What follows belongs to an exercise in optimizing a design on an open flow for small area, a short achievable clock period and few clock cycles per item; a production flow would make more cautious choices.
At most, simulation tests tie the RTL to the original design; equivalence was not proved.
The series may have gaps, and a smaller design here may also do less where the tests do not look.
Only the layout flow was run in runs 5 and 6; the RTL was not checked for function there.

==> flow/design.v <==
module dffhr (d, r, clk, q);
  parameter WIDTH = 1;
  input 			r;
  input 			clk;
  input 	[WIDTH-1:0] 	d;
  output 	[WIDTH-1:0] 	q;
  reg 		[WIDTH-1:0] 	q;
  always @ (posedge clk) 
    if ( r ) 
      q <= {WIDTH{1'b0}};
    else
      q <= d;
endmodule  
module sha1_round (cv_in, w, round, cv_out);
   input [159:0] cv_in;
   input [31:0]  w;
   input [6:0]   round;
   output [159:0] cv_out;
   reg [31:0]     k;
   reg [31:0]     f;
   wire [31:0]    a_shift;
   wire [31:0]    b_shift;
   wire [31:0]    add_result;
   wire [31:0]    a = cv_in[159:128];
   wire [31:0]    b = cv_in[127:96];
   wire [31:0]    c = cv_in[95:64];
   wire [31:0]    d = cv_in[63:32];
   wire [31:0]    e = cv_in[31:0];
   always @(round)
     begin
        k = 32'd0;
        if ((round >= 7'd0) && (round <= 7'd19))
          k = 32'h5A827999;
        if ((round >= 7'd20) && (round <= 7'd39))
          k = 32'h6ED9EBA1;
        if ((round >= 7'd40) && (round <= 7'd59))
          k = 32'h8F1BBCDC;
        if ((round >= 7'd60) && (round <= 7'd79))
          k = 32'hCA62C1D6;
     end  
   always @(round or b or c or d)
     begin
        f = 32'd0;
        if ((round >= 7'd0) && (round <= 7'd19))
          f = ((b & c) | (~b & d));
        if ((round >= 7'd20) && (round <= 7'd39))
          f = (b ^ c ^ d);
        if ((round >= 7'd40) && (round <= 7'd59))
          f = ((b & c) | (b & d) | (c & d));
        if ((round >= 7'd60) && (round <= 7'd79))
          f = (b ^ c ^ d);
     end  
   assign a_shift = {a[26:0], a[31:27]};
   assign b_shift = {b[1:0], b[31:2]};
   assign add_result = (a_shift + ((f + k) + (e + w)));
   assign cv_out = {add_result, a, b_shift, c, d};
endmodule  
module sha1_exec(clk, reset, start, data_in, load_in, cv, 
  use_prev_cv, busy, out_valid, cv_next);
   input clk, reset;     
   input start;
   input [31:0] data_in;
   input load_in;
   input [159:0] cv;
   input use_prev_cv;
   output        busy;
   output        out_valid;
   output [159:0] cv_next;  
   reg            busy;         
   reg            out_valid;    
   reg [6:0]      rnd_cnt_d;    
   wire [6:0]     rnd_cnt_q;    
   wire [159:0]   rnd_d;        
   wire [159:0]   rnd_q;
   wire [159:0]   sha1_round_wire;   
   wire [159:0]   cv_d;         
   wire [159:0]   cv_q;         
   wire [159:0]   cv_next_d;    
   wire [159:0]   cv_next_q;
   parameter      IDLE = 2'b00;
   parameter      CALC = 2'b01;
   parameter      VALID_OUT = 2'b10;
   parameter      VALID_OUT2 = 2'b11;
   wire [1:0]     state; 
   reg [1:0]      next_state;
   wire [511:0]   w_d;
   wire [511:0]   w_q;
   wire [511:0]   w_temp;
   wire [31:0]    w;    
   wire [31:0]    w_gen_temp = w_temp[511:480] ^ w_temp[447:416] ^ 
                  w_temp[255:224] ^ w_temp[95:64];  
   wire [31:0]    w_gen = {w_gen_temp[30:0], w_gen_temp[31]};
   assign         w_d = ((load_in == 1'b1) ? w_temp :
                  ((rnd_cnt_q < 7'd15) ? w_temp : 
                  {w_gen, w_temp[479:0]}));
   assign w_temp = (state == CALC) ? {w_q[479:0], w_q[511:480]} : 
     ((load_in == 1'b1) ? {w_q[479:0], data_in} : w_q);
   assign w = w_q[511:480];
   sha1_round sha1_round(.cv_in(rnd_q), .w(w), .round(rnd_cnt_q),
                           .cv_out(sha1_round_wire));
   assign         rnd_d = ((state == CALC) ? sha1_round_wire : 
     (use_prev_cv == 1'b1) ? cv_next_q : cv);
   assign         cv_d = ((state == CALC) ? cv_q : 
     (use_prev_cv == 1'b1) ? cv_next_q : cv);
   assign         cv_next_d = (state == VALID_OUT) ? 
                                ({cv_q[159:128] + rnd_q[159:128],
                                  cv_q[127:96] + rnd_q[127:96],
                                  cv_q[95:64] + rnd_q[95:64],
                                  cv_q[63:32] + rnd_q[63:32],
                                  cv_q[31:0] + rnd_q[31:0]}) :
                                  (cv_next_q);
   assign         cv_next = cv_next_q;
   always @(state or start or rnd_cnt_q)
     begin
        out_valid = 1'b0;       
        busy = 1'b0;
        rnd_cnt_d = 7'b0000000;
        case (state)
          IDLE : begin
             out_valid = 1'b0;
             rnd_cnt_d = 7'b0000000;
             if (start) begin
                busy = 1'b1;
                next_state = CALC;
             end
             else begin
                busy = 1'b1;
                next_state = IDLE;
             end
          end  
          CALC : begin
             busy = 1'b1;
             out_valid = 1'b0;
             if (start) begin
                next_state = IDLE;
                rnd_cnt_d = 7'd0000000;
             end
             else if (rnd_cnt_q == 7'd79) begin
                next_state = VALID_OUT;
                rnd_cnt_d = 7'd0000000;
             end
             else begin
                next_state = CALC;
                rnd_cnt_d = rnd_cnt_q + 7'd0000001;
             end
          end  
          VALID_OUT : begin
             busy = 1'b1;
             out_valid = 1'b0;       
             if (start) begin
                next_state = IDLE;
                rnd_cnt_d = 7'd0000000;
             end else begin
                next_state = VALID_OUT2;
             end
          end     
          VALID_OUT2 : begin
             busy = 1'b0;
             out_valid = 1'b1;
             if (start) begin
                next_state = CALC;
             end
             else begin
                next_state = IDLE;
             end
          end
          default : begin
             next_state = IDLE;
          end
        endcase
     end          
   dffhr #(7) rnd_cnt_reg (.d(rnd_cnt_d), .q(rnd_cnt_q),
                           .clk(clk), .r(reset));
   dffhr #(2) state_reg (.d(next_state), .q(state), 
                         .clk(clk), .r(reset)); 
   dffhr #(512) w_reg (.d(w_d), .q(w_q), .clk(clk), .r(reset));
   dffhr #(160) cv_reg (.d(cv_d), .q(cv_q), .clk(clk), .r(reset));
   dffhr #(160) rnd_reg (.d(rnd_d), .q(rnd_q), .clk(clk), .r(reset));
   dffhr #(160) cv_next_reg (.d(cv_next_d), .q(cv_next_q),
                             .clk(clk), .r(reset));   
endmodule  
==> flow/run.sh <==
#!/bin/bash
# synth_recipe.tcl (not shown) runs the flow's synth.tcl, then flattens the netlist and writes it again
# the make line also repeats each setting of config.mk as NAME=value (left out here)
make -C /OpenROAD-flow-scripts/flow DESIGN_CONFIG=/design/flow/config.mk WORK_HOME=/design/flow/orfs CLKGATE_MAP_FILE= SYNTH_SCRIPT=/design/flow/synth_recipe.tcl finish
==> flow/config.mk <==
export PLATFORM = sky130hd
export DESIGN_NAME = sha1_exec
export DESIGN_NICKNAME = sha1_exec
export VERILOG_FILES = /design/flow/design.v
export SDC_FILE = /design/flow/constraint.sdc
export NUM_CORES = 4
export LEC_CHECK = 0
export CAP_MARGIN = 20
export CORE_MARGIN = 2
export CORE_UTILIZATION = 40
export SLEW_MARGIN = 20
==> flow/constraint.sdc <==
create_clock -name core_clock -period 8.0 [get_ports {clk}]
set_input_delay 1.6000 -clock core_clock [delete_from_list [all_inputs] [get_ports {clk}]]
set_output_delay 1.6000 -clock core_clock [all_outputs]
set_load 0.01 [all_outputs]
**Run 1: signal wires on met2**

Scale: 1 px per µm. Cells faint in the background.
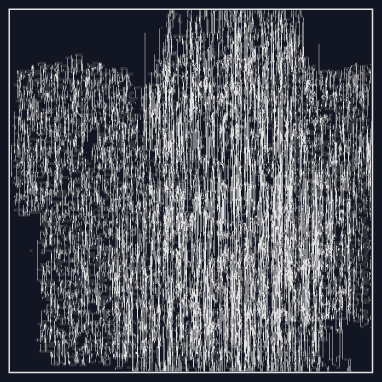
The layer holds 47% of the routed length. The wires run mostly vertical. 5427 nets have wire on it. The layer carries 77.8 mm of wire. The longest straight run is 137 µm.

**Run 1: finished layout with every layer on**

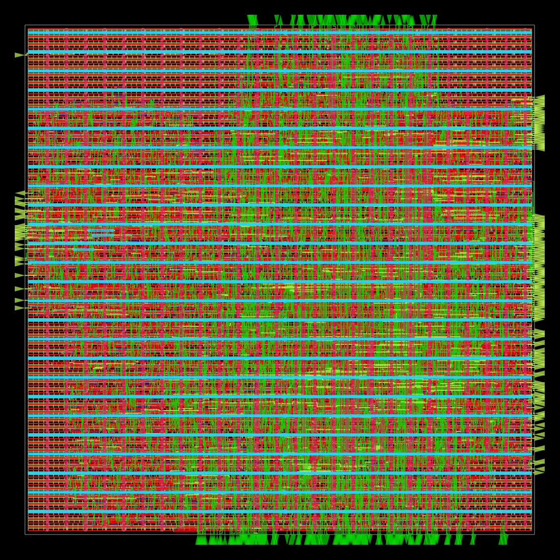
vertical extent of the die: 362 µm
wire length reported by the detailed router: 164 mm

**Run 1: port wiring**

Scale: 1.5 px per µm.
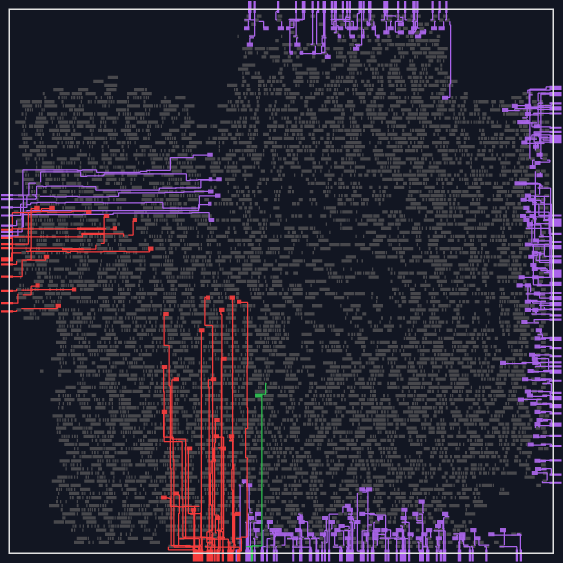
Green marks `out_valid`, direction output, edge bottom, end cells 1, buffers 1, wire 126 µm. Red marks `data_in`, direction input, edge 21 bottom, 11 left, end cells 32, buffers 32, wire 3020 µm. Purple marks `cv`, direction input, edge 62 right, 58 bottom, 33 top, 7 left, end cells 160, buffers 160, wire 4800 µm.
input/output buffers: 358
number of ports placed on the die boundary: 359

==> flow_summary_export.csv, run 1 <==
group,metric,value,unit
worst_setup_path,critPathTopFamily,"simple AND/OR/NAND/NOR gates",
timing,hold_slack,0.442,ns
place,hpwl,120,mm
global_route,vias_in_the_first_global_route,40200,
synth,postSynthRegisterBits,1001,
synth,netlist_top_cells_area,"dfxtp_1 39%, a21oi_1 9.7%, nand2_1 8.4%",
synth,synth_sequential_area_ratio,39.1,%
hold_path,hold_path_startpoint,"w_reg.q[370]",
global_route,grt_antenna_before_repair,9,
global_route,gr-usage-met2,41.0,%
synth,count_of_flip_flops_with_a_built_in_enable_after_synthesis,0,
floorplanning,die_w,362,µm
hold_path,whs_endpoint,"w_reg.q[402]",
worst_setup_path,start_kind,"flip-flop",
worst_setup_path,cell_with_the_biggest_individual_delay_on_the_critical_path,"a222oi_1",
synth,synth_area,0.0512,mm²
timing,clock-skew-final,0.0418,ns
clocking,cts_inserted_buffers,109,
place,placed_cell_area,0.0560,mm²
layout,synthToLayoutAreaGrowth,16.4,%
clocking,maximum_level_of_the_cts_h_tree,3,
clocking,post_cts.resized_instances,0,
clocking,postCtsHoldBufs,0,
detailed_routing,met2RoutedLength,77.8,mm
clocking,clock_insertion_delay_worst_skew,0.71,ns
worst_setup_path,setup.worst_path.end_class,"flip-flop",
worst_setup_path,timing.critical_path.buf_inv,4,
synth,top_count_cell_post_synth,"nand2_1",
synth,prevailing_post_synth_register_cell,"dfxtp_1",
place,place.gp.congestion,0.949,
clocking,cts_setup_buffers,0,
detailed_routing,vias,42900,
synth,yosys_warnings,6,
timing,finalHoldViolations,0,
layout,final_core_util,46.8,%
clocking,clk_pin_slew_worst_paths,0.06,ns
worst_setup_path,worstSetupEndpoint,"rnd_reg.q[157]",
detailed_routing,drt-pass1-iter-count,6,
global_route,grt_max_degree,219,
worst_setup_path,crit_path_start,"rnd_cnt_reg.q[2]",
worst_setup_path,timing.critical_path.depth,23,
clocking,cts.sink_count,1001,
detailed_routing,topRoutingLayerUsed,"met5",
detailed_routing,drt-vias-per-instance,5.27,
place,pre_cts_ws,1.20,ns
clocking,cts_root_buffer,"clkbuf_16",
worst_setup_path,worst-setup-path-type,"flip-flop to flip-flop",
worst_setup_path,worstPathCellList,"nand3_1, o211ai_1, o21ai_0, nand2_1, nand2b_1, buf_4, a222oi_1, fa_1, inv_1, fa_1, inv_1, fa_1, inv_1, ha_1, and3_1, o31ai_1, a22oi_1, or3_1, or3_1, and3_1, or4_1, nand3_1, a21oi_1",
worst_setup_path,worst-r2r-setup-slack,1.18,ns
timing,grt_setup_unrepaired,"false",
floorplanning,fp-row-count,131,
layout,final_cell_mix,"1148 x nand2_1, 1001 x dfxtp_1, 989 x a21oi_1",
global_route,globalRoute.totalOverflow,0,
detailed_routing,met1Wirelength,71.5,mm
synth,ys_async_sr_fraction,0,%
detailed_routing,drtIter0Drc,3536,
synth,synth_cell_types,89,
floorplanning,dieArea,0.131,mm²
place,place_inst,7937,
timing,fin_crit_sh,85.3,%
worst_setup_path,cpPeakStageDelay,0.68,ns
detailed_routing,drtAntennaViolNets,0,
synth,ys_top_cells_by_count,"1148 x nand2_1, 1001 x dfxtp_1, 989 x a21oi_1",
global_route,gr-max-usage-layer,"met2",
worst_setup_path,rr_worst_depth,23,
timing,fin_crit,6.82,ns
detailed_routing,route.met3.wl,7.36,mm
worst_setup_path,worstPathMaxFanout,18,
synth,yosys.area.top_type_share,39.1,%
layout,fillers,12500,
timing,achievable-frequency,0.147,GHz
detailed_routing,wl_per_cell,20.1,µm
clocking,clock_tree.buffer_depth,3,
synth,synth_nets,6753,
timing,final_number_of_setup_violating_endpoints,0,
hold_path,worst_hold_path.num_cells,2,
floorplanning,placeableCoreArea,0.127,mm²
worst_setup_path,critPathRequiredTime,8.55,ns
clocking,cts_tree,"done",
global_route,met1_track_usage_gr,31.1,%
timing,fin_ws,1.18,ns
worst_setup_path,reg2reg_to,"rnd_reg.q[157]",
status,status,"finished clean",
layout,area_of_all_placed_cells_without_fillers,0.0596,mm²
layout,final_cell_count_no_fill,8137,
layout,layout-drive-gt1-share,6.21,%
layout,nNetsFinal,6905,
worst_setup_path,crit_arrival,7.37,ns
global_route,wire_length_of_the_first_global_routing_pass,245,mm
hold_path,worstHoldPathType,"flip-flop to flip-flop",
Testbench counts for the RTL of run 1, summed over its fixed seeds: cycles 37,256, blocks 384.
[run 1: cell type report]
cell class	count	area, µm²	share of cell area (%)
well taps	1662	2080	3.49
diodes	2	5.00	0.00840
flip-flops and latches	1001	20000	33.6
clock inverters	41	420	0.705
inverters	444	1670	2.80
clock buffers	157	3200	5.37
repair buffers	397	4000	6.71
multi-input cells	4433	28200	47.3
[run 1: registers in the layout (all words and copies together) (netlist names)]
register,count
w_reg.q,512
rnd_cnt_reg.q,7
state_reg.q,2
cv_next_reg.q,160
cv_reg.q,160
rnd_reg.q,160
[run 1: logic make-up (layout without fill, tap and decap cells)]
family                     after synthesis  in the layout  synth area share (%)
and+or+nand+nor                       1855           1855                  15.1
AOI/OAI and AO/OA                     1691           1691                  19.5
DFF                                   1001           1001                  39.1
buffers and inverters                  800           1039                  5.89
adders and majority gates              322            322                  9.72
xor gates and xnor gates               301            301                  5.15
muxes                                  264            264                  5.50
other                                    0              2                     0
**Run 1: signal routing as the flow saved it**

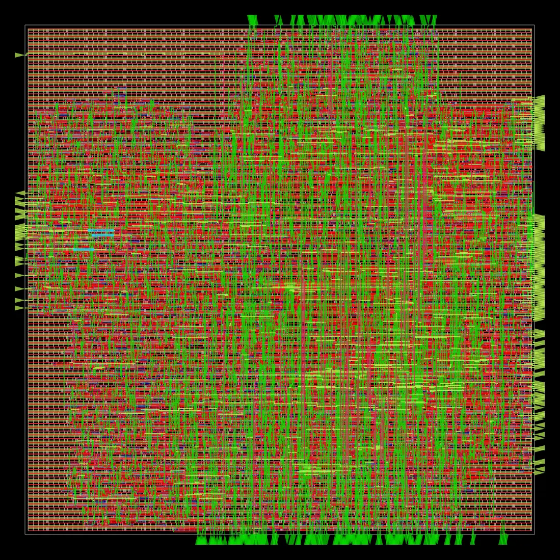

==> run 2: a larger rewrite; changed files in full <==
==> flow/design.v <==
module dffhr (d, r, clk, q);
  parameter WIDTH = 1;
  input 			r;
  input 			clk;
  input 	[WIDTH-1:0] 	d;
  output 	[WIDTH-1:0] 	q;
  reg 		[WIDTH-1:0] 	q;
  always @ (posedge clk) 
    if ( r ) 
      q <= {WIDTH{1'b0}};
    else
      q <= d;
endmodule  
module sha1_round (cv_in, w, round, cv_out);
   input [159:0] cv_in;
   input [31:0]  w;
   input [6:0]   round;
   output [159:0] cv_out;
   reg [31:0]     k;
   reg [31:0]     f;
   wire [31:0]    a_shift;
   wire [31:0]    b_shift;
   wire [31:0]    add_result;
   wire [31:0]    a = cv_in[159:128];
   wire [31:0]    b = cv_in[127:96];
   wire [31:0]    c = cv_in[95:64];
   wire [31:0]    d = cv_in[63:32];
   wire [31:0]    e = cv_in[31:0];
   always @(round)
     begin
        k = 32'd0;
        if ((round >= 7'd0) && (round <= 7'd19))
          k = 32'h5A827999;
        if ((round >= 7'd20) && (round <= 7'd39))
          k = 32'h6ED9EBA1;
        if ((round >= 7'd40) && (round <= 7'd59))
          k = 32'h8F1BBCDC;
        if ((round >= 7'd60) && (round <= 7'd79))
          k = 32'hCA62C1D6;
     end  
   always @(round or b or c or d)
     begin
        f = 32'd0;
        if ((round >= 7'd0) && (round <= 7'd19))
          f = ((b & c) | (~b & d));
        if ((round >= 7'd20) && (round <= 7'd39))
          f = (b ^ c ^ d);
        if ((round >= 7'd40) && (round <= 7'd59))
          f = ((b & c) | (b & d) | (c & d));
        if ((round >= 7'd60) && (round <= 7'd79))
          f = (b ^ c ^ d);
     end  
   assign a_shift = {a[26:0], a[31:27]};
   assign b_shift = {b[1:0], b[31:2]};
   assign add_result = (a_shift + ((f + k) + (e + w)));
   assign cv_out = {add_result, a, b_shift, c, d};
endmodule  
module sha1_exec(clk, reset, start, data_in, load_in, cv,
  use_prev_cv, busy, out_valid, cv_next);
   input clk, reset;
   input start;
   input [31:0] data_in;
   input load_in;
   input [159:0] cv;
   input use_prev_cv;
   output        busy;
   output        out_valid;
   output [159:0] cv_next;
   reg            run;         
   reg [6:0]      e;           
   reg            feed_q;      
   reg            valid_q, busy_q;
   reg            is0, is1, le15, ring_q, ysel_q, last_q;
   reg            g0, g1, g2;   
   wire           start_nc = start & ~use_prev_cv;
   wire           step = is0 | (le15 ? feed_q : run);
   reg [6:0]      e_n;
   reg            run_n;
   always @* begin
      run_n = run;
      e_n = e;
      if (start) begin
         run_n = 1'b1;
         if (start_nc) e_n = 7'd0;
         else if (step) e_n = e + 7'd1;
      end else if (last_q) begin
         run_n = 1'b0;
         e_n = 7'd0;
      end else if (step)
        e_n = e + 7'd1;
      if (reset) begin
         run_n = 1'b0;
         e_n = 7'd0;
      end
   end
   always @(posedge clk) begin
      run     <= run_n;
      e       <= e_n;
      is0     <= (e_n == 7'd0);
      is1     <= (e_n == 7'd1);
      le15    <= (e_n <= 7'd15);
      ring_q  <= (e_n >= 7'd78);
      ysel_q  <= (e_n >= 7'd81);
      last_q  <= (e_n == 7'd82);
      g0      <= (e_n <= 7'd20);
      g1      <= (e_n >= 7'd21) & (e_n <= 7'd40);
      g2      <= (e_n >= 7'd41) & (e_n <= 7'd60);
      if (reset) begin
         feed_q  <= 1'b0;
         valid_q <= 1'b0;
         busy_q  <= 1'b1;
      end else begin
         feed_q  <= load_in | (run & le15);
         valid_q <= last_q;
         busy_q  <= ~last_q;
      end
   end
   assign out_valid = valid_q;
   assign busy = busy_q;
   reg [511:0]    w_q;
   wire [31:0]    wx = w_q[511:480] ^ w_q[447:416] ^ w_q[255:224] ^ w_q[95:64];
   wire [31:0]    wgen = {wx[30:0], wx[31]};
   wire [31:0]    w_new = run ? (le15 ? w_q[511:480] : wgen) : data_in;
   always @(posedge clk)
     if (load_in | run)
       w_q <= {w_q[479:0], w_new};
   wire [31:0]    wt = w_q[31:0];
   reg [159:0]    h_q;
   wire [31:0]    h0 = h_q[159:128];
   wire [31:0]    h1 = h_q[127:96];
   wire [31:0]    h2 = h_q[95:64];
   wire [31:0]    h3 = h_q[63:32];
   wire [31:0]    h4 = h_q[31:0];
   reg [31:0]     a, b, c, d, F, P;
   wire [31:0]    b30 = {b[1:0], b[31:2]};
   wire [31:0]    fch  = (a & b30) | (~a & c);
   wire [31:0]    fpar = a ^ b30 ^ c;
   wire [31:0]    fmaj = (a & b30) | (a & c) | (b30 & c);
   wire [31:0]    f = g0 ? fch : (g2 ? fmaj : fpar);
   wire [31:0]    K = g0 ? 32'h5A827999 : g1 ? 32'h6ED9EBA1 :
                  g2 ? 32'h8F1BBCDC : 32'hCA62C1D6;
   wire [31:0]    p_n = d + K + wt;
   wire [31:0]    a_sum = {a[26:0], a[31:27]} + F + P;
   always @(posedge clk)
     if (step) begin
        if (is0) begin
           a <= h1;
           b <= {h2[29:0], h2[31:30]};
           c <= h3;
           d <= h4;
        end else begin
           a <= is1 ? h0 : a_sum;
           b <= a;
           c <= b30;
           d <= c;
        end
        F <= f;
        P <= p_n;
     end
   wire [31:0]    y = ysel_q ? a : {a[1:0], a[31:2]};
   wire [31:0]    r_sum = h4 + y;
   always @(posedge clk)
     if (start_nc)
       h_q <= cv;
     else if (ring_q)
       h_q <= {r_sum, h0, h1, h2, h3};
   assign cv_next = h_q;
endmodule  
==> flow/config.mk <==
export PLATFORM = sky130hd
export DESIGN_NAME = sha1_exec
export DESIGN_NICKNAME = sha1_exec
export VERILOG_FILES = /design/flow/design.v
export SDC_FILE = /design/flow/constraint.sdc
export NUM_CORES = 4
export LEC_CHECK = 0
export ABC_CLOCK_PERIOD_IN_PS = 2500
export CAP_MARGIN = 20
export CORE_MARGIN = 2
export CORE_UTILIZATION = 40
export SETUP_SLACK_MARGIN = 5
export SLEW_MARGIN = 20
**Run 2: signal routing as the flow saved it**

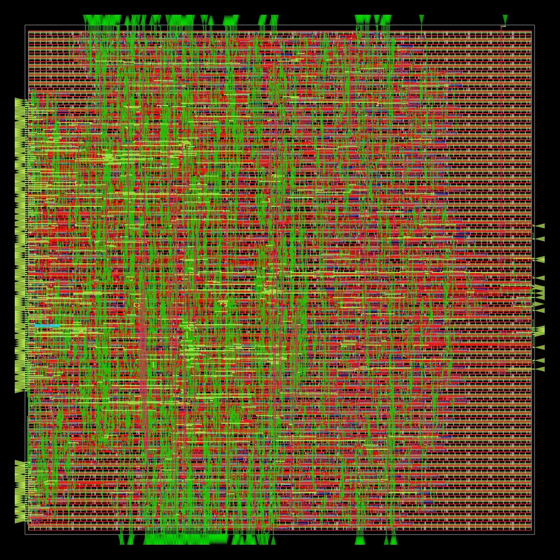
DR WL/cell: 23.5 µm
overall fraction of global-route tracks in use: 20.6%
Met1 Wirelength: 46.8 mm
routed length on met3: 6.25 mm

==> run 2 against run 1 <==
  * Still clean on timing, DRC and antenna
  * Utilization grew 6.1 points
  * Routed wire length shrank 34%
  * Global-route usage shrank 3.7 points
  * Critical path depth shrank 7
  * Sequential share of layout area grew 17 points
==> flow_summary_export.csv, run 2 <==
group,metric,value,unit
worst_setup_path,worstPathMaxFanout,5,
worst_setup_path,cpPeakStageDelay,0.53,ns
layout,register_with_the_highest_flop_count,"w_q",
layout,largest_register_ffs,512,
global_route,vias_in_the_first_global_route,25100,
clocking,clk_pin_slew_worst_paths,0.07,ns
layout,n_clock_buffer,117,
worst_setup_path,worst-setup-path-type,"flip-flop to flip-flop",
place,place.gp.congestion,0.922,
detailed_routing,drtAntennaViolNets,0,
synth,yosys.area.top_type_share,65.2,%
detailed_routing,drt-vias-per-instance,5.29,
synth,ys_async_sr_fraction,0,%
clocking,clock_tree.buffer_depth,3,
layout,final_cell_count_no_fill,4621,
global_route,met1_track_usage_gr,27.9,%
worst_setup_path,critPathRequiredTime,8.41,ns
global_route,wire_length_of_the_first_global_routing_pass,158,mm
clocking,cts_tree,"done",
detailed_routing,drtIter0Drc,1945,
timing,clock-skew-final,0.0332,ns
floorplanning,dieArea,0.102,mm²
place,hpwl,68.7,mm
worst_setup_path,reg2reg_to,"P[29]",
layout,final_core_util,52.9,%
layout,area_of_all_placed_cells_without_fillers,0.0522,mm²
synth,postSynthRegisterBits,884,
global_route,gr-max-usage-layer,"met2",
global_route,grt_max_degree,108,
timing,fin_ws,4.25,ns
synth,top_count_cell_post_synth,"edfxtp_1",
layout,multi_input_comb_area,0.0144,mm²
clocking,post_cts.resized_instances,534,
layout,dominant-cell-class,"sequential cells",
detailed_routing,wl,109,mm
detailed_routing,drt-pass1-iter-count,5,
timing,finalHoldViolations,0,
layout,seq-cell-share,50.5,%
layout,area_share_nonclk_buffers,12.3,%
timing,fin_crit,3.75,ns
layout,largest_registers,"w_q (512), h_q (160)",
synth,netlist_top_cells_area,"edfxtp_1 65%, mux2_2 8.1%, fa_1 4.4%",
place,place_inst,4129,
layout,multi_input_cells,1491,
synth,synth_nets,2936,
synth,ys_top_cells_by_count,"864 x edfxtp_1, 285 x mux2_2, 147 x xnor2_1",
clocking,clock_insertion_delay_worst_skew,0.67,ns
synth,yosys_warnings,1,
floorplanning,tap_cell_count,1287,
worst_setup_path,crit_path_start,"g2",
timing,achievable-frequency,0.267,GHz
layout,nNetsFinal,3648,
layout,buffers,696,
timing,hold_slack,0.413,ns
status,status,"finished clean",
place,pre_cts_ws,3.46,ns
layout,inverters,95,
global_route,grt_antenna_before_repair,5,
layout,fillers,7917,
detailed_routing,topRoutingLayerUsed,"met5",
layout,flops_and_latches,884,
clocking,cts.sink_count,884,
worst_setup_path,crit_arrival,4.16,ns
floorplanning,placeableCoreArea,0.0986,mm²
place,placed_cell_area,0.0450,mm²
floorplanning,ios,359,
floorplanning,fp-row-count,115,
detailed_routing,met2RoutedLength,51.7,mm
clocking,postCtsHoldBufs,0,
clocking,cts_setup_buffers,263,
worst_setup_path,start_kind,"flip-flop",
layout,area.sequential,0.0264,mm²
clocking,cts_inserted_buffers,94,
layout,share_of_cell_area_taken_by_multi_input_logic_gates,27.7,%
worst_setup_path,worstSetupEndpoint,"P[29]",
synth,prevailing_post_synth_register_cell,"edfxtp_1",
worst_setup_path,cell_with_the_biggest_individual_delay_on_the_critical_path,"or4b_4",
hold_path,worst_hold_path.num_cells,0,
synth,synth_cell_types,75,
synth,count_of_flip_flops_with_a_built_in_enable_after_synthesis,864,
global_route,globalRoute.totalOverflow,0,
worst_setup_path,rr_worst_depth,16,
clocking,maximum_level_of_the_cts_h_tree,3,
worst_setup_path,worst-r2r-setup-slack,4.25,ns
Testbench counts for the RTL of run 2, summed over its fixed seeds: cycles 33,416, blocks 384.
**Run 2: port wiring**

Scale: 2 px per µm.
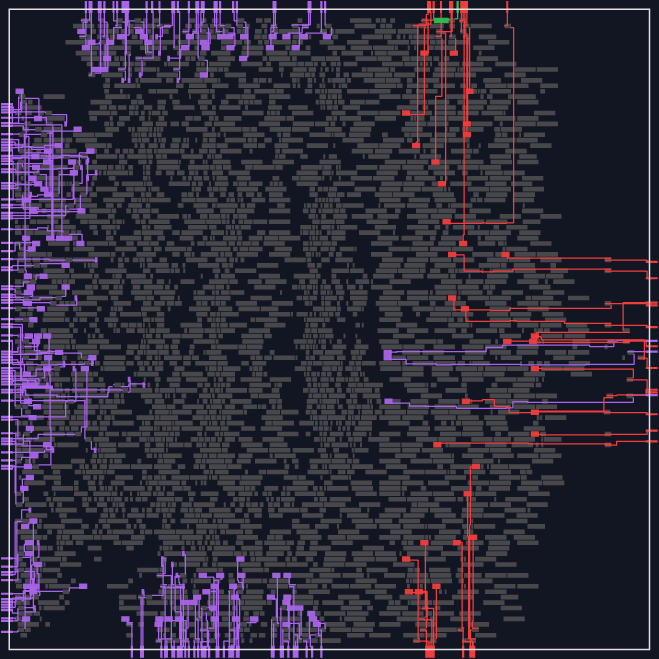

## run 2: worst min-delay path by stage
stage	startpoint	end	slack [ns]
2_1_floorplan	w_q[96]	w_q[128]	0.40
4_1_cts	w_q[32]	w_q[64]	0.41
3_3_place_gp	w_q[42]	w_q[74]	0.40
6_report	w_q[397]	w_q[429]	0.41
3_5_place_dp	w_q[113]	w_q[145]	0.40
5_1_grt	w_q[305]	w_q[337]	0.42
## run 2: kinds of logic (layout without fill, tap and decap cells)
family	Yosys count	after routing	synth area share, %
adder cells (fa/ha/maj)	189	189	7.58
AO/OA/AOI/OAI	449	450	7.24
other	0	1	0
AND/OR/NAND/NOR	333	336	3.95
flip-flops	884	884	66.2
XOR/XNOR	191	191	4.20
buffers and inverters	179	958	1.75
multiplexers	325	325	9.07
## run 2: worst max-delay path: cells and delay by family, from the launching register on
kind / cells / cell delay, ns
AO/OA/AOI/OAI: 6 / 1.04
buffers and inverters: 2 / 0.20
adder cells (fa/ha/maj): 3 / 0.59
AND/OR/NAND/NOR: 3 / 1.01
XOR/XNOR: 2 / 0.31
flip-flops: 1 / 0.36
**Run 2: layout detail**

Region (225, 225) to (255, 255) µm. Cells in grey, sequential cells in the stronger grey; small squares are vias.
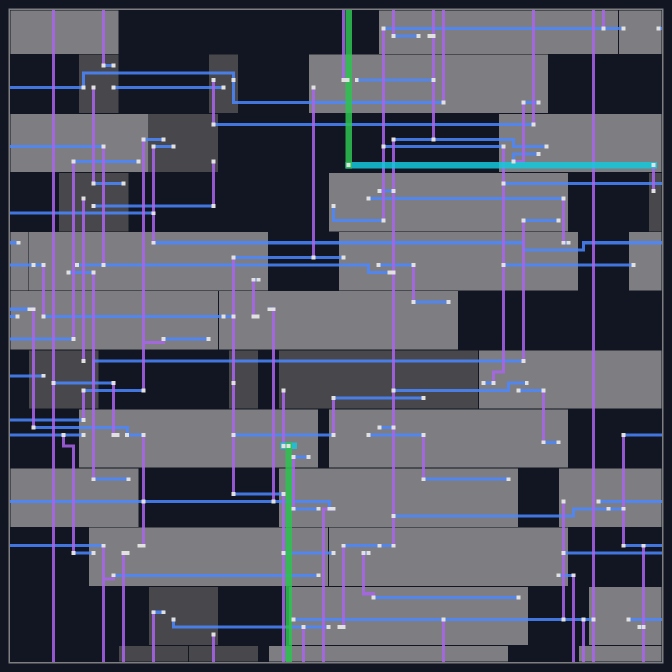

==> run 3, diff against run 2 <==
--- a/flow/config.mk
+++ b/flow/config.mk
@@ -5,9 +5,7 @@
 export SDC_FILE = /design/flow/constraint.sdc
 export NUM_CORES = 4
 export LEC_CHECK = 0
-export ABC_CLOCK_PERIOD_IN_PS = 2500
 export CAP_MARGIN = 20
 export CORE_MARGIN = 2
 export CORE_UTILIZATION = 40
-export SETUP_SLACK_MARGIN = 5
 export SLEW_MARGIN = 20
**Run 3: layout detail**

Region (225, 225) to (255, 255) µm. Cells in grey, sequential cells in the stronger grey; small squares are vias.
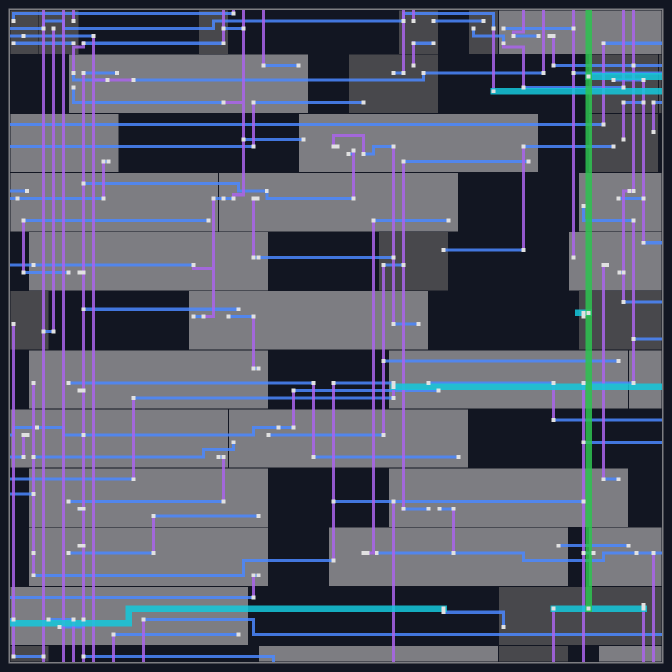
Green marks metal 4. Purple marks metal 2. Blue marks metal 1. Cyan marks metal 3.
26 logic cells have their middle in the window. Sequential cells in the window: 16. Netlist names of flops here include `w_q` (16). Most frequent: edfxtp_1 (16), xnor2_1 (4), o21ai_0 (2).

**Run 3: port wiring**

Scale: 2 px per µm.
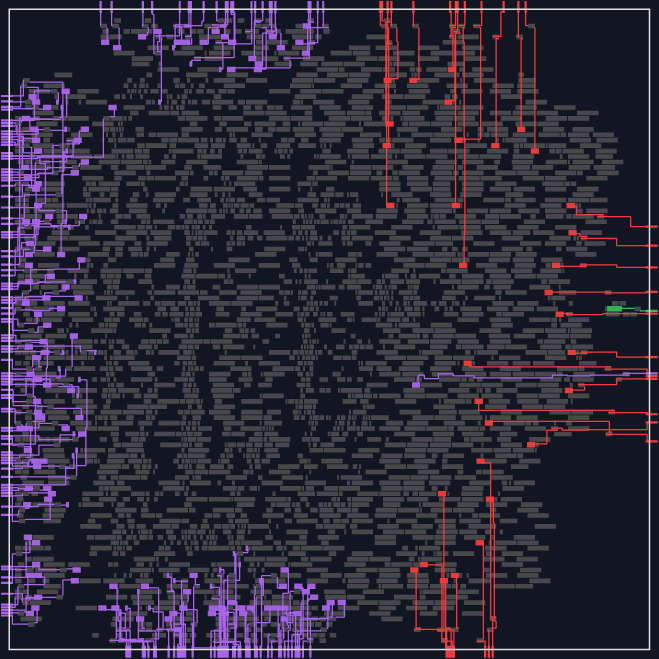
Green marks `out_valid`, direction output, edge right, end cells 1, buffers 1, wire 10.7 µm. Purple marks `cv`, direction input, edge 90 left, 46 bottom, 23 top, 1 right, end cells 160, buffers 160, wire 4980 µm. Red marks `data_in`, direction input, edge 13 top, 11 right, 8 bottom, end cells 32, buffers 32, wire 2110 µm.

==> run 3 against run 2 <==
  * Clock skew down 0.012 ns
  * Hold slack got worse by 0.0012 ns
  * Cell count decreased by 7.0%
  * Area after synthesis unchanged
  * Largest cell class unchanged
  * Utilization is 4.2 points lower
  * Worst setup slack lost 0.99 ns
  * Still clean
  * Flip-flop and latch count stayed put
==> flow_summary_export.csv, run 3 <==
group,metric,value,unit
status,status,"finished clean",
timing,final_number_of_setup_violating_endpoints,0,
synth,ys_top_cells_by_count,"864 x edfxtp_1, 285 x mux2_2, 147 x xnor2_1",
clocking,clock_tree.buffer_depth,3,
synth,synth_area_leader_cell,"edfxtp_1",
clocking,postCtsHoldBufs,0,
synth,top_count_cell_post_synth,"edfxtp_1",
hold_path,whs_endpoint,"w_q[89]",
layout,layout-drive-gt1-share,15.7,%
layout,multi_input_comb_area,0.0128,mm²
worst_setup_path,cpPeakStageDelay,0.73,ns
synth,synth_nets,2936,
layout,final_cell_mix,"864 x edfxtp_1, 358 x clkdlybuf4s50_1, 285 x mux2_2",
detailed_routing,drtAntennaViolNets,0,
place,place.gp.congestion,0.861,
place,pre_cts_ws,3.22,ns
global_route,grt.total_usage,19.1,%
worst_setup_path,critPathTopFamily,"simple AND/OR/NAND/NOR gates",
detailed_routing,wl,98.1,mm
floorplanning,floorplan.die.height,319,µm
global_route,grt_antenna_before_repair,0,
layout,largest_register_ffs,512,
hold_path,worstHoldPathType,"flip-flop to flip-flop",
layout,flops_and_latches,884,
synth,synth_top_family_by_area,"multiplexers",
worst_setup_path,rr_worst_depth,15,
synth,netlist_top_cells_area,"edfxtp_1 65%, mux2_2 8.1%, fa_1 4.4%",
synth,yosys_warnings,1,
job,drv_cap,0,
floorplanning,dieArea,0.102,mm²
layout,dominant-cell-class,"sequential cells",
layout,share_of_cell_area_taken_by_multi_input_logic_gates,26.6,%
worst_setup_path,critPathRequiredTime,8.41,ns
timing,fin_ws,3.26,ns
global_route,gr-max-usage-layer,"met2",
detailed_routing,topRoutingLayerUsed,"met4",
layout,buffers,376,
floorplanning,ios,359,
synth,count_of_flip_flops_with_a_built_in_enable_after_synthesis,864,
synth,synth_cell_types,75,
global_route,vias_in_the_first_global_route,23300,
synth,synth-compound-area-share,7.24,%
layout,synthToLayoutAreaGrowth,20.6,%
synth,postSynthRegisterBits,884,
detailed_routing,met2RoutedLength,46.4,mm
clocking,cts_tree,"done",
layout,final_cell_count_no_fill,4298,
timing,setup-tns-final,0,ns
layout,area_share_nonclk_buffers,7.85,%
layout,diodes,0,
worst_setup_path,worstPathCellList,"nor2_1, and2_1, xor2_1, ha_1, a21o_1, ha_1, o21a_1, o21ai_0, a211o_1, a211o_1, o211ai_1, or4b_1, a31oi_2, o21bai_1, xor2_1",
place,hpwl,67.6,mm
timing,clock-skew-final,0.0214,ns
layout,register_with_the_highest_flop_count,"w_q",
synth,share_of_synthesized_cell_area_in_full_adder_half_adder_and_majority_cells,7.58,%
global_route,globalRoute.totalOverflow,0,
worst_setup_path,crit_arrival,5.15,ns
detailed_routing,wl_per_cell,22.8,µm
clocking,clock_insertion_delay_worst_skew,0.66,ns
worst_setup_path,worst-r2r-setup-slack,3.26,ns
worst_setup_path,worst-setup-path-type,"flip-flop to flip-flop",
place,place_inst,4129,
layout,final_core_util,48.7,%
hold_path,worst_hold_path.num_cells,0,
global_route,wire_length_of_the_first_global_routing_pass,148,mm
layout,largest_registers,"w_q (512), h_q (160)",
timing,achievable-frequency,0.211,GHz
clocking,cts_inserted_buffers,95,
layout,clock_cell_area_share,6.55,%
global_route,met1_track_usage_gr,27.2,%
synth,synth_simple_gate_area_share,3.95,%
clocking,post_cts.resized_instances,0,
worst_setup_path,start_kind,"flip-flop",
clocking,cts.sink_count,884,
layout,area.sequential,0.0264,mm²
floorplanning,placeableCoreArea,0.0986,mm²
layout,fillers,8301,
clocking,cts_root_buffer,"clkbuf_16",
worst_setup_path,r2r-start,"g1",
synth,yosys.area.top_type_share,65.2,%
synth,prevailing_post_synth_register_cell,"edfxtp_1",
detailed_routing,route.met3.wl,4.96,mm
detailed_routing,drtIter0Drc,1889,
timing,finalHoldViolations,0,
worst_setup_path,cell_with_the_biggest_individual_delay_on_the_critical_path,"nor2_1",
global_route,grt.met3_usage,3.15,%
timing,relSlewSlack,27.8,%
layout,nNetsFinal,3325,
clocking,maximum_level_of_the_cts_h_tree,3,
floorplanning,die_w,319,µm
floorplanning,tap_cell_count,1287,
synth,synthMuxAreaShare,9.07,%
worst_setup_path,timing.critical_path.buf_inv,0,
floorplanning,fp-row-count,115,
detailed_routing,drt-pass1-iter-count,5,
detailed_routing,drt-vias-per-instance,5.26,
clocking,cts_setup_buffers,0,
layout,seq-cell-share,54.9,%
synth,ys_async_sr_fraction,0,%
timing,fin_crit,4.74,ns
detailed_routing,vias,22600,
synth,synth_xor_area_share,4.20,%
layout,multi_input_cells,1487,
clocking,clk_pin_slew_worst_paths,0.06,ns
layout,layout_commonest_cell,"edfxtp_1",
floorplanning,floorplan.initialDensity,40.4,%
worst_setup_path,reg2reg_to,"P[29]",
hold_path,hold_path_startpoint,"w_q[57]",
layout,n_clock_buffer,114,
timing,grt_setup_unrepaired,"false",
worst_setup_path,worstPathMaxFanout,8,
layout,inverters,95,
detailed_routing,met1Wirelength,44.9,mm
global_route,grt_max_degree,198,
-- run 3: changes by cell type in the layout (fill, tap and decap cells not counted), sizes merged, moves of 4 or more --
cell	change
clkinvlp	-4
clkbuf	-5
dlygate4sd2	-48
clkdlybuf4s50	+163
buf	-345
clkdlybuf4s15	-86
bufinv	+5
-- run 3: worst max path at each step --
stage                     slack [ns]    from  depth (start not counted)       end
after CTS                       3.17  ysel_q                         12  h_q[158]
after global routing            3.05      g0                         14     P[29]
final                           3.26      g1                         15     P[29]
after floorplan                 1.62     run                          8        g2
after global placement          3.24  ysel_q                         12  h_q[158]
after detailed placement        3.22  ysel_q                         12  h_q[158]
-- run 3: through the flow --
stage | area, µm² | hold WS, ns
3_3_place_gp | 44900 | 0.401
2_1_floorplan | 39800 | 0.400
3_5_place_dp | 44900 | 0.405
6_report | 48000 | 0.411
5_1_grt | 48000 | 0.418
4_1_cts | 48000 | 0.411
**Run 3: signal routing as the flow saved it**

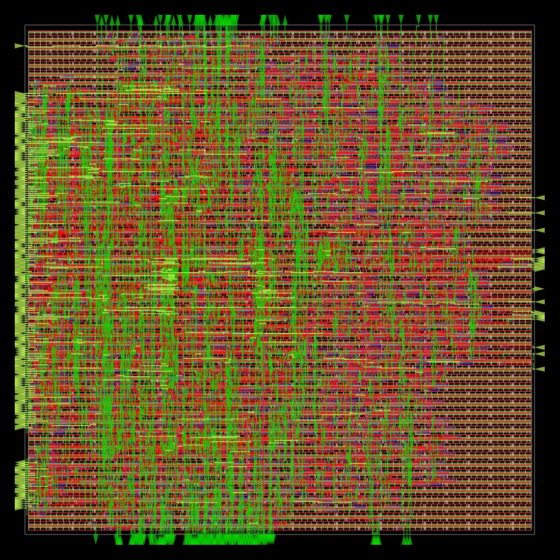

==> run 4, diff against run 3 <==
--- a/flow/config.mk
+++ b/flow/config.mk
@@ -5,7 +5,9 @@
 export SDC_FILE = /design/flow/constraint.sdc
 export NUM_CORES = 4
 export LEC_CHECK = 0
+export ABC_CLOCK_PERIOD_IN_PS = 3500
 export CAP_MARGIN = 20
 export CORE_MARGIN = 2
 export CORE_UTILIZATION = 40
+export SETUP_SLACK_MARGIN = 4
 export SLEW_MARGIN = 20
**Run 4: signal routing as the flow saved it**

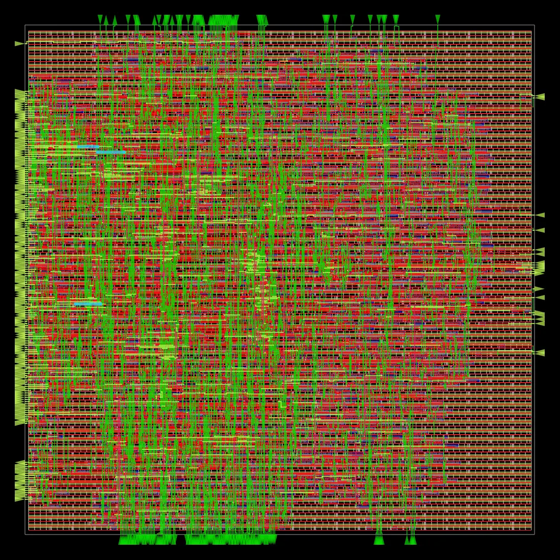
detailed-route via count: 23300
routed length on met3: 5.89 mm
DR WL/cell: 23.5 µm
total met2 wirelength after detailed routing: 48.7 mm
overall fraction of global-route tracks in use: 19.8%

==> run 4 against run 3 <==
  * Via count increased by 3.2%
  * Count of clock-buffer cells in the layout increased by 3
  * Flip-flop and latch count unchanged
  * Register-to-register slack improved by 0.71 ns
  * Hold slack improved by 0.0017 ns
  * Area after synthesis unchanged
  * Critical path depth increased by 1
  * Global-route usage increased by 0.68 points
  * Largest cell class unchanged
==> flow_summary_export.csv, run 4 <==
group,metric,value,unit
timing,setup-tns-final,0,ns
layout,diodes,0,
layout,final_core_util,49.5,%
detailed_routing,drtAntennaViolNets,0,
worst_setup_path,timing.critical_path.depth,16,
synth,ys_top_cells_by_count,"864 x edfxtp_1, 285 x mux2_2, 147 x xnor2_1",
floorplanning,ios,359,
layout,final_cell_count_no_fill,4362,
worst_setup_path,reg2reg_to,"P[29]",
synth,yosys_warnings,1,
clocking,cts_setup_buffers,31,
global_route,globalRoute.totalOverflow,0,
worst_setup_path,crit_arrival,4.44,ns
floorplanning,dieArea,0.102,mm²
layout,layout_commonest_cell,"edfxtp_1",
timing,fin_crit,4.03,ns
synth,top_count_cell_post_synth,"edfxtp_1",
status,status,"finished clean",
layout,layout-drive-gt1-share,18.5,%
layout,largest_register_ffs,512,
worst_setup_path,cell_with_the_biggest_individual_delay_on_the_critical_path,"or4b_4",
clocking,clock_insertion_delay_worst_skew,0.68,ns
floorplanning,floorplan.die.height,319,µm
worst_setup_path,r2r-start,"g2",
layout,nNetsFinal,3382,
global_route,grt_antenna_before_repair,5,
layout,synthToLayoutAreaGrowth,22.6,%
synth,synth_nets,2936,
clocking,postCtsHoldBufs,0,
clocking,clock_tree.buffer_depth,3,
timing,fin_ws,3.97,ns
layout,area_of_all_placed_cells_without_fillers,0.0488,mm²
worst_setup_path,timing.critical_path.buf_inv,2,
hold_path,hold_path_startpoint,"w_q[50]",
worst_setup_path,start_kind,"flip-flop",
place,placed_cell_area,0.0449,mm²
place,pre_cts_ws,2.99,ns
timing,finalHoldViolations,0,
floorplanning,die_w,319,µm
clocking,cts_tree,"done",
global_route,grt_max_degree,225,
floorplanning,fp-row-count,115,
timing,grt_setup_unrepaired,"true",
synth,netlist_top_cells_area,"edfxtp_1 65%, mux2_2 8.1%, fa_1 4.4%",
detailed_routing,drtIter0Drc,2141,
worst_setup_path,worst-r2r-setup-slack,3.97,ns
hold_path,worst_hold_path.num_cells,0,
worst_setup_path,worst-setup-path-type,"flip-flop to flip-flop",
place,place.gp.congestion,0.916,
clocking,maximum_level_of_the_cts_h_tree,3,
layout,multi_input_comb_area,0.0130,mm²
synth,ys_async_sr_fraction,0,%
detailed_routing,wl,102,mm
layout,final_cell_mix,"864 x edfxtp_1, 358 x clkdlybuf4s50_1, 285 x mux2_2",
clocking,cts.sink_count,884,
synth,yosys.area.top_type_share,65.2,%
layout,largest_registers,"w_q (512), h_q (160)",
worst_setup_path,critPathTopFamily,"compound AO/OA/AOI/OAI gates",
worst_setup_path,worstPathCellList,"buf_12, or3_4, xnor2_1, ha_1, ha_2, inv_2, fa_2, nor2b_1, o31a_1, o211ai_1, a211o_1, o211ai_1, or4b_4, a31oi_4, o21bai_1, xor2_1",
synth,synth_cell_types,75,
worst_setup_path,worstPathMaxFanout,5,
place,place_inst,4127,
worst_setup_path,rr_worst_depth,16,
place,hpwl,68.0,mm
worst_setup_path,cpPeakStageDelay,0.54,ns
floorplanning,placeableCoreArea,0.0986,mm²
synth,postSynthRegisterBits,884,
detailed_routing,drt-pass1-iter-count,6,
detailed_routing,drt-vias-per-instance,5.34,
synth,prevailing_post_synth_register_cell,"edfxtp_1",
timing,achievable-frequency,0.248,GHz
clocking,cts_inserted_buffers,94,
clocking,cts_root_buffer,"clkbuf_16",
synth,synth_area_leader_cell,"edfxtp_1",
worst_setup_path,critPathRequiredTime,8.41,ns
layout,register_with_the_highest_flop_count,"w_q",
job,drv_cap,0,
**Run 4: port wiring**

Scale: 2 px per µm.
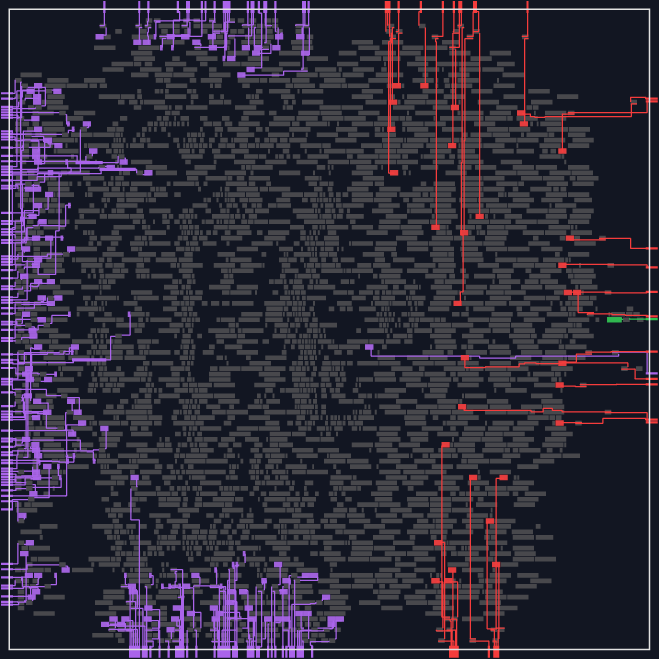

run 4: cell counts after synthesis:
Identical to the previous run, type by type.
run 4: final cells by class:
type,count,area share [%]
clock buffers,117,5.10
clock inverters,58,1.26
inverters,95,0.731
multi-input cells,1487,26.6
flip-flops and latches,884,54.1
well taps,1287,3.30
repair buffers,434,8.96
run 4: per-layer routing:
| metal | share of wire (%) | track usage [%] |
|---|---|---|
| met1 | 45 | 27.7 |
| met5 | 0.043 | 0 |
| met2 | 48 | 32.1 |
| met3 | 5.7 | 3.69 |
| met4 | 2.0 | 4.54 |
run 4: kinds of logic after synthesis:
kind of cell,share of synthesized area (%)
and+or+nand+nor,3.95
buffers and inverters,1.75
adders and majority gates,7.58
muxes,9.07
DFF,66.2
AOI/OAI and AO/OA,7.24
xor gates and xnor gates,4.20
run 4: how the worst max path moves through the flow:
stage	from	end	slack, ns
after floorplan	load_in	w_q[0]	2.26
after global placement	g0	P[29]	3.01
after detailed placement	g0	P[29]	2.99
after CTS	ysel_q	h_q[159]	3.92
after global routing	g2	P[29]	3.89
final	g2	P[29]	3.97
**Run 4: layout detail**

Region (225, 225) to (255, 255) µm. Cells in grey, sequential cells in the stronger grey; small squares are vias.
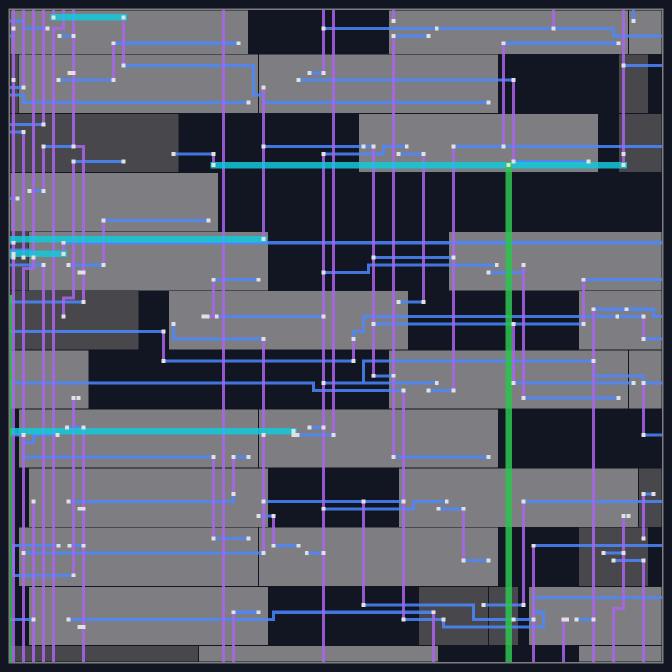

## Run 5: files that changed since run 4, shown whole
==> flow/design.v <==
module dffhr (d, r, clk, q);
  parameter WIDTH = 1;
  input 			r;
  input 			clk;
  input 	[WIDTH-1:0] 	d;
  output 	[WIDTH-1:0] 	q;
  reg 		[WIDTH-1:0] 	q;
  always @ (posedge clk) 
    if ( r ) 
      q <= {WIDTH{1'b0}};
    else
      q <= d;
endmodule  
module sha1_add2 (x, y, s);
   input [31:0]  x, y;
   output [31:0] s;
   wire [31:0] p0 = x ^ y;
   wire [31:0] g0 = x & y;
   wire [31:0] g1, p1, g2, p2, g3, p3, g4, p4, g5;
   genvar i;
   generate
      for (i = 0; i < 32; i = i + 1) begin : l1
         if (i < 1) begin
            assign g1[i] = g0[i];  assign p1[i] = p0[i];
         end else begin
            assign g1[i] = g0[i] | (p0[i] & g0[i-1]);
            assign p1[i] = p0[i] & p0[i-1];
         end
      end
      for (i = 0; i < 32; i = i + 1) begin : l2
         if (i < 2) begin
            assign g2[i] = g1[i];  assign p2[i] = p1[i];
         end else begin
            assign g2[i] = g1[i] | (p1[i] & g1[i-2]);
            assign p2[i] = p1[i] & p1[i-2];
         end
      end
      for (i = 0; i < 32; i = i + 1) begin : l3
         if (i < 4) begin
            assign g3[i] = g2[i];  assign p3[i] = p2[i];
         end else begin
            assign g3[i] = g2[i] | (p2[i] & g2[i-4]);
            assign p3[i] = p2[i] & p2[i-4];
         end
      end
      for (i = 0; i < 32; i = i + 1) begin : l4
         if (i < 8) begin
            assign g4[i] = g3[i];  assign p4[i] = p3[i];
         end else begin
            assign g4[i] = g3[i] | (p3[i] & g3[i-8]);
            assign p4[i] = p3[i] & p3[i-8];
         end
      end
      for (i = 0; i < 32; i = i + 1) begin : l5
         if (i < 16) begin
            assign g5[i] = g4[i];
         end else begin
            assign g5[i] = g4[i] | (p4[i] & g4[i-16]);
         end
      end
   endgenerate
   assign s = p0 ^ {g5[30:0], 1'b0};
endmodule
module sha1_add3 (x, y, z, s);
   input [31:0]  x, y, z;
   output [31:0] s;
   wire [31:0] cs_s = x ^ y ^ z;
   wire [31:0] cs_c = (x & y) | (x & z) | (y & z);
   sha1_add2 add (.x(cs_s), .y({cs_c[30:0], 1'b0}), .s(s));
endmodule
module sha1_exec(clk, reset, start, data_in, load_in, cv,
  use_prev_cv, busy, out_valid, cv_next);
   input clk, reset;
   input start;
   input [31:0] data_in;
   input load_in;
   input [159:0] cv;
   input use_prev_cv;
   output        busy;
   output        out_valid;
   output [159:0] cv_next;
   reg            run;         
   reg [6:0]      e;           
   reg            feed_q;      
   reg            valid_q, busy_q;
   reg            is0, is1, le15, ring_q, ysel_q, last_q;
   reg            g0, g1, g2, g3;   
   wire           start_nc = start & ~use_prev_cv;
   wire           step = is0 | (le15 ? feed_q : run);
   reg [6:0]      e_n;
   reg            run_n;
   always @* begin
      run_n = run;
      e_n = e;
      if (start) begin
         run_n = 1'b1;
         if (start_nc) e_n = 7'd0;
         else if (step) e_n = e + 7'd1;
      end else if (last_q) begin
         run_n = 1'b0;
         e_n = 7'd0;
      end else if (step)
        e_n = e + 7'd1;
      if (reset) begin
         run_n = 1'b0;
         e_n = 7'd0;
      end
   end
   always @(posedge clk) begin
      run     <= run_n;
      e       <= e_n;
      is0     <= (e_n == 7'd0);
      is1     <= (e_n == 7'd1);
      le15    <= (e_n <= 7'd15);
      ring_q  <= (e_n >= 7'd78);
      ysel_q  <= (e_n >= 7'd81);
      last_q  <= (e_n == 7'd82);
      g0      <= (e_n <= 7'd20);
      g1      <= (e_n >= 7'd21) & (e_n <= 7'd40);
      g2      <= (e_n >= 7'd41) & (e_n <= 7'd60);
      g3      <= (e_n >= 7'd61);
      if (reset) begin
         feed_q  <= 1'b0;
         valid_q <= 1'b0;
         busy_q  <= 1'b1;
      end else begin
         feed_q  <= load_in | (run & le15);
         valid_q <= last_q;
         busy_q  <= ~last_q;
      end
   end
   assign out_valid = valid_q;
   assign busy = busy_q;
   reg [511:0]    w_q;
   wire [31:0]    wx = w_q[511:480] ^ w_q[447:416] ^ w_q[255:224] ^ w_q[95:64];
   wire [31:0]    wgen = {wx[30:0], wx[31]};
   wire [31:0]    w_new = run ? (le15 ? w_q[511:480] : wgen) : data_in;
   always @(posedge clk)
     if (load_in | run)
       w_q <= {w_q[479:0], w_new};
   wire [31:0]    wt = w_q[31:0];
   reg [159:0]    h_q;
   wire [31:0]    h0 = h_q[159:128];
   wire [31:0]    h1 = h_q[127:96];
   wire [31:0]    h2 = h_q[95:64];
   wire [31:0]    h3 = h_q[63:32];
   wire [31:0]    h4 = h_q[31:0];
   reg [31:0]     a, b, c, d, F, P;
   wire [31:0]    b30 = {b[1:0], b[31:2]};
   wire [31:0]    fch  = (a & b30) | (~a & c);
   wire [31:0]    fpar = a ^ b30 ^ c;
   wire [31:0]    fmaj = (a & b30) | (a & c) | (b30 & c);
   wire [31:0]    f = g0 ? fch : (g2 ? fmaj : fpar);
   wire [31:0]    K = ({32{g0}} & 32'h5A827999) | ({32{g1}} & 32'h6ED9EBA1) |
                  ({32{g2}} & 32'h8F1BBCDC) | ({32{g3}} & 32'hCA62C1D6);
   wire [31:0]    p_n;
   sha1_add3 add_p (.x(d), .y(wt), .z(K), .s(p_n));
   wire [31:0]    a_sum;
   sha1_add3 add_a (.x({a[26:0], a[31:27]}), .y(F), .z(P), .s(a_sum));
   always @(posedge clk)
     if (step) begin
        if (is0) begin
           a <= h1;
           b <= {h2[29:0], h2[31:30]};
           c <= h3;
           d <= h4;
        end else begin
           a <= is1 ? h0 : a_sum;
           b <= a;
           c <= b30;
           d <= c;
        end
        F <= f;
        P <= p_n;
     end
   wire [31:0]    y = ysel_q ? a : {a[1:0], a[31:2]};
   wire [31:0]    r_sum;
   sha1_add2 add_r (.x(h4), .y(y), .s(r_sum));
   always @(posedge clk)
     if (start_nc)
       h_q <= cv;
     else if (ring_q)
       h_q <= {r_sum, h0, h1, h2, h3};
   assign cv_next = h_q;
endmodule  
==> flow/config.mk <==
export PLATFORM = sky130hd
export DESIGN_NAME = sha1_exec
export DESIGN_NICKNAME = sha1_exec
export VERILOG_FILES = /design/flow/design.v
export SDC_FILE = /design/flow/constraint.sdc
export NUM_CORES = 4
export LEC_CHECK = 0
export ABC_CLOCK_PERIOD_IN_PS = 1500
export CAP_MARGIN = 20
export CORE_MARGIN = 2
export CORE_UTILIZATION = 40
export SETUP_SLACK_MARGIN = 5
export SLEW_MARGIN = 20
**Run 5: layout detail**

Region (226, 226) to (256, 256) µm. Cells in grey, sequential cells in the stronger grey; small squares are vias.
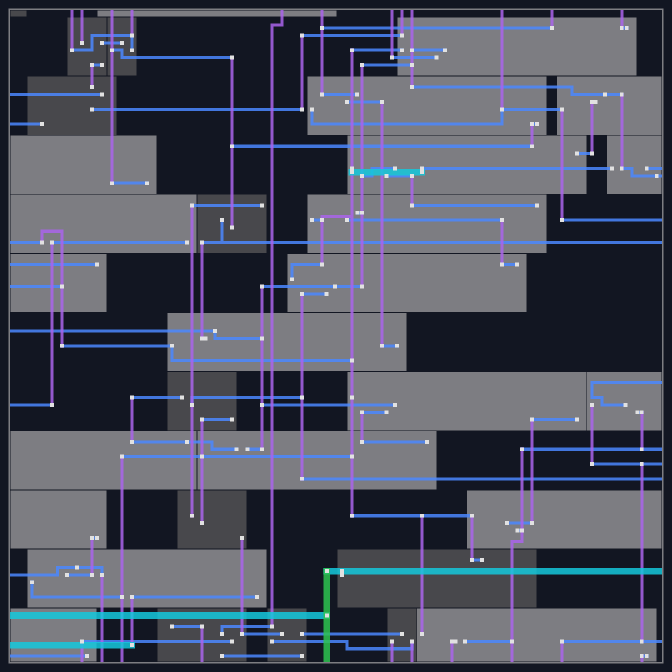
Purple marks metal 2. Cyan marks metal 3. Green marks metal 4. Blue marks metal 1.
Sequential cells in the window: 14. Netlist names of flops here include `w_q` (14). 24 logic cells have their middle in the window. Most frequent: edfxtp_1 (14), xnor2_1 (3).

**Run 5: wiring by layer**

Scale: 1 px per µm. Only two layers are drawn.
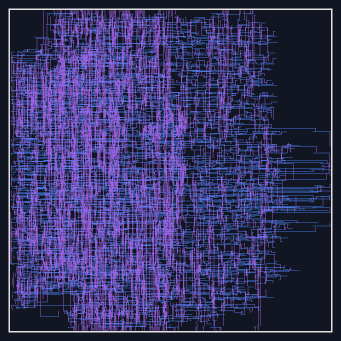
Purple marks metal 2, wire length 53.1 mm. Blue marks metal 1, wire length 50.0 mm.
wire length reported by the detailed router: 113 mm
detailed-route via count: 25900
overall fraction of global-route tracks in use: 21.4%

==> run 5 against run 4 <==
  * Routed wire length increased by 11%
  * First-iteration DRC count up 6.9%
==> flow_summary_export.csv, run 5 <==
group,metric,value,unit
status,status,"finished clean",
synth,synth_area_leader_cell,"edfxtp_1",
synth,synth_sequential_area_ratio,65.6,%
hold_path,worst_hold_path.num_cells,0,
clocking,maximum_level_of_the_cts_h_tree,3,
detailed_routing,met1Wirelength,50.0,mm
hold_path,whs_endpoint,"w_q[413]",
global_route,grt_antenna_before_repair,3,
hold_path,hold_path_startpoint,"w_q[381]",
global_route,vias_in_the_first_global_route,25200,
layout,diodes,1,
global_route,wire_length_of_the_first_global_routing_pass,163,mm
worst_setup_path,setup.worst_path.end_class,"flip-flop",
synth,ys_top_cells_by_count,"864 x edfxtp_1, 501 x nand2_1, 158 x mux2_2",
layout,fillers,8455,
global_route,globalRoute.totalOverflow,0,
timing,relSlewSlack,32.3,%
layout,multi_input_cells,1807,
worst_setup_path,worstSetupEndpoint,"P[31]",
layout,dominant-cell-class,"sequential cells",
synth,synthesis.area_per_instance,14.0,µm²
detailed_routing,drt-pass1-iter-count,5,
floorplanning,floorplan.initialDensity,40.3,%
timing,setup-tns-final,0,ns
layout,largest_register_ffs,512,
synth,netlist_top_cells_area,"edfxtp_1 65%, fa_1 4.7%, nand2_1 4.7%",
worst_setup_path,r2r-start,"g2",
timing,worst_pin_slew,1.01,ns
synth,top_count_cell_post_synth,"edfxtp_1",
timing,fin_crit_sh,45.0,%
synth,prevailing_post_synth_register_cell,"edfxtp_1",
floorplanning,floorplan.die.height,321,µm
detailed_routing,wl_per_cell,23.0,µm
hold_path,worstHoldPathType,"flip-flop to flip-flop",
floorplanning,dieArea,0.103,mm²
layout,flops_and_latches,885,
worst_setup_path,start_kind,"flip-flop",
synth,syn-instance-count,2881,
timing,finalHoldViolations,0,
detailed_routing,met2RoutedLength,53.1,mm
worst_setup_path,timing.critical_path.buf_inv,1,
floorplanning,die_w,321,µm
layout,multi_input_comb_area,0.0147,mm²
layout,inverters,89,
timing,clock-skew-final,0.0283,ns
clocking,cts_root_buffer,"clkbuf_16",
synth,postSynthRegisterBits,885,
worst_setup_path,cell_with_the_biggest_individual_delay_on_the_critical_path,"o41a_1",
layout,area.sequential,0.0264,mm²
clocking,clk_pin_slew_worst_paths,0.06,ns
synth,count_of_flip_flops_with_a_built_in_enable_after_synthesis,864,
worst_setup_path,critPathTopFamily,"compound AO/OA/AOI/OAI gates",
layout,seq-cell-share,50.4,%
floorplanning,tap_cell_count,1298,
layout,register_with_the_highest_flop_count,"w_q",
synth,synth_nets,3267,
synth,yosys_warnings,1,
worst_setup_path,worst-r2r-setup-slack,4.40,ns
worst_setup_path,crit_arrival,4.02,ns
layout,buffers,679,
worst_setup_path,worst-setup-path-type,"flip-flop to flip-flop",
layout,synthToLayoutAreaGrowth,30.3,%
detailed_routing,drt-vias-per-instance,5.26,
worst_setup_path,worstPathCellList,"buf_12, or2_4, fa_1, ha_1, o21a_1, o31a_1, o311ai_4, a21boi_2, o41a_1, a311o_1, a21oi_2, xnor2_1",
synth,ys_async_sr_fraction,0,%
place,placement.io_buffers,358,
worst_setup_path,cpPeakStageDelay,0.41,ns
place,place.gp.congestion,0.866,
timing,timing.final.max_slew_violations,0,
layout,layout-drive-gt1-share,25.3,%
detailed_routing,drtAntennaViolNets,0,
clocking,clock_insertion_delay_worst_skew,0.68,ns
clocking,cts_inserted_buffers,94,
clocking,cts.sink_count,885,
clocking,cts_setup_buffers,240,
clocking,post_cts.resized_instances,579,
floorplanning,fp-row-count,116,
layout,n_clock_buffer,110,
worst_setup_path,worstPathMaxFanout,4,
worst_setup_path,timing.critical_path.depth,12,
floorplanning,ios,359,
clocking,postCtsHoldBufs,0,
worst_setup_path,critPathRequiredTime,8.42,ns
timing,achievable-frequency,0.278,GHz
clocking,clock_tree.buffer_depth,3,
job,drv_cap,0,
detailed_routing,topRoutingLayerUsed,"met5",
layout,clock_cell_area_share,5.95,%
floorplanning,placeableCoreArea,0.0999,mm²
layout,area_share_nonclk_buffers,11.9,%
layout,share_of_cell_area_taken_by_multi_input_logic_gates,28.0,%
layout,nNetsFinal,3942,
timing,grt_setup_unrepaired,"true",
detailed_routing,drtIter0Drc,2289,
layout,final_cell_mix,"864 x edfxtp_1, 497 x nand2_1, 263 x buf_4",
detailed_routing,drt_drc_violations_left,0,
global_route,grt_max_degree,117,
worst_setup_path,rr_worst_depth,12,
place,hpwl,70.6,mm
timing,final_number_of_setup_violating_endpoints,0,
timing,fin_crit,3.60,ns
clocking,cts_tree,"done",
layout,layout_commonest_cell,"edfxtp_1",
worst_setup_path,crit_path_start,"g2",
synth,synth_area,0.0402,mm²
synth,yosys.area.top_type_share,64.6,%
detailed_routing,route.met3.wl,7.17,mm
synth,synth_cell_types,68,
worst_setup_path,reg2reg_to,"P[31]",
layout,largest_registers,"w_q (512), h_q (160)",
[run 5: cell types whose count changed in the layout (fill, tap and decap cells not counted), moves of 41 or more]
cell,delta
nand2_1,+368
buf_4,+204
clkdlybuf4s50_1,-164
mux2_2,-135
clkdlybuf4s15_1,+89
o21ai_0,-41
[run 5: logic make-up (layout without fill, tap and decap cells)]
group,after synthesis,in the layout,share of synthesized area (%)
buffers and inverters,194,943,1.81
adder cells (fa/ha/maj),189,189,7.64
AND/OR/NAND/NOR,762,767,8.10
AO/OA/AOI/OAI,476,476,7.57
flip-flops,885,885,65.6
multiplexers,200,200,5.47
XOR/XNOR,175,175,3.81
other,0,1,0
[run 5: through the flow]
step	worst slack [ns]	area [µm²]	util, %	hold slack (ns)	instances
floorplan	2.26	40500	-	0.400	2881
global placement	3.52	45400	45.5	0.401	4454
CTS	4.36	51300	51.4	0.402	4880
detailed placement	3.51	45400	45.5	0.405	4454
global route	4.32	52400	52.5	0.416	4933
finish	4.40	52400	52.5	0.405	4934
[run 5: layer usage]
layer  up-vias  GRT usage, %
li1      11900             -
met1     13000          30.2
met2       893          34.0
met3       168          3.71
met4         4          6.00
met5         -             0
==> run 6, diff against run 5 <==
--- a/flow/config.mk
+++ b/flow/config.mk
@@ -5,7 +5,7 @@
 export SDC_FILE = /design/flow/constraint.sdc
 export NUM_CORES = 4
 export LEC_CHECK = 0
-export ABC_CLOCK_PERIOD_IN_PS = 1500
+export ABC_CLOCK_PERIOD_IN_PS = 2500
 export CAP_MARGIN = 20
 export CORE_MARGIN = 2
 export CORE_UTILIZATION = 40
**Run 6: port wiring**

Scale: 2 px per µm.
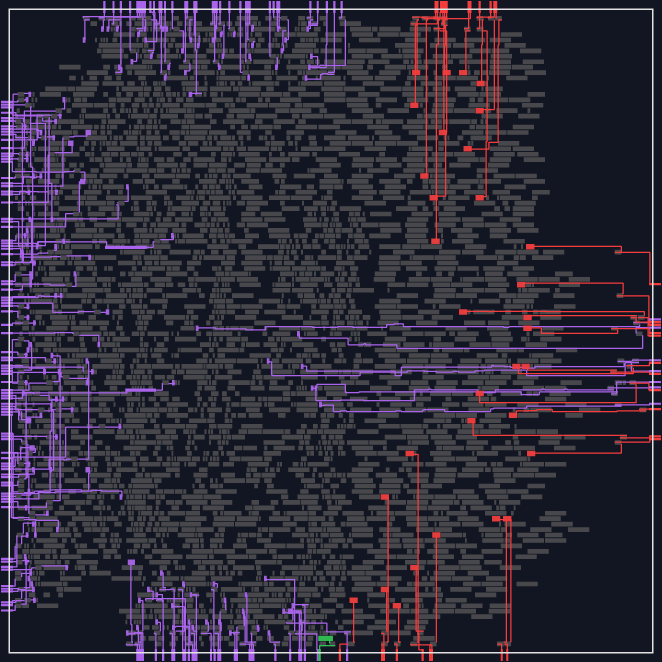

**Run 6: signal routing as the flow saved it**

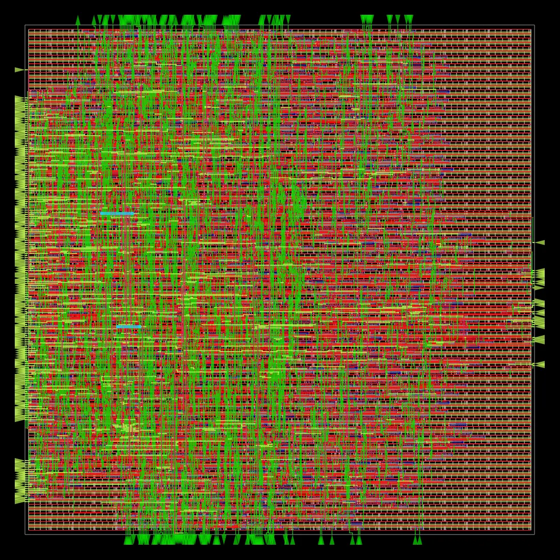
total met2 wirelength after detailed routing: 53.1 mm
routed length on met3: 7.17 mm

==> run 6 against run 5 <==
  * Still clean
  * Synthesized cell count did not move
  * Register-to-register slack is essentially flat
  * Hold slack unchanged
  * Count of clock-buffer cells in the layout unchanged
  * Routed wire length unchanged
  * Global-route usage stayed put
==> flow_summary_export.csv, run 6 <==
group,metric,value,unit
detailed_routing,topRoutingLayerUsed,"met5",
synth,synth_cell_types,68,
worst_setup_path,r2r-start,"g2",
worst_setup_path,critPathTopFamily,"compound AO/OA/AOI/OAI gates",
place,place.gp.congestion,0.866,
timing,fin_crit_sh,45.0,%
worst_setup_path,cell_with_the_biggest_individual_delay_on_the_critical_path,"o41a_1",
worst_setup_path,worst-setup-path-type,"flip-flop to flip-flop",
place,placement.io_buffers,358,
detailed_routing,drtIter0Drc,2289,
global_route,globalRoute.totalOverflow,0,
clocking,cts_root_buffer,"clkbuf_16",
clocking,cts_tree,"done",
timing,worst_pin_slew,1.01,ns
synth,synth_nets,3267,
clocking,cts_inserted_buffers,94,
synth,syn-instance-count,2881,
layout,largest_registers,"w_q (512), h_q (160)",
layout,synthToLayoutAreaGrowth,30.3,%
timing,final_number_of_setup_violating_endpoints,0,
global_route,wire_length_of_the_first_global_routing_pass,163,mm
layout,register_with_the_highest_flop_count,"w_q",
detailed_routing,wl,113,mm
clocking,cts_setup_buffers,240,
place,hpwl,70.6,mm
global_route,gr-usage-met2,34.0,%
floorplanning,dieArea,0.103,mm²
global_route,grt.total_usage,21.4,%
clocking,post_cts.resized_instances,579,
synth,synthesis.area_per_instance,14.0,µm²
timing,setup-tns-final,0,ns
worst_setup_path,reg2reg_to,"P[31]",
layout,nNetsFinal,3942,
global_route,vias_in_the_first_global_route,25200,
worst_setup_path,setup.worst_path.end_class,"flip-flop",
synth,synth_area_leader_cell,"edfxtp_1",
worst_setup_path,timing.critical_path.buf_inv,1,
synth,yosys_warnings,1,
detailed_routing,met1Wirelength,50.0,mm
detailed_routing,drt-pass1-iter-count,5,
timing,clock-skew-final,0.0283,ns
layout,layout-drive-gt1-share,25.3,%
timing,relSlewSlack,32.3,%
floorplanning,die_w,321,µm
worst_setup_path,start_kind,"flip-flop",
synth,postSynthRegisterBits,885,
global_route,grt_max_degree,117,
detailed_routing,drt_drc_violations_left,0,
timing,grt_setup_unrepaired,"true",
detailed_routing,drtAntennaViolNets,0,
synth,netlist_top_cells_area,"edfxtp_1 65%, fa_1 4.7%, nand2_1 4.7%",
worst_setup_path,cpPeakStageDelay,0.41,ns
hold_path,worst_hold_path.num_cells,0,
worst_setup_path,timing.critical_path.depth,12,
synth,ys_top_cells_by_count,"864 x edfxtp_1, 501 x nand2_1, 158 x mux2_2",
timing,fin_crit,3.60,ns
worst_setup_path,worstPathCellList,"buf_12, or2_4, fa_1, ha_1, o21a_1, o31a_1, o311ai_4, a21boi_2, o41a_1, a311o_1, a21oi_2, xnor2_1",
worst_setup_path,critPathRequiredTime,8.42,ns
synth,synth_sequential_area_ratio,65.6,%
detailed_routing,wl_per_cell,23.0,µm
global_route,grt.met3_usage,3.71,%
clocking,maximum_level_of_the_cts_h_tree,3,
synth,count_of_flip_flops_with_a_built_in_enable_after_synthesis,864,
floorplanning,floorplan.initialDensity,40.3,%
global_route,grt_antenna_before_repair,3,
worst_setup_path,crit_path_start,"g2",
worst_setup_path,rr_worst_depth,12,
job,drv_cap,0,
status,status,"finished clean",
timing,achievable-frequency,0.278,GHz
worst_setup_path,worstSetupEndpoint,"P[31]",
worst_setup_path,crit_arrival,4.02,ns
worst_setup_path,worst-r2r-setup-slack,4.40,ns
detailed_routing,drt-vias-per-instance,5.26,
run 6: cell counts in the layout (fill, tap and decap cells not counted):
Identical to the previous run, type by type.
run 6: stage by stage:
step	hold slack (ns)	instance area (µm²)	setup slack (ns)	utilization, %	cells
after global routing	0.416	52400	4.32	52.5	4933
after global placement	0.401	45400	3.52	45.5	4454
after detailed placement	0.405	45400	3.51	45.5	4454
after CTS	0.402	51300	4.36	51.4	4880
final	0.405	52400	4.40	52.5	4934
after floorplan	0.400	40500	2.26	-	2881
run 6: final cells by class:
type                            count  area, µm²
Multi-Input combinational cell   1807      14700
Fill cell                        8455      47500
Timing Repair Buffer              679       6240
Antenna cell                        1       2.50
Clock buffer                      110       2450
Tap cell                         1298       1620
Inverter                           89        334
Clock inverter                     65        659
Sequential cell                   885      26400
run 6: cell families after synthesis:
logic type / count (synthesis) / share of synthesized area [%]
buffers and inverters: 194 / 1.81
adders and majority gates: 189 / 7.64
DFF: 885 / 65.6
xor gates and xnor gates: 175 / 3.81
muxes: 200 / 5.47
AOI/OAI and AO/OA: 476 / 7.57
and+or+nand+nor: 762 / 8.10
**Run 6: finished layout with every layer on**

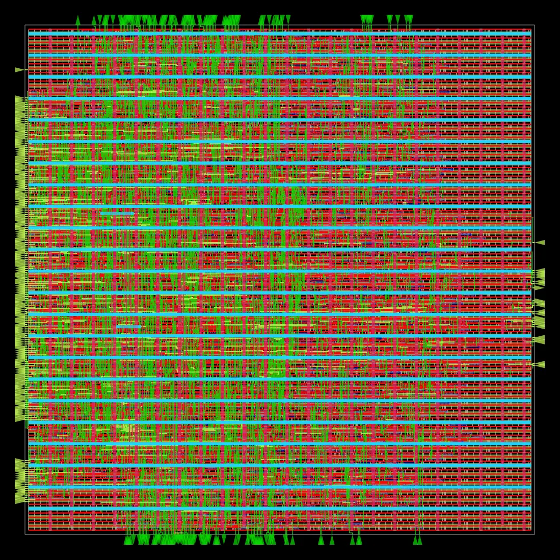

==> run 7: a larger rewrite; changed files in full <==
removed: flow/run.sh
==> flow/design.v <==
module dffhr (d, r, clk, q);
  parameter WIDTH = 1;
  input 			r;
  input 			clk;
  input 	[WIDTH-1:0] 	d;
  output 	[WIDTH-1:0] 	q;
  reg 		[WIDTH-1:0] 	q;
  always @ (posedge clk) 
    if ( r ) 
      q <= {WIDTH{1'b0}};
    else
      q <= d;
endmodule  
module sha1_add2 (x, y, s);
   input [31:0]  x, y;
   output [31:0] s;
   wire [31:0] p0 = x ^ y;
   wire [31:0] g0 = x & y;
   wire [31:0] g1, p1, g2, p2, g3, p3, g4, p4, g5;
   genvar i;
   generate
      for (i = 0; i < 32; i = i + 1) begin : l1
         if (i < 1) begin
            assign g1[i] = g0[i];  assign p1[i] = p0[i];
         end else begin
            assign g1[i] = g0[i] | (p0[i] & g0[i-1]);
            assign p1[i] = p0[i] & p0[i-1];
         end
      end
      for (i = 0; i < 32; i = i + 1) begin : l2
         if (i < 2) begin
            assign g2[i] = g1[i];  assign p2[i] = p1[i];
         end else begin
            assign g2[i] = g1[i] | (p1[i] & g1[i-2]);
            assign p2[i] = p1[i] & p1[i-2];
         end
      end
      for (i = 0; i < 32; i = i + 1) begin : l3
         if (i < 4) begin
            assign g3[i] = g2[i];  assign p3[i] = p2[i];
         end else begin
            assign g3[i] = g2[i] | (p2[i] & g2[i-4]);
            assign p3[i] = p2[i] & p2[i-4];
         end
      end
      for (i = 0; i < 32; i = i + 1) begin : l4
         if (i < 8) begin
            assign g4[i] = g3[i];  assign p4[i] = p3[i];
         end else begin
            assign g4[i] = g3[i] | (p3[i] & g3[i-8]);
            assign p4[i] = p3[i] & p3[i-8];
         end
      end
      for (i = 0; i < 32; i = i + 1) begin : l5
         if (i < 16) begin
            assign g5[i] = g4[i];
         end else begin
            assign g5[i] = g4[i] | (p4[i] & g4[i-16]);
         end
      end
   endgenerate
   assign s = p0 ^ {g5[30:0], 1'b0};
endmodule
module sha1_add3 (x, y, z, s);
   input [31:0]  x, y, z;
   output [31:0] s;
   wire [31:0] cs_s = x ^ y ^ z;
   wire [31:0] cs_c = (x & y) | (x & z) | (y & z);
   sha1_add2 add (.x(cs_s), .y({cs_c[30:0], 1'b0}), .s(s));
endmodule
module sha1_exec(clk, reset, start, data_in, load_in, cv,
  use_prev_cv, busy, out_valid, cv_next);
   input clk, reset;
   input start;
   input [31:0] data_in;
   input load_in;
   input [159:0] cv;
   input use_prev_cv;
   output        busy;
   output        out_valid;
   output [159:0] cv_next;
   reg            run;         
   reg [6:0]      e;           
   reg            feed_q;      
   reg            valid_q, busy_q;
   reg            is0, is1, le15, ring_q, ysel_q, last_q;
   reg            g0, g1, g2, g3;   
   reg            q1, q0, x12;      
   wire           start_nc = start & ~use_prev_cv;
   wire           step = is0 | (le15 ? feed_q : run);
   wire [6:0]     e_adv = step ? e + 7'd1 : e;
   wire           zero = reset | start_nc | last_q;
   wire [6:0]     e_n = zero ? 7'd0 : e_adv;
   always @(posedge clk) begin
      e       <= e_n;
      is0     <= zero | (e_adv == 7'd0);
      is1     <= ~zero & (e_adv == 7'd1);
      le15    <= zero | (e_adv <= 7'd15);
      ring_q  <= ~zero & (e_adv >= 7'd78);
      ysel_q  <= ~zero & (e_adv >= 7'd81);
      last_q  <= ~zero & (e_adv == 7'd82);
      g0      <= zero | (e_adv <= 7'd20);
      g1      <= ~zero & (e_adv >= 7'd21) & (e_adv <= 7'd40);
      g2      <= ~zero & (e_adv >= 7'd41) & (e_adv <= 7'd60);
      g3      <= ~zero & (e_adv >= 7'd61);
      q1      <= ~zero & (e_adv >= 7'd41);
      q0      <= ~zero & (((e_adv >= 7'd21) & (e_adv <= 7'd40)) | (e_adv >= 7'd61));
      x12     <= ~zero & (e_adv >= 7'd21) & (e_adv <= 7'd60);
      if (reset) begin
         run     <= 1'b0;
         feed_q  <= 1'b0;
         have16  <= 1'b0;
         valid_q <= 1'b0;
         busy_q  <= 1'b1;
      end else begin
         run     <= start | (run & ~last_q);
         feed_q  <= load_in | (run & le15);
         have16  <= ~start & ~run & ~le15 & (feed_q | have16);
         valid_q <= last_q;
         busy_q  <= ~last_q;
      end
   end
   assign out_valid = valid_q;
   assign busy = busy_q;
   reg [479:0]    wv;
   reg [31:0]     dq;
   reg            have16;      
   wire [31:0]    wx = wv[479:448] ^ wv[415:384] ^ wv[223:192] ^ wv[63:32];
   wire [31:0]    wgen = {wx[30:0], wx[31]};
   wire           push = run | (feed_q & le15);
   wire           dq_hold = ~run & ~le15 & (feed_q | have16);
   always @(posedge clk) begin
      if (push)
        wv <= {wv[447:0], dq};
      if (~dq_hold)
        dq <= run ? (le15 ? wv[479:448] : wgen) : data_in;
   end
   wire [31:0]    wt = dq;
   reg [159:0]    h_q;
   wire [31:0]    h0 = h_q[159:128];
   wire [31:0]    h1 = h_q[127:96];
   wire [31:0]    h2 = h_q[95:64];
   wire [31:0]    h3 = h_q[63:32];
   wire [31:0]    h4 = h_q[31:0];
   reg [31:0]     a, b, c, d, F, P;
   wire [31:0]    b30 = {b[1:0], b[31:2]};
   wire [31:0]    fch  = (a & b30) | (~a & c);
   wire [31:0]    fpar = a ^ b30 ^ c;
   wire [31:0]    fmaj = (a & b30) | (a & c) | (b30 & c);
   wire [31:0]    f = g0 ? fch : (g2 ? fmaj : fpar);
   wire [31:0]    K = {q1, ~g2, g1, g0, 1'b1, x12, 1'b1, g2,
                      ~q1, q0, g3, x12, x12, 1'b0, ~g1, x12,
                      ~g0, ~g2, ~g3, ~q0, ~g3, g2, g1, ~g2,
                      1'b1, q1, g1, ~g1, ~q0, q1, g3, ~q1};
   wire [31:0]    p_n;
   sha1_add3 add_p (.x(d), .y(wt), .z(K), .s(p_n));
   wire [31:0]    a_sum;
   sha1_add3 add_a (.x({a[26:0], a[31:27]}), .y(F), .z(P), .s(a_sum));
   always @(posedge clk)
     if (step) begin
        if (is0) begin
           a <= h1;
           b <= {h2[29:0], h2[31:30]};
           c <= h3;
           d <= h4;
        end else begin
           a <= is1 ? h0 : a_sum;
           b <= a;
           c <= b30;
           d <= c;
        end
        F <= f;
        P <= p_n;
     end
   wire [31:0]    y = ysel_q ? a : {a[1:0], a[31:2]};
   wire [31:0]    r_sum;
   sha1_add2 add_r (.x(h4), .y(y), .s(r_sum));
   always @(posedge clk)
     if (start_nc)
       h_q <= cv;
     else if (ring_q)
       h_q <= {r_sum, h0, h1, h2, h3};
   assign cv_next = h_q;
endmodule  
==> flow/flow/run.sh <==
#!/bin/bash
# Layout flow: the standard ORFS flow (standard.sh, unchanged synthesis),
# with the input/output port buffers inserted as buf_1 instead of ORFS's
# default pick; the resizer upsizes them where timing needs it.
# The make output goes to flow_make.log here; each ORFS step keeps its own
# log under orfs/logs/.
set -euo pipefail
export BUFFER_PORTS_ARGS="-buffer_cell sky130_fd_sc_hd__buf_1"
bash standard.sh finish > flow_make.log 2>&1
==> flow/standard.sh <==
#!/bin/bash
# synth_recipe.tcl (not shown) runs the flow's synth.tcl, then flattens the netlist and writes it again
# the make line also repeats each setting of config.mk as NAME=value (left out here)
make -C /OpenROAD-flow-scripts/flow DESIGN_CONFIG=/design/flow/config.mk WORK_HOME=/design/flow/orfs CLKGATE_MAP_FILE= SYNTH_SCRIPT=/design/flow/synth_recipe.tcl "${@:-finish}"
==> flow/config.mk <==
export PLATFORM = sky130hd
export DESIGN_NAME = sha1_exec
export DESIGN_NICKNAME = sha1_exec
export VERILOG_FILES = /design/flow/design.v
export SDC_FILE = /design/flow/constraint.sdc
export NUM_CORES = 4
export LEC_CHECK = 0
export CAP_MARGIN = 20
export CORE_MARGIN = 2
export CORE_UTILIZATION = 40
export CTS_CLUSTER_DIAMETER = 70
export CTS_CLUSTER_SIZE = 35
export SETUP_SLACK_MARGIN = 5
export SLEW_MARGIN = 20
**Run 7: finished layout with every layer on**

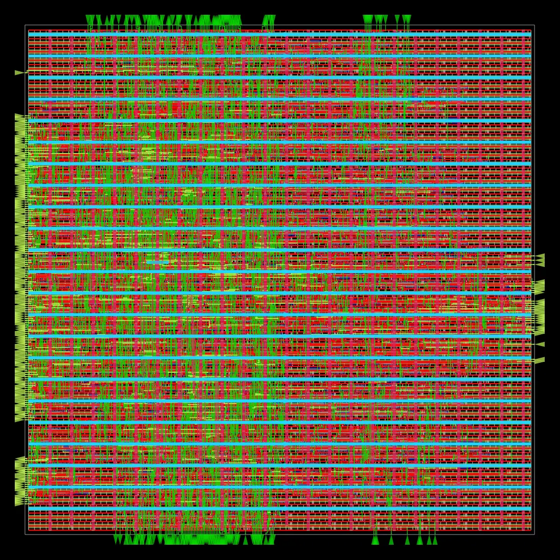
wire length reported by the detailed router: 108 mm
post-route non-filler standard cell count: 4757
number of core rows: 116
final design utilization: 48.6%

**Run 7: signal wires on met2**

Scale: 1.5 px per µm. Cells faint in the background.
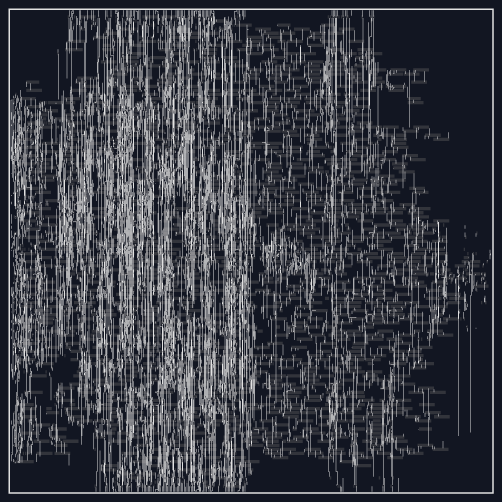
The layer holds 46% of the routed length. The layer carries 49.9 mm of wire. The longest straight run is 109 µm. 3260 nets have wire on it. The wires run mostly vertical.

==> run 7 against run 6 <==
  * First-iteration DRC count down 3.6%
  * Synthesized cell count up 0.69%
  * Critical path depth up 1
  * Die area up 0.32%
  * Non-clock buffer count down 124
  * Register-to-register slack better by 0.11 ns
  * Flip-flop and latch count up 4
  * Critical endpoint is now a[31]
  * Still clean
  * Worst setup slack better by 0.11 ns
==> flow_summary_export.csv, run 7 <==
group,metric,value,unit
synth,synth_area_leader_cell,"edfxtp_1",
clocking,cts_root_buffer,"clkbuf_16",
synth,prevailing_post_synth_register_cell,"edfxtp_1",
clocking,cts_setup_buffers,135,
timing,finalHoldViolations,0,
clocking,maximum_level_of_the_cts_h_tree,2,
synth,yosys.area.top_type_share,64.3,%
floorplanning,ios,359,
hold_path,worst_hold_path.num_cells,0,
synth,synth_top_family_by_area,"simple AND/OR/NAND/NOR gates",
detailed_routing,wl_per_cell,22.6,µm
clocking,clk_pin_slew_worst_paths,0.10,ns
worst_setup_path,r2r-start,"a[28]",
timing,final_number_of_setup_violating_endpoints,0,
detailed_routing,topRoutingLayerUsed,"met5",
clocking,clock_tree.buffer_depth,3,
worst_setup_path,worstPathMaxFanout,3,
timing,hold_slack,0.407,ns
synth,syn-instance-count,2901,
synth,count_of_flip_flops_with_a_built_in_enable_after_synthesis,864,
detailed_routing,vias,25300,
synth,synthMuxAreaShare,5.51,%
worst_setup_path,critPathRequiredTime,8.43,ns
place,placement.io_buffers,358,
synth,synth_xor_area_share,3.97,%
clocking,cts.sink_count,889,
global_route,grt_max_degree,218,
layout,layout_commonest_cell,"edfxtp_1",
clocking,cts_inserted_buffers,53,
detailed_routing,drt-pass1-iter-count,5,
clocking,clock_insertion_delay_worst_skew,0.67,ns
timing,grt_setup_unrepaired,"true",
layout,register_with_the_highest_flop_count,"wv",
status,status,"finished clean",
synth,share_of_synthesized_cell_area_in_full_adder_half_adder_and_majority_cells,7.60,%
clocking,postCtsHoldBufs,0,
place,hpwl,69.1,mm
synth,netlist_top_cells_area,"edfxtp_1 64%, nand2_1 4.9%, fa_1 4.6%",
layout,nNetsFinal,3803,
synth,synth_simple_gate_area_share,8.41,%
detailed_routing,drtAntennaViolNets,0,
global_route,gr-max-usage-layer,"met2",
layout,layout-drive-gt1-share,20.4,%
hold_path,whs_endpoint,"wv[368]",
synth,synth-compound-area-share,7.07,%
detailed_routing,met2RoutedLength,49.9,mm
worst_setup_path,worst-r2r-setup-slack,4.52,ns
place,pre_cts_ws,3.55,ns
floorplanning,floorplan.die.height,321,µm
layout,final_cell_mix,"864 x edfxtp_1, 521 x nand2_1, 344 x buf_1",
timing,fin_crit,3.48,ns
place,placed_cell_area,0.0434,mm²
synth,synth_sequential_area_ratio,65.6,%
place,place.gp.congestion,0.909,
floorplanning,die_w,321,µm
detailed_routing,met1Wirelength,48.0,mm
worst_setup_path,reg2reg_to,"a[31]",
timing,setup-tns-final,0,ns
worst_setup_path,start_kind,"flip-flop",
global_route,vias_in_the_first_global_route,24600,
timing,clock-skew-final,0.0385,ns
synth,synth_cell_types,79,
worst_setup_path,setup.worst_path.end_class,"flip-flop",
layout,synthToLayoutAreaGrowth,20.6,%
timing,fin_ws,4.52,ns
synth,yosys_warnings,1,
synth,synthesis.area_per_instance,13.9,µm²
timing,relSlewSlack,24.4,%
global_route,wire_length_of_the_first_global_routing_pass,157,mm
detailed_routing,drtIter0Drc,2207,
synth,ys_async_sr_fraction,0,%
layout,largest_register_ffs,480,
hold_path,hold_path_startpoint,"wv[336]",
synth,synth_nets,3287,
global_route,globalRoute.totalOverflow,0,
synth,ys_top_cells_by_count,"864 x edfxtp_1, 525 x nand2_1, 160 x mux2_2",
synth,top_count_cell_post_synth,"edfxtp_1",
worst_setup_path,rr_worst_depth,13,
timing,fin_crit_sh,43.6,%
timing,worst_pin_slew,1.13,ns
hold_path,worstHoldPathType,"flip-flop to flip-flop",
place,place_inst,4475,
layout,fillers,8592,
global_route,met1_track_usage_gr,29.0,%
global_route,gr-usage-met2,32.0,%
layout,largest_registers,"wv (480), h_q (160)",
timing,achievable-frequency,0.287,GHz
floorplanning,placeableCoreArea,0.100,mm²
clocking,cts_tree,"done",
clocking,post_cts.resized_instances,236,
synth,synth_area,0.0403,mm²
global_route,grt.met3_usage,2.82,%
job,drv_cap,0,
worst_setup_path,worst-setup-path-type,"flip-flop to flip-flop",
global_route,grt_antenna_before_repair,2,
global_route,grt.total_usage,20.3,%
layout,area_of_all_placed_cells_without_fillers,0.0486,mm²
synth,postSynthRegisterBits,889,
detailed_routing,drt_drc_violations_left,0,
detailed_routing,drt-vias-per-instance,5.32,
floorplanning,dieArea,0.103,mm²
layout,diodes,0,
floorplanning,floorplan.initialDensity,40.3,%
timing,timing.final.max_slew_violations,0,
worst_setup_path,crit_arrival,3.91,ns
detailed_routing,route.met3.wl,6.36,mm
Testbench counts for the RTL of run 7, summed over its fixed seeds: cycles 33,416, blocks 384.
==> run 7: critical path, stage by stage (launching register included) <==
cell	delay (ns)
edfxtp_1	0.51
fa_1	0.54
ha_2	0.19
inv_2	0.04
fa_2	0.34
nor2b_2	0.14
o21a_1	0.17
o21ai_2	0.08
a21oi_2	0.21
a21oi_4	0.12
o211ai_4	0.23
a311oi_2	0.15
and3_1	0.18
or3b_1	0.34
==> run 7: final cells by class <==
cell class	count	area, µm²	area share (%)
inverters	100	402	0.826
well taps	1298	1620	3.34
multi-input cells	1816	14700	30.2
clock buffers	53	1330	2.73
flip-flops and latches	889	26500	54.5
repair buffers	555	3350	6.88
clock inverters	44	729	1.50
repair inverters	2	17.5	0.0360
==> run 7: worst max-delay path by stage <==
stage,startpoint,endpoint,slack (ns),depth (start not counted)
floorplan,le15,wv[0],3.75,3
global placement,ysel_q,h_q[156],3.58,11
detailed placement,ysel_q,h_q[156],3.55,11
CTS,a[28],a[31],4.54,13
global route,a[28],a[31],4.38,13
finish,a[28],a[31],4.52,13
**Run 7: port wiring**

Scale: 2 px per µm.
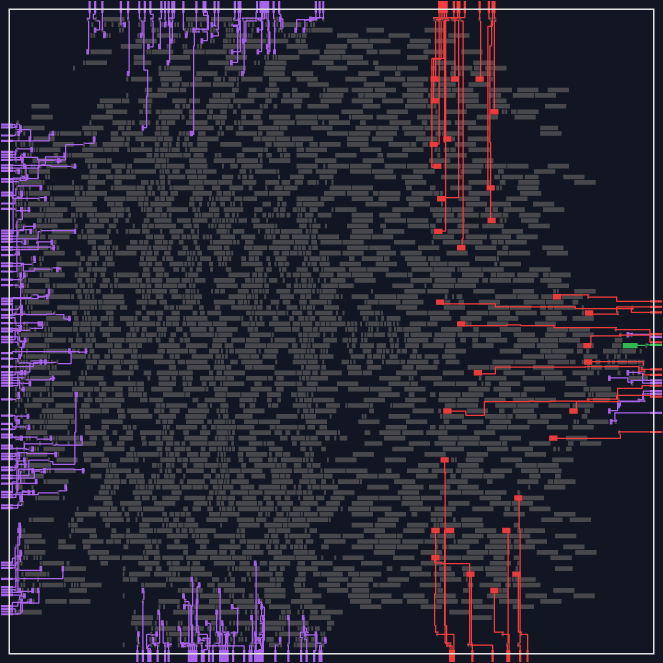

==> run 8, diff against run 7 <==
--- a/flow/config.mk
+++ b/flow/config.mk
@@ -8,7 +8,5 @@
 export CAP_MARGIN = 20
 export CORE_MARGIN = 2
 export CORE_UTILIZATION = 40
-export CTS_CLUSTER_DIAMETER = 70
-export CTS_CLUSTER_SIZE = 35
 export SETUP_SLACK_MARGIN = 5
 export SLEW_MARGIN = 20
**Run 8: port wiring**

Scale: 2 px per µm.
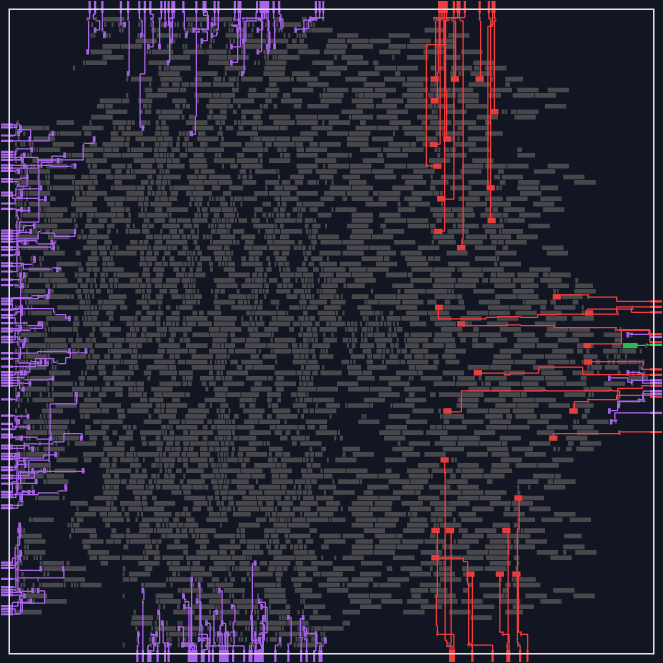
Purple marks `cv`, direction input, edge 84 left, 37 bottom, 33 top, 6 right, end cells 160, buffers 160, wire 3230 µm. Red marks `data_in`, direction input, edge 13 top, 10 right, 9 bottom, end cells 32, buffers 32, wire 2260 µm. Green marks `out_valid`, direction output, edge right, end cells 1, buffers 1, wire 7.90 µm.

**Run 8: layout detail**

Region (226, 226) to (256, 256) µm. Cells in grey, sequential cells in the stronger grey; small squares are vias.
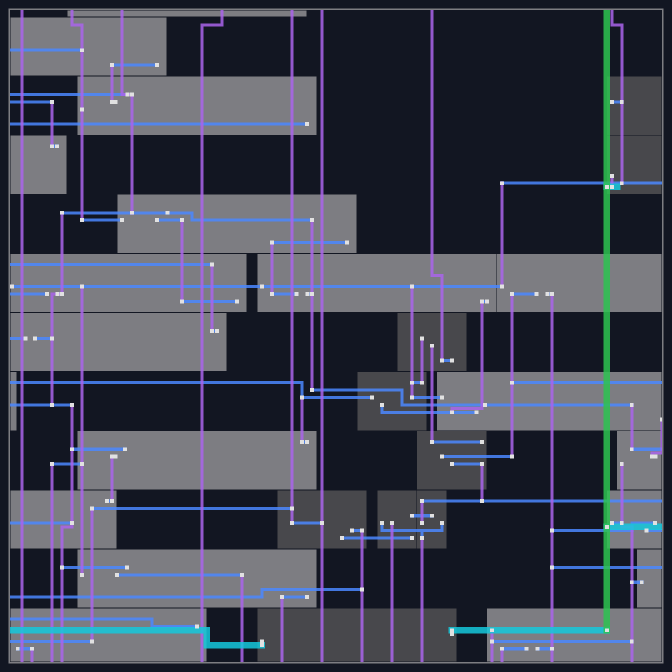
Blue marks metal 1. Purple marks metal 2. Cyan marks metal 3. Green marks metal 4.
Netlist names of flops here include `wv` (11), `dq` (1). 20 logic cells have their middle in the window. Most frequent: edfxtp_1 (12), xnor2_1 (3). Sequential cells in the window: 12.

==> run 8 against run 7 <==
  * Still clean
  * Hold slack got worse by 0.0044 ns
  * Via count rose by 0.86%
  * First-iteration DRC count fell by 6.7%
  * Global-route usage rose by 0.19 points
  * Synthesized cell count did not move
  * Cell count rose by 1.4%
  * Design area rose by 2.0%
==> flow_summary_export.csv, run 8 <==
group,metric,value,unit
synth,synth_sequential_area_ratio,65.6,%
worst_setup_path,timing.critical_path.buf_inv,1,
synth,top_count_cell_post_synth,"edfxtp_1",
detailed_routing,drt-pass1-iter-count,5,
floorplanning,floorplan.initialDensity,40.3,%
layout,register_with_the_highest_flop_count,"wv",
layout,inverters,102,
global_route,gr-max-usage-layer,"met2",
detailed_routing,wl,109,mm
layout,multi_input_cells,1815,
clocking,cts_setup_buffers,129,
clocking,cts.sink_count,889,
layout,layout_commonest_cell,"edfxtp_1",
timing,achievable-frequency,0.285,GHz
worst_setup_path,worst-setup-path-type,"flip-flop to flip-flop",
worst_setup_path,cell_with_the_biggest_individual_delay_on_the_critical_path,"edfxtp_1",
synth,synth_cell_types,79,
layout,area.sequential,0.0265,mm²
synth,yosys_warnings,1,
layout,synthToLayoutAreaGrowth,23.0,%
clocking,clk_pin_slew_worst_paths,0.06,ns
layout,diodes,1,
job,drv_cap,0,
clocking,post_cts.resized_instances,222,
worst_setup_path,critPathTopFamily,"compound AO/OA/AOI/OAI gates",
timing,grt_setup_unrepaired,"true",
synth,synth_area_leader_cell,"edfxtp_1",
worst_setup_path,timing.critical_path.depth,12,
synth,synthesis.area_per_instance,13.9,µm²
timing,timing.final.max_slew_violations,0,
synth,ys_async_sr_fraction,0,%
synth,synth_area,0.0403,mm²
clocking,clock_insertion_delay_worst_skew,0.68,ns
layout,area_share_nonclk_buffers,6.50,%
hold_path,worstHoldPathType,"flip-flop to flip-flop",
global_route,grt_max_degree,218,
floorplanning,die_w,321,µm
layout,layout-drive-gt1-share,20.8,%
global_route,grt.total_usage,20.5,%
worst_setup_path,crit_arrival,3.89,ns
timing,worst_pin_slew,1.05,ns
floorplanning,fp-row-count,116,
global_route,grt.met3_usage,3.56,%
synth,synth_nets,3287,
global_route,grt_antenna_before_repair,1,
worst_setup_path,critPathRequiredTime,8.38,ns
detailed_routing,drtAntennaViolNets,0,
place,hpwl,69.1,mm
layout,dominant-cell-class,"sequential cells",
detailed_routing,drtIter0Drc,2060,
worst_setup_path,crit_path_start,"a[6]",
timing,finalHoldViolations,0,
floorplanning,dieArea,0.103,mm²
synth,ys_top_cells_by_count,"864 x edfxtp_1, 525 x nand2_1, 160 x mux2_2",
layout,multi_input_comb_area,0.0147,mm²
layout,fillers,8506,
clocking,cts_tree,"done",
clocking,maximum_level_of_the_cts_h_tree,3,
timing,clock-skew-final,0.0254,ns
synth,netlist_top_cells_area,"edfxtp_1 64%, nand2_1 4.9%, fa_1 4.6%",
layout,largest_registers,"wv (480), h_q (160)",
worst_setup_path,rr_worst_depth,12,
worst_setup_path,cpPeakStageDelay,0.53,ns
layout,n_clock_buffer,118,
layout,area_of_all_placed_cells_without_fillers,0.0496,mm²
timing,hold_slack,0.402,ns
detailed_routing,vias,25500,
floorplanning,ios,359,
status,status,"finished clean",
layout,seq-cell-share,53.4,%
synth,yosys.area.top_type_share,64.3,%
place,placement.io_buffers,358,
worst_setup_path,r2r-start,"a[6]",
clocking,clock_tree.buffer_depth,3,
timing,relSlewSlack,29.8,%
worst_setup_path,setup.worst_path.end_class,"flip-flop",
timing,fin_crit,3.51,ns
worst_setup_path,worstPathCellList,"buf_4, mux2_4, ha_4, and3_4, a41oi_4, a31oi_4, o311a_4, a2111o_1, a21oi_4, o21bai_1, mux2i_1, o211ai_1",
worst_setup_path,start_kind,"flip-flop",
layout,nNetsFinal,3835,
detailed_routing,drt_drc_violations_left,0,
clocking,cts_root_buffer,"clkbuf_16",
synth,postSynthRegisterBits,889,
timing,fin_crit_sh,43.9,%
place,place.gp.congestion,0.909,
layout,flops_and_latches,889,
layout,final_core_util,49.6,%
timing,final_number_of_setup_violating_endpoints,0,
clocking,postCtsHoldBufs,0,
synth,syn-instance-count,2901,
layout,buffers,545,
detailed_routing,wl_per_cell,22.5,µm
layout,clock_cell_area_share,6.41,%
layout,final_cell_mix,"864 x edfxtp_1, 521 x nand2_1, 347 x buf_1",
global_route,gr-usage-met2,32.1,%
global_route,met1_track_usage_gr,28.9,%
worst_setup_path,reg2reg_to,"h_q[155]",
layout,share_of_cell_area_taken_by_multi_input_logic_gates,29.6,%
place,placed_cell_area,0.0434,mm²
global_route,vias_in_the_first_global_route,25000,
worst_setup_path,worst-r2r-setup-slack,4.49,ns
floorplanning,tap_cell_count,1298,
floorplanning,floorplan.die.height,321,µm
detailed_routing,drt-vias-per-instance,5.29,
layout,largest_register_ffs,480,
worst_setup_path,worstPathMaxFanout,4,
global_route,globalRoute.totalOverflow,0,
floorplanning,placeableCoreArea,0.100,mm²
global_route,wire_length_of_the_first_global_routing_pass,158,mm
clocking,cts_inserted_buffers,96,
synth,prevailing_post_synth_register_cell,"edfxtp_1",
synth,count_of_flip_flops_with_a_built_in_enable_after_synthesis,864,
timing,setup-tns-final,0,ns
worst_setup_path,worstSetupEndpoint,"h_q[155]",
==> run 8: worst min path at each step <==
stage	startpoint	endpoint	slack (ns)	cells after the start
floorplan	wv[68]	wv[100]	0.40	0
global placement	wv[78]	wv[110]	0.40	0
detailed placement	wv[79]	wv[111]	0.40	0
CTS	wv[23]	wv[55]	0.38	0
global route	wv[72]	wv[104]	0.41	0
finish	wv[23]	wv[55]	0.40	0
==> run 8: cells by family (layout without fill, tap and decap cells) <==
logic type               after synthesis  in the layout  share of synthesized area, %
AND/OR/NAND/NOR                      785            786                          8.41
XOR/XNOR                             181            181                          3.97
buffers and inverters                198            822                          1.85
multiplexers                         202            202                          5.51
adder cells (fa/ha/maj)              189            189                          7.60
flip-flops                           889            889                          65.6
other                                  0              1                             0
AO/OA/AOI/OAI                        457            457                          7.07
==> run 8: metal layers <==
layer  up-vias  routed length (µm)
li1      11600                   -
met1     12700               47900
met2       957               50400
met3       193                6710
met4         0                3570
met5         -                   0
==> run 8: metrics by stage <==
step	instances	worst slack (ns)
final	4825	4.49
after global routing	4824	4.39
after CTS	4784	4.54
after detailed placement	4475	3.55
after global placement	4475	3.58
after floorplan	2901	3.75
**Run 8: wiring by layer**

Scale: 1 px per µm. Only two layers are drawn.
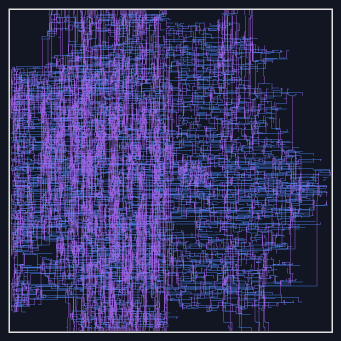

==> run 9, diff against run 8 <==
--- a/flow/design.v
+++ b/flow/design.v
@@ -176,9 +176,7 @@
    wire [31:0]    r_sum;
    sha1_add2 add_r (.x(h4), .y(y), .s(r_sum));
    always @(posedge clk)
-     if (start_nc)
-       h_q <= cv;
-     else if (ring_q)
-       h_q <= {r_sum, h0, h1, h2, h3};
+     if (start_nc | ring_q)
+       h_q <= ring_q ? {r_sum, h0, h1, h2, h3} : cv;
    assign cv_next = h_q;
 endmodule  
--- a/flow/config.mk
+++ b/flow/config.mk
@@ -5,6 +5,7 @@
 export SDC_FILE = /design/flow/constraint.sdc
 export NUM_CORES = 4
 export LEC_CHECK = 0
+export ABC_AREA = 1
 export CAP_MARGIN = 20
 export CORE_MARGIN = 2
 export CORE_UTILIZATION = 40
**Run 9: wiring by layer**

Scale: 1 px per µm. Only two layers are drawn.
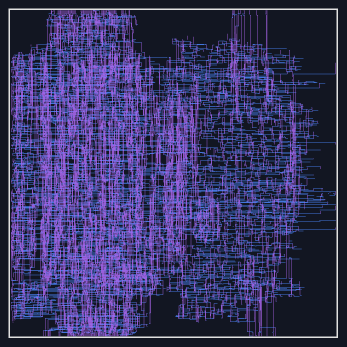
Purple marks metal 2, wire length 54.6 mm. Blue marks metal 1, wire length 51.5 mm.

**Run 9: signal routing as the flow saved it**

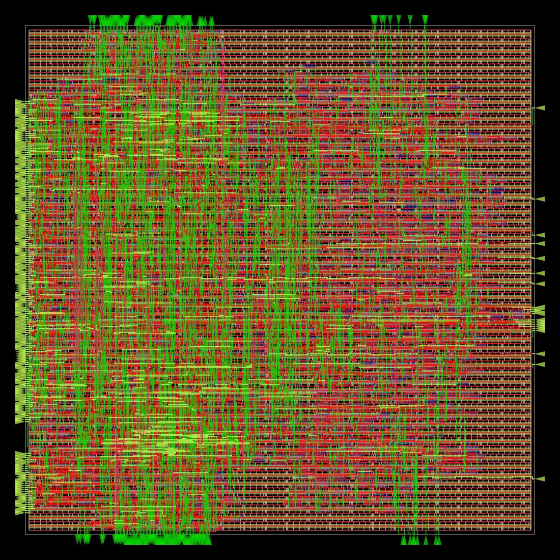
DR WL/cell: 20.5 µm
total met2 wirelength after detailed routing: 54.6 mm
Met1 Wirelength: 51.5 mm
highest routed layer: met4
overall fraction of global-route tracks in use: 21.5%

==> run 9 against run 8 <==
  * Sequential share of layout area is 1.1 points higher
  * Clock skew decreased by 0.0038 ns
  * Global-route usage up 1.1 points
  * First-iteration DRC count up 28%
  * Design area down 2.2%
  * Via count rose by 13%
  * Still clean on timing, DRC and antenna
  * Synthesized cell count is 32% higher
  * Count of clock-buffer cells in the layout shrank 1
  * Fmax up 16%
==> flow_summary_export.csv, run 9 <==
group,metric,value,unit
layout,largest_register_ffs,480,
synth,share_of_synthesized_cell_area_in_full_adder_half_adder_and_majority_cells,7.36,%
synth,synth_xor_area_share,3.22,%
worst_setup_path,setup.worst_path.end_class,"output port",
synth,ys_top_cells_by_count,"1277 x nand2_1, 864 x edfxtp_1, 345 x inv_1",
synth,synth_area_leader_cell,"edfxtp_1",
layout,diodes,0,
timing,worst_pin_slew,1.14,ns
job,drv_cap,0,
clocking,clk_pin_slew_worst_paths,0.06,ns
synth,synth_simple_gate_area_share,16.4,%
synth,count_of_flip_flops_with_a_built_in_enable_after_synthesis,864,
layout,area.sequential,0.0265,mm²
layout,layout_commonest_cell,"nand2_1",
timing,relSlewSlack,23.4,%
floorplanning,die_w,327,µm
global_route,globalRoute.totalOverflow,0,
worst_setup_path,timing.critical_path.buf_inv,1,
global_route,wire_length_of_the_first_global_routing_pass,173,mm
place,place.gp.congestion,0.920,
detailed_routing,drtIter0Drc,2630,
detailed_routing,vias,28900,
floorplanning,fp-row-count,118,
layout,largest_registers,"wv (480), h_q (160)",
worst_setup_path,start_kind,"flip-flop",
detailed_routing,drt-pass1-iter-count,6,
layout,final_cell_mix,"1259 x nand2_1, 864 x edfxtp_1, 352 x buf_1",
timing,achievable-frequency,0.331,GHz
layout,area_of_all_placed_cells_without_fillers,0.0485,mm²
place,placement.io_buffers,358,
hold_path,worstHoldPathType,"flip-flop to flip-flop",
timing,finalHoldViolations,0,
synth,synth_top_family_by_area,"simple AND/OR/NAND/NOR gates",
synth,ys_async_sr_fraction,0,%
detailed_routing,drt_drc_violations_left,0,
timing,final_number_of_setup_violating_endpoints,0,
synth,top_count_cell_post_synth,"nand2_1",
timing,clock-skew-final,0.0217,ns
worst_setup_path,crit_arrival,1.42,ns
worst_setup_path,worst-setup-path-type,"flip-flop to output port",
synth,synth_sequential_area_ratio,63.5,%
place,pre_cts_ws,3.66,ns
place,placed_cell_area,0.0445,mm²
clocking,clock_tree.buffer_depth,3,
layout,register_with_the_highest_flop_count,"wv",
layout,fillers,9634,
timing,hold_slack,0.411,ns
worst_setup_path,cpPeakStageDelay,0.54,ns
synth,prevailing_post_synth_register_cell,"edfxtp_1",
global_route,vias_in_the_first_global_route,27800,
worst_setup_path,worstPathMaxFanout,3,
worst_setup_path,cell_with_the_biggest_individual_delay_on_the_critical_path,"edfxtp_1",
layout,final_cell_count_no_fill,5705,
detailed_routing,wl,117,mm
clocking,cts_tree,"done",
clocking,clock_insertion_delay_worst_skew,0.67,ns
clocking,postCtsHoldBufs,0,
layout,multi_input_comb_area,0.0138,mm²
synth,synth-compound-area-share,5.38,%
timing,setup-tns-final,0,ns
floorplanning,floorplan.die.height,327,µm
timing,fin_ws,4.98,ns
worst_setup_path,critPathTopFamily,"flip-flops",
clocking,cts_root_buffer,"clkbuf_16",
synth,synth_cell_types,42,
synth,netlist_top_cells_area,"edfxtp_1 62%, nand2_1 12%, fa_1 4.5%",
synth,synth_area,0.0416,mm²
timing,fin_crit,3.02,ns
synth,syn-instance-count,3817,
synth,yosys.area.top_type_share,62.3,%
timing,grt_setup_unrepaired,"true",
worst_setup_path,critPathRequiredTime,6.40,ns
clocking,cts.sink_count,889,
status,status,"finished clean",
floorplanning,dieArea,0.107,mm²
synth,yosys_warnings,1,
layout,layout-drive-gt1-share,7.42,%
global_route,grt_antenna_before_repair,0,
layout,final_core_util,47.0,%
global_route,grt_max_degree,182,
detailed_routing,drtAntennaViolNets,0,
synth,synth_nets,4203,
place,place_inst,5469,
clocking,maximum_level_of_the_cts_h_tree,3,
synth,synthMuxAreaShare,0,%
layout,nNetsFinal,4634,
timing,fin_crit_sh,37.7,%
floorplanning,placeableCoreArea,0.103,mm²
floorplanning,ios,359,
synth,postSynthRegisterBits,889,
layout,synthToLayoutAreaGrowth,16.6,%
clocking,cts_inserted_buffers,95,
floorplanning,floorplan.initialDensity,40.3,%
synth,synthesis.area_per_instance,10.9,µm²
detailed_routing,drt-vias-per-instance,5.07,
worst_setup_path,worstPathCellList,"buf_6",
timing,timing.final.max_slew_violations,0,
place,hpwl,82.6,mm
Testbench counts for the RTL of run 9, summed over its fixed seeds: cycles 33,416, blocks 384.
## run 9: timing repair
| action | 4_1_cts | 5_1_grt |
|---|---|---|
| pin swaps | 7 | 10 |
| buffers inserted | 37 | 19 |
| resized for setup | 44 | 71 |
| endpoints found under the setup margin | 833 | 345 |
| gates cloned | 5 | 1 |
## run 9: layout make-up
| type | count | area share [%] |
|---|---|---|
| flip-flops and latches | 889 | 54.5 |
| multi-input cells | 2475 | 28.5 |
| clock buffers | 117 | 5.17 |
| repair buffers | 435 | 4.49 |
| well taps | 1380 | 3.56 |
| inverters | 352 | 2.76 |
| clock inverters | 57 | 1.01 |
## run 9: path summary, 6_finish.rpt
check        slack [ns]           to    start  depth (start not counted)
min reg2reg        0.41      wv[357]  wv[325]                          0
max                4.98  cv_next[11]  h_q[11]                          1
min                0.41      wv[357]  wv[325]                          0
max reg2reg        5.08        a[26]     a[3]                         14
## run 9: layer usage
layer,routed length [µm],track usage [%]
met1,51500,30.2
met2,54600,34.6
met3,7270,2.96
met4,3650,7.15
met5,0,0
**Run 9: layout detail**

Region (230, 230) to (260, 260) µm. Cells in grey, sequential cells in the stronger grey; small squares are vias.
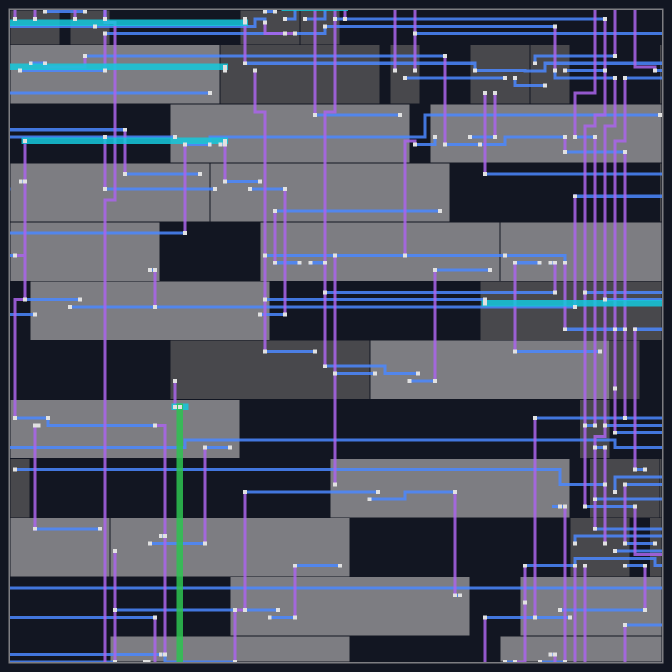

==> run 10, diff against run 9 <==
--- a/flow/config.mk
+++ b/flow/config.mk
@@ -9,5 +9,7 @@
 export CAP_MARGIN = 20
 export CORE_MARGIN = 2
 export CORE_UTILIZATION = 40
+export CTS_CLUSTER_DIAMETER = 150
+export CTS_CLUSTER_SIZE = 25
 export SETUP_SLACK_MARGIN = 5
 export SLEW_MARGIN = 20
**Run 10: layout detail**

Region (230, 230) to (260, 260) µm. Cells in grey, sequential cells in the stronger grey; small squares are vias.
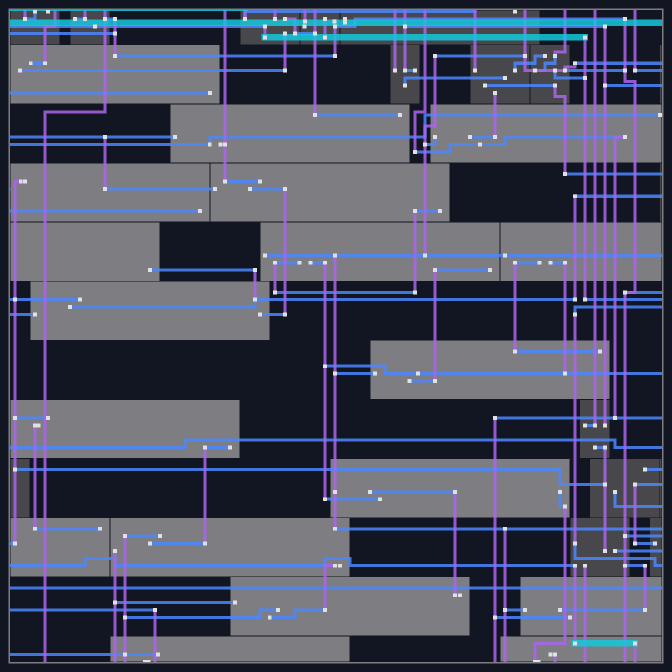

==> run 10 against run 9 <==
  * Hold slack better by 0.0042 ns
  * Utilization shrank 1.7 points
  * Clock skew increased by 0.037 ns
  * Die area is the same
  * Largest cell class unchanged
==> flow_summary_export.csv, run 10 <==
group,metric,value,unit
status,status,"finished clean",
worst_setup_path,setup.worst_path.end_class,"output port",
synth,prevailing_post_synth_register_cell,"edfxtp_1",
synth,top_count_cell_post_synth,"nand2_1",
detailed_routing,wl_per_cell,20.7,µm
clocking,cts_root_buffer,"clkbuf_16",
worst_setup_path,cell_with_the_biggest_individual_delay_on_the_critical_path,"edfxtp_1",
timing,fin_crit_sh,37.6,%
layout,multi_input_cells,2475,
detailed_routing,route.met3.wl,6.88,mm
timing,setup-tns-final,0,ns
detailed_routing,met1Wirelength,51.8,mm
clocking,cts_inserted_buffers,41,
worst_setup_path,timing.critical_path.depth,1,
detailed_routing,drt_drc_violations_left,0,
floorplanning,ios,359,
synth,synth_nets,4203,
synth,yosys_warnings,1,
timing,relSlewSlack,37.0,%
synth,synth_area,0.0416,mm²
layout,largest_registers,"wv (480), h_q (160)",
floorplanning,floorplan.initialDensity,40.3,%
synth,postSynthRegisterBits,889,
job,drv_cap,0,
worst_setup_path,crit_arrival,1.41,ns
detailed_routing,drt-pass1-iter-count,6,
layout,synthToLayoutAreaGrowth,12.4,%
worst_setup_path,worstPathMaxFanout,3,
synth,synthesis.area_per_instance,10.9,µm²
global_route,grt_antenna_before_repair,1,
timing,worst_pin_slew,0.946,ns
worst_setup_path,timing.critical_path.buf_inv,1,
timing,fin_ws,4.99,ns
timing,achievable-frequency,0.333,GHz
place,pre_cts_ws,3.66,ns
synth,count_of_flip_flops_with_a_built_in_enable_after_synthesis,864,
timing,hold_slack,0.416,ns
layout,inverters,352,
floorplanning,dieArea,0.107,mm²
place,placement.io_buffers,358,
clocking,clk_pin_slew_worst_paths,0.10,ns
clocking,clock_tree.buffer_depth,3,
place,hpwl,82.6,mm
detailed_routing,drt-vias-per-instance,5.08,
timing,timing.final.max_slew_violations,0,
worst_setup_path,rr_worst_depth,12,
worst_setup_path,cpPeakStageDelay,0.56,ns
layout,multi_input_comb_area,0.0138,mm²
floorplanning,floorplan.die.height,327,µm
synth,synth_area_leader_cell,"edfxtp_1",
global_route,grt.met3_usage,2.53,%
clocking,postCtsHoldBufs,0,
timing,clock-skew-final,0.0582,ns
synth,netlist_top_cells_area,"edfxtp_1 62%, nand2_1 12%, fa_1 4.5%",
detailed_routing,drtAntennaViolNets,0,
layout,diodes,1,
synth,ys_top_cells_by_count,"1277 x nand2_1, 864 x edfxtp_1, 345 x inv_1",
clocking,maximum_level_of_the_cts_h_tree,2,
layout,largest_register_ffs,480,
detailed_routing,met2RoutedLength,54.1,mm
layout,area.sequential,0.0265,mm²
global_route,grt_max_degree,182,
worst_setup_path,worst-setup-path-type,"flip-flop to output port",
layout,final_cell_mix,"1262 x nand2_1, 864 x edfxtp_1, 353 x buf_1",
layout,dominant-cell-class,"sequential cells",
worst_setup_path,critPathRequiredTime,6.40,ns
hold_path,worst_hold_path.num_cells,0,
timing,fin_crit,3.01,ns
global_route,gr-usage-met2,34.5,%
clocking,cts_tree,"done",
layout,area_share_nonclk_buffers,4.90,%
layout,area_of_all_placed_cells_without_fillers,0.0468,mm²
global_route,met1_track_usage_gr,30.1,%
worst_setup_path,worstPathCellList,"clkbuf_2",
floorplanning,die_w,327,µm
worst_setup_path,start_kind,"flip-flop",
layout,register_with_the_highest_flop_count,"wv",
detailed_routing,drtIter0Drc,2704,
global_route,globalRoute.totalOverflow,0,
clocking,cts.sink_count,889,
layout,n_clock_buffer,58,
synth,syn-instance-count,3817,
layout,layout_commonest_cell,"nand2_1",
global_route,grt.total_usage,21.2,%
global_route,vias_in_the_first_global_route,27200,
layout,seq-cell-share,56.6,%
layout,nNetsFinal,4592,
**Run 10: signal wires on met2**

Scale: 1.5 px per µm. Cells faint in the background.
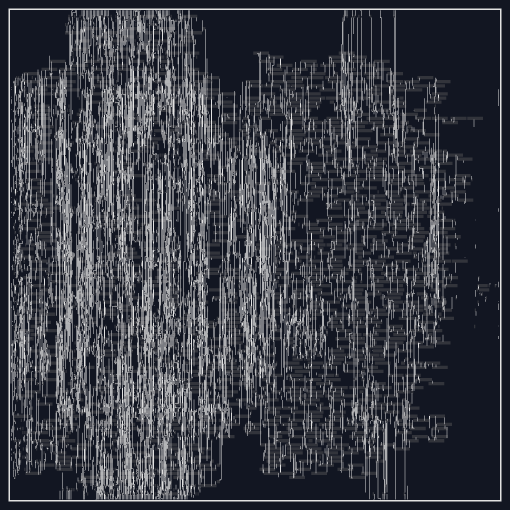
3669 nets have wire on it. The longest straight run is 136 µm.
wire length reported by the detailed router: 116 mm
detailed-route via count: 28500

run 10: through the flow:
stage,instances,util (%)
floorplan,3817,-
global placement,5468,43.1
detailed placement,5469,43.1
CTS,5570,44.7
global route,5604,45.3
finish,5605,45.3
run 10: worst paths after layout:
path,from,to,slack (ns)
worst max-delay path,h_q[27],cv_next[27],4.99
worst min-delay path,wv[184],wv[216],0.42
worst max register to register,a[0],h_q[159],5.07
worst min register to register,wv[184],wv[216],0.42
run 10: cell families (layout without fill, tap and decap cells):
kind of cell	Yosys count	in the layout	share of synthesized area (%)
AND/OR/NAND/NOR	1723	1726	16.4
flip-flops	889	889	63.5
buffers and inverters	456	860	4.15
AO/OA/AOI/OAI	408	408	5.38
adder cells (fa/ha/maj)	189	189	7.36
XOR/XNOR	152	152	3.22
other	0	1	0
run 10: timing repair:
action,in CTS,in global routing
buffers inserted,35,32
endpoints found under the hold margin,0,0
endpoints found under the setup margin,826,367
cloned,5,1
resized for setup,42,62
pin swaps,7,7

==> gallery <==
Signal wires on met2.
Scale: 1.5 px per µm. Cells faint in the background.
panel A
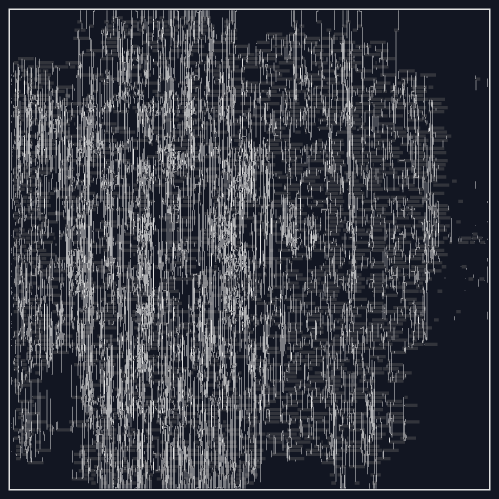
panel B
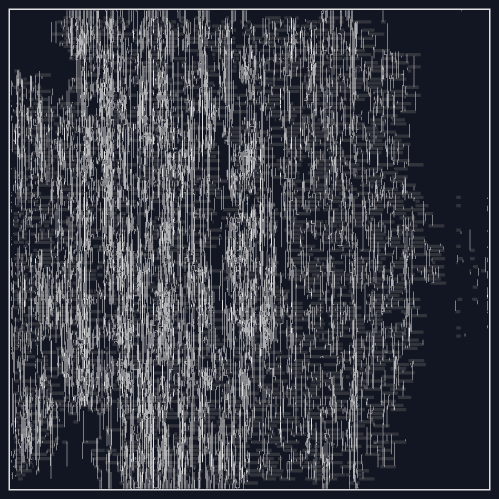
panel C
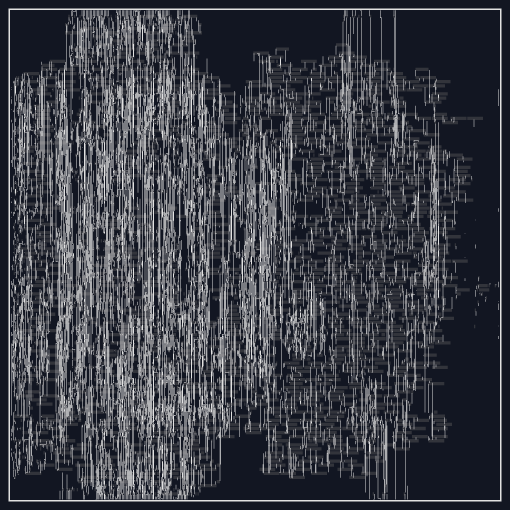
panel D
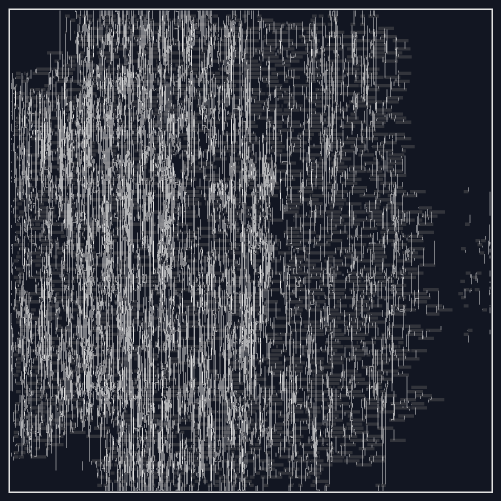
panel E
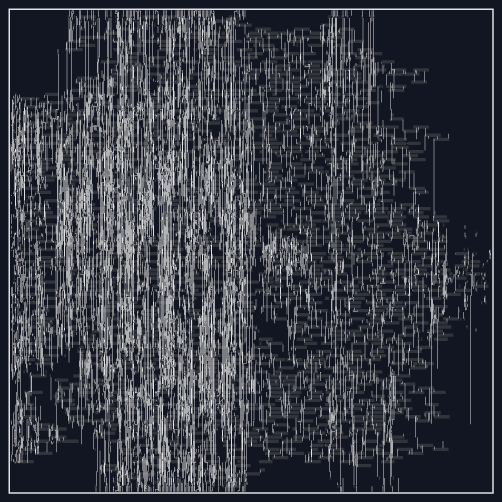
run 8 -> panel E
run 6 -> panel D
run 2 -> panel B
run 9 -> panel C
run 4 -> panel A


==> screenshots <==
Wiring by layer.
Scale: 1 px per µm. Only two layers are drawn.
Plate I
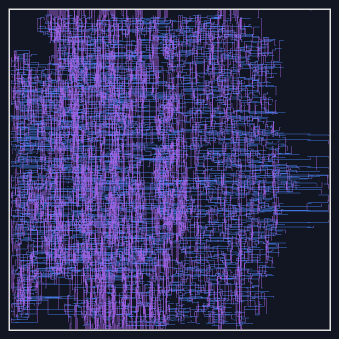
Plate II
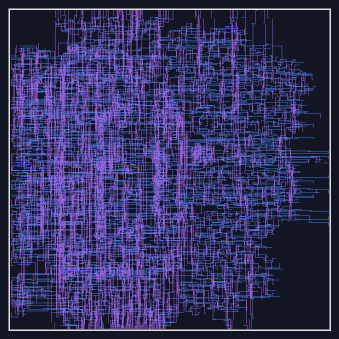
Plate III
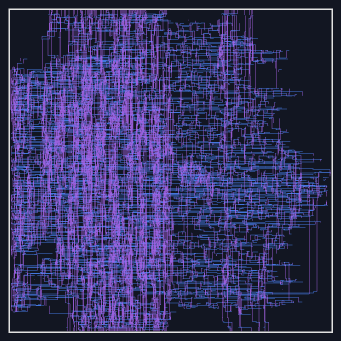
Plate IV
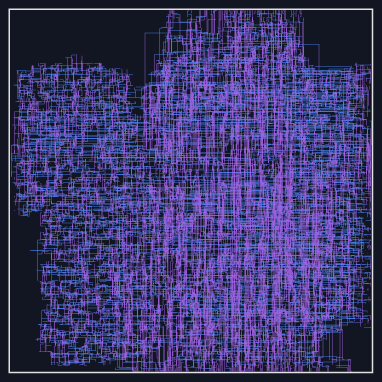
Plate V
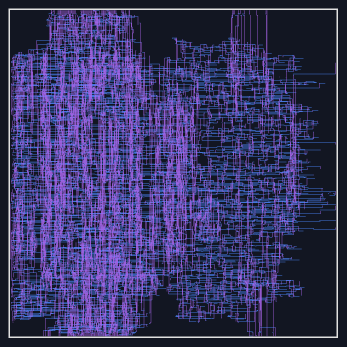
| from | picture |
|---|---|
| run 1 | Plate IV |
| run 3 | Plate II |
| run 7 | Plate III |
| run 2 | Plate I |
| run 10 | Plate V |

## re-timing with driven ports
No port has a modelled driver above. Below, the same layouts with a new extraction and two added sets of constraints.
Step 1 sets driving cells, clkbuf_16 on the clock port and buf_2 on the other inputs (assumed; they add their load-dependent delay and slew).
Step 2 also shifts input and output timing later by t, the mid clock arrival at the registers, as if the neighbouring blocks saw the same clock.
Slacks: no drivers / after step 1 / after step 2; pairs: no drivers / after step 1.
run | shift t [ns] | setup WS [ns] | worst setup path after step 2 | worst data-port slew with drivers (ns)
run 1 | 0.767 | 1.180 / 1.180 / 1.180 | register to register | 0.12
run 2 | 0.720 | 4.248 / 4.248 / 4.248 | register to register | 0.08
run 3 | 0.726 | 3.256 / 3.256 / 3.256 | register to register | 0.08
run 4 | 0.736 | 3.969 / 3.969 / 3.602 | input to register | 0.08
run 5 | 0.731 | 4.403 / 4.403 / 4.365 | input to register | 0.08
run 6 | 0.731 | 4.403 / 4.403 / 4.365 | input to register | 0.08
run 7 | 0.730 | 4.515 / 4.515 / 4.330 | input to register | 0.06
run 8 | 0.736 | 4.491 / 4.491 / 4.350 | input to register | 0.06
run 9 | 0.732 | 4.980 / 4.908 / 4.461 | input to register | 0.06
run 10 | 0.706 | 4.994 / 4.920 / 4.488 | input to register | 0.06
After both steps every run listed still meets setup and hold. The setup slack of run 9, which loses most, moves by -0.072 ns with the drivers and by -0.519 ns with both steps.
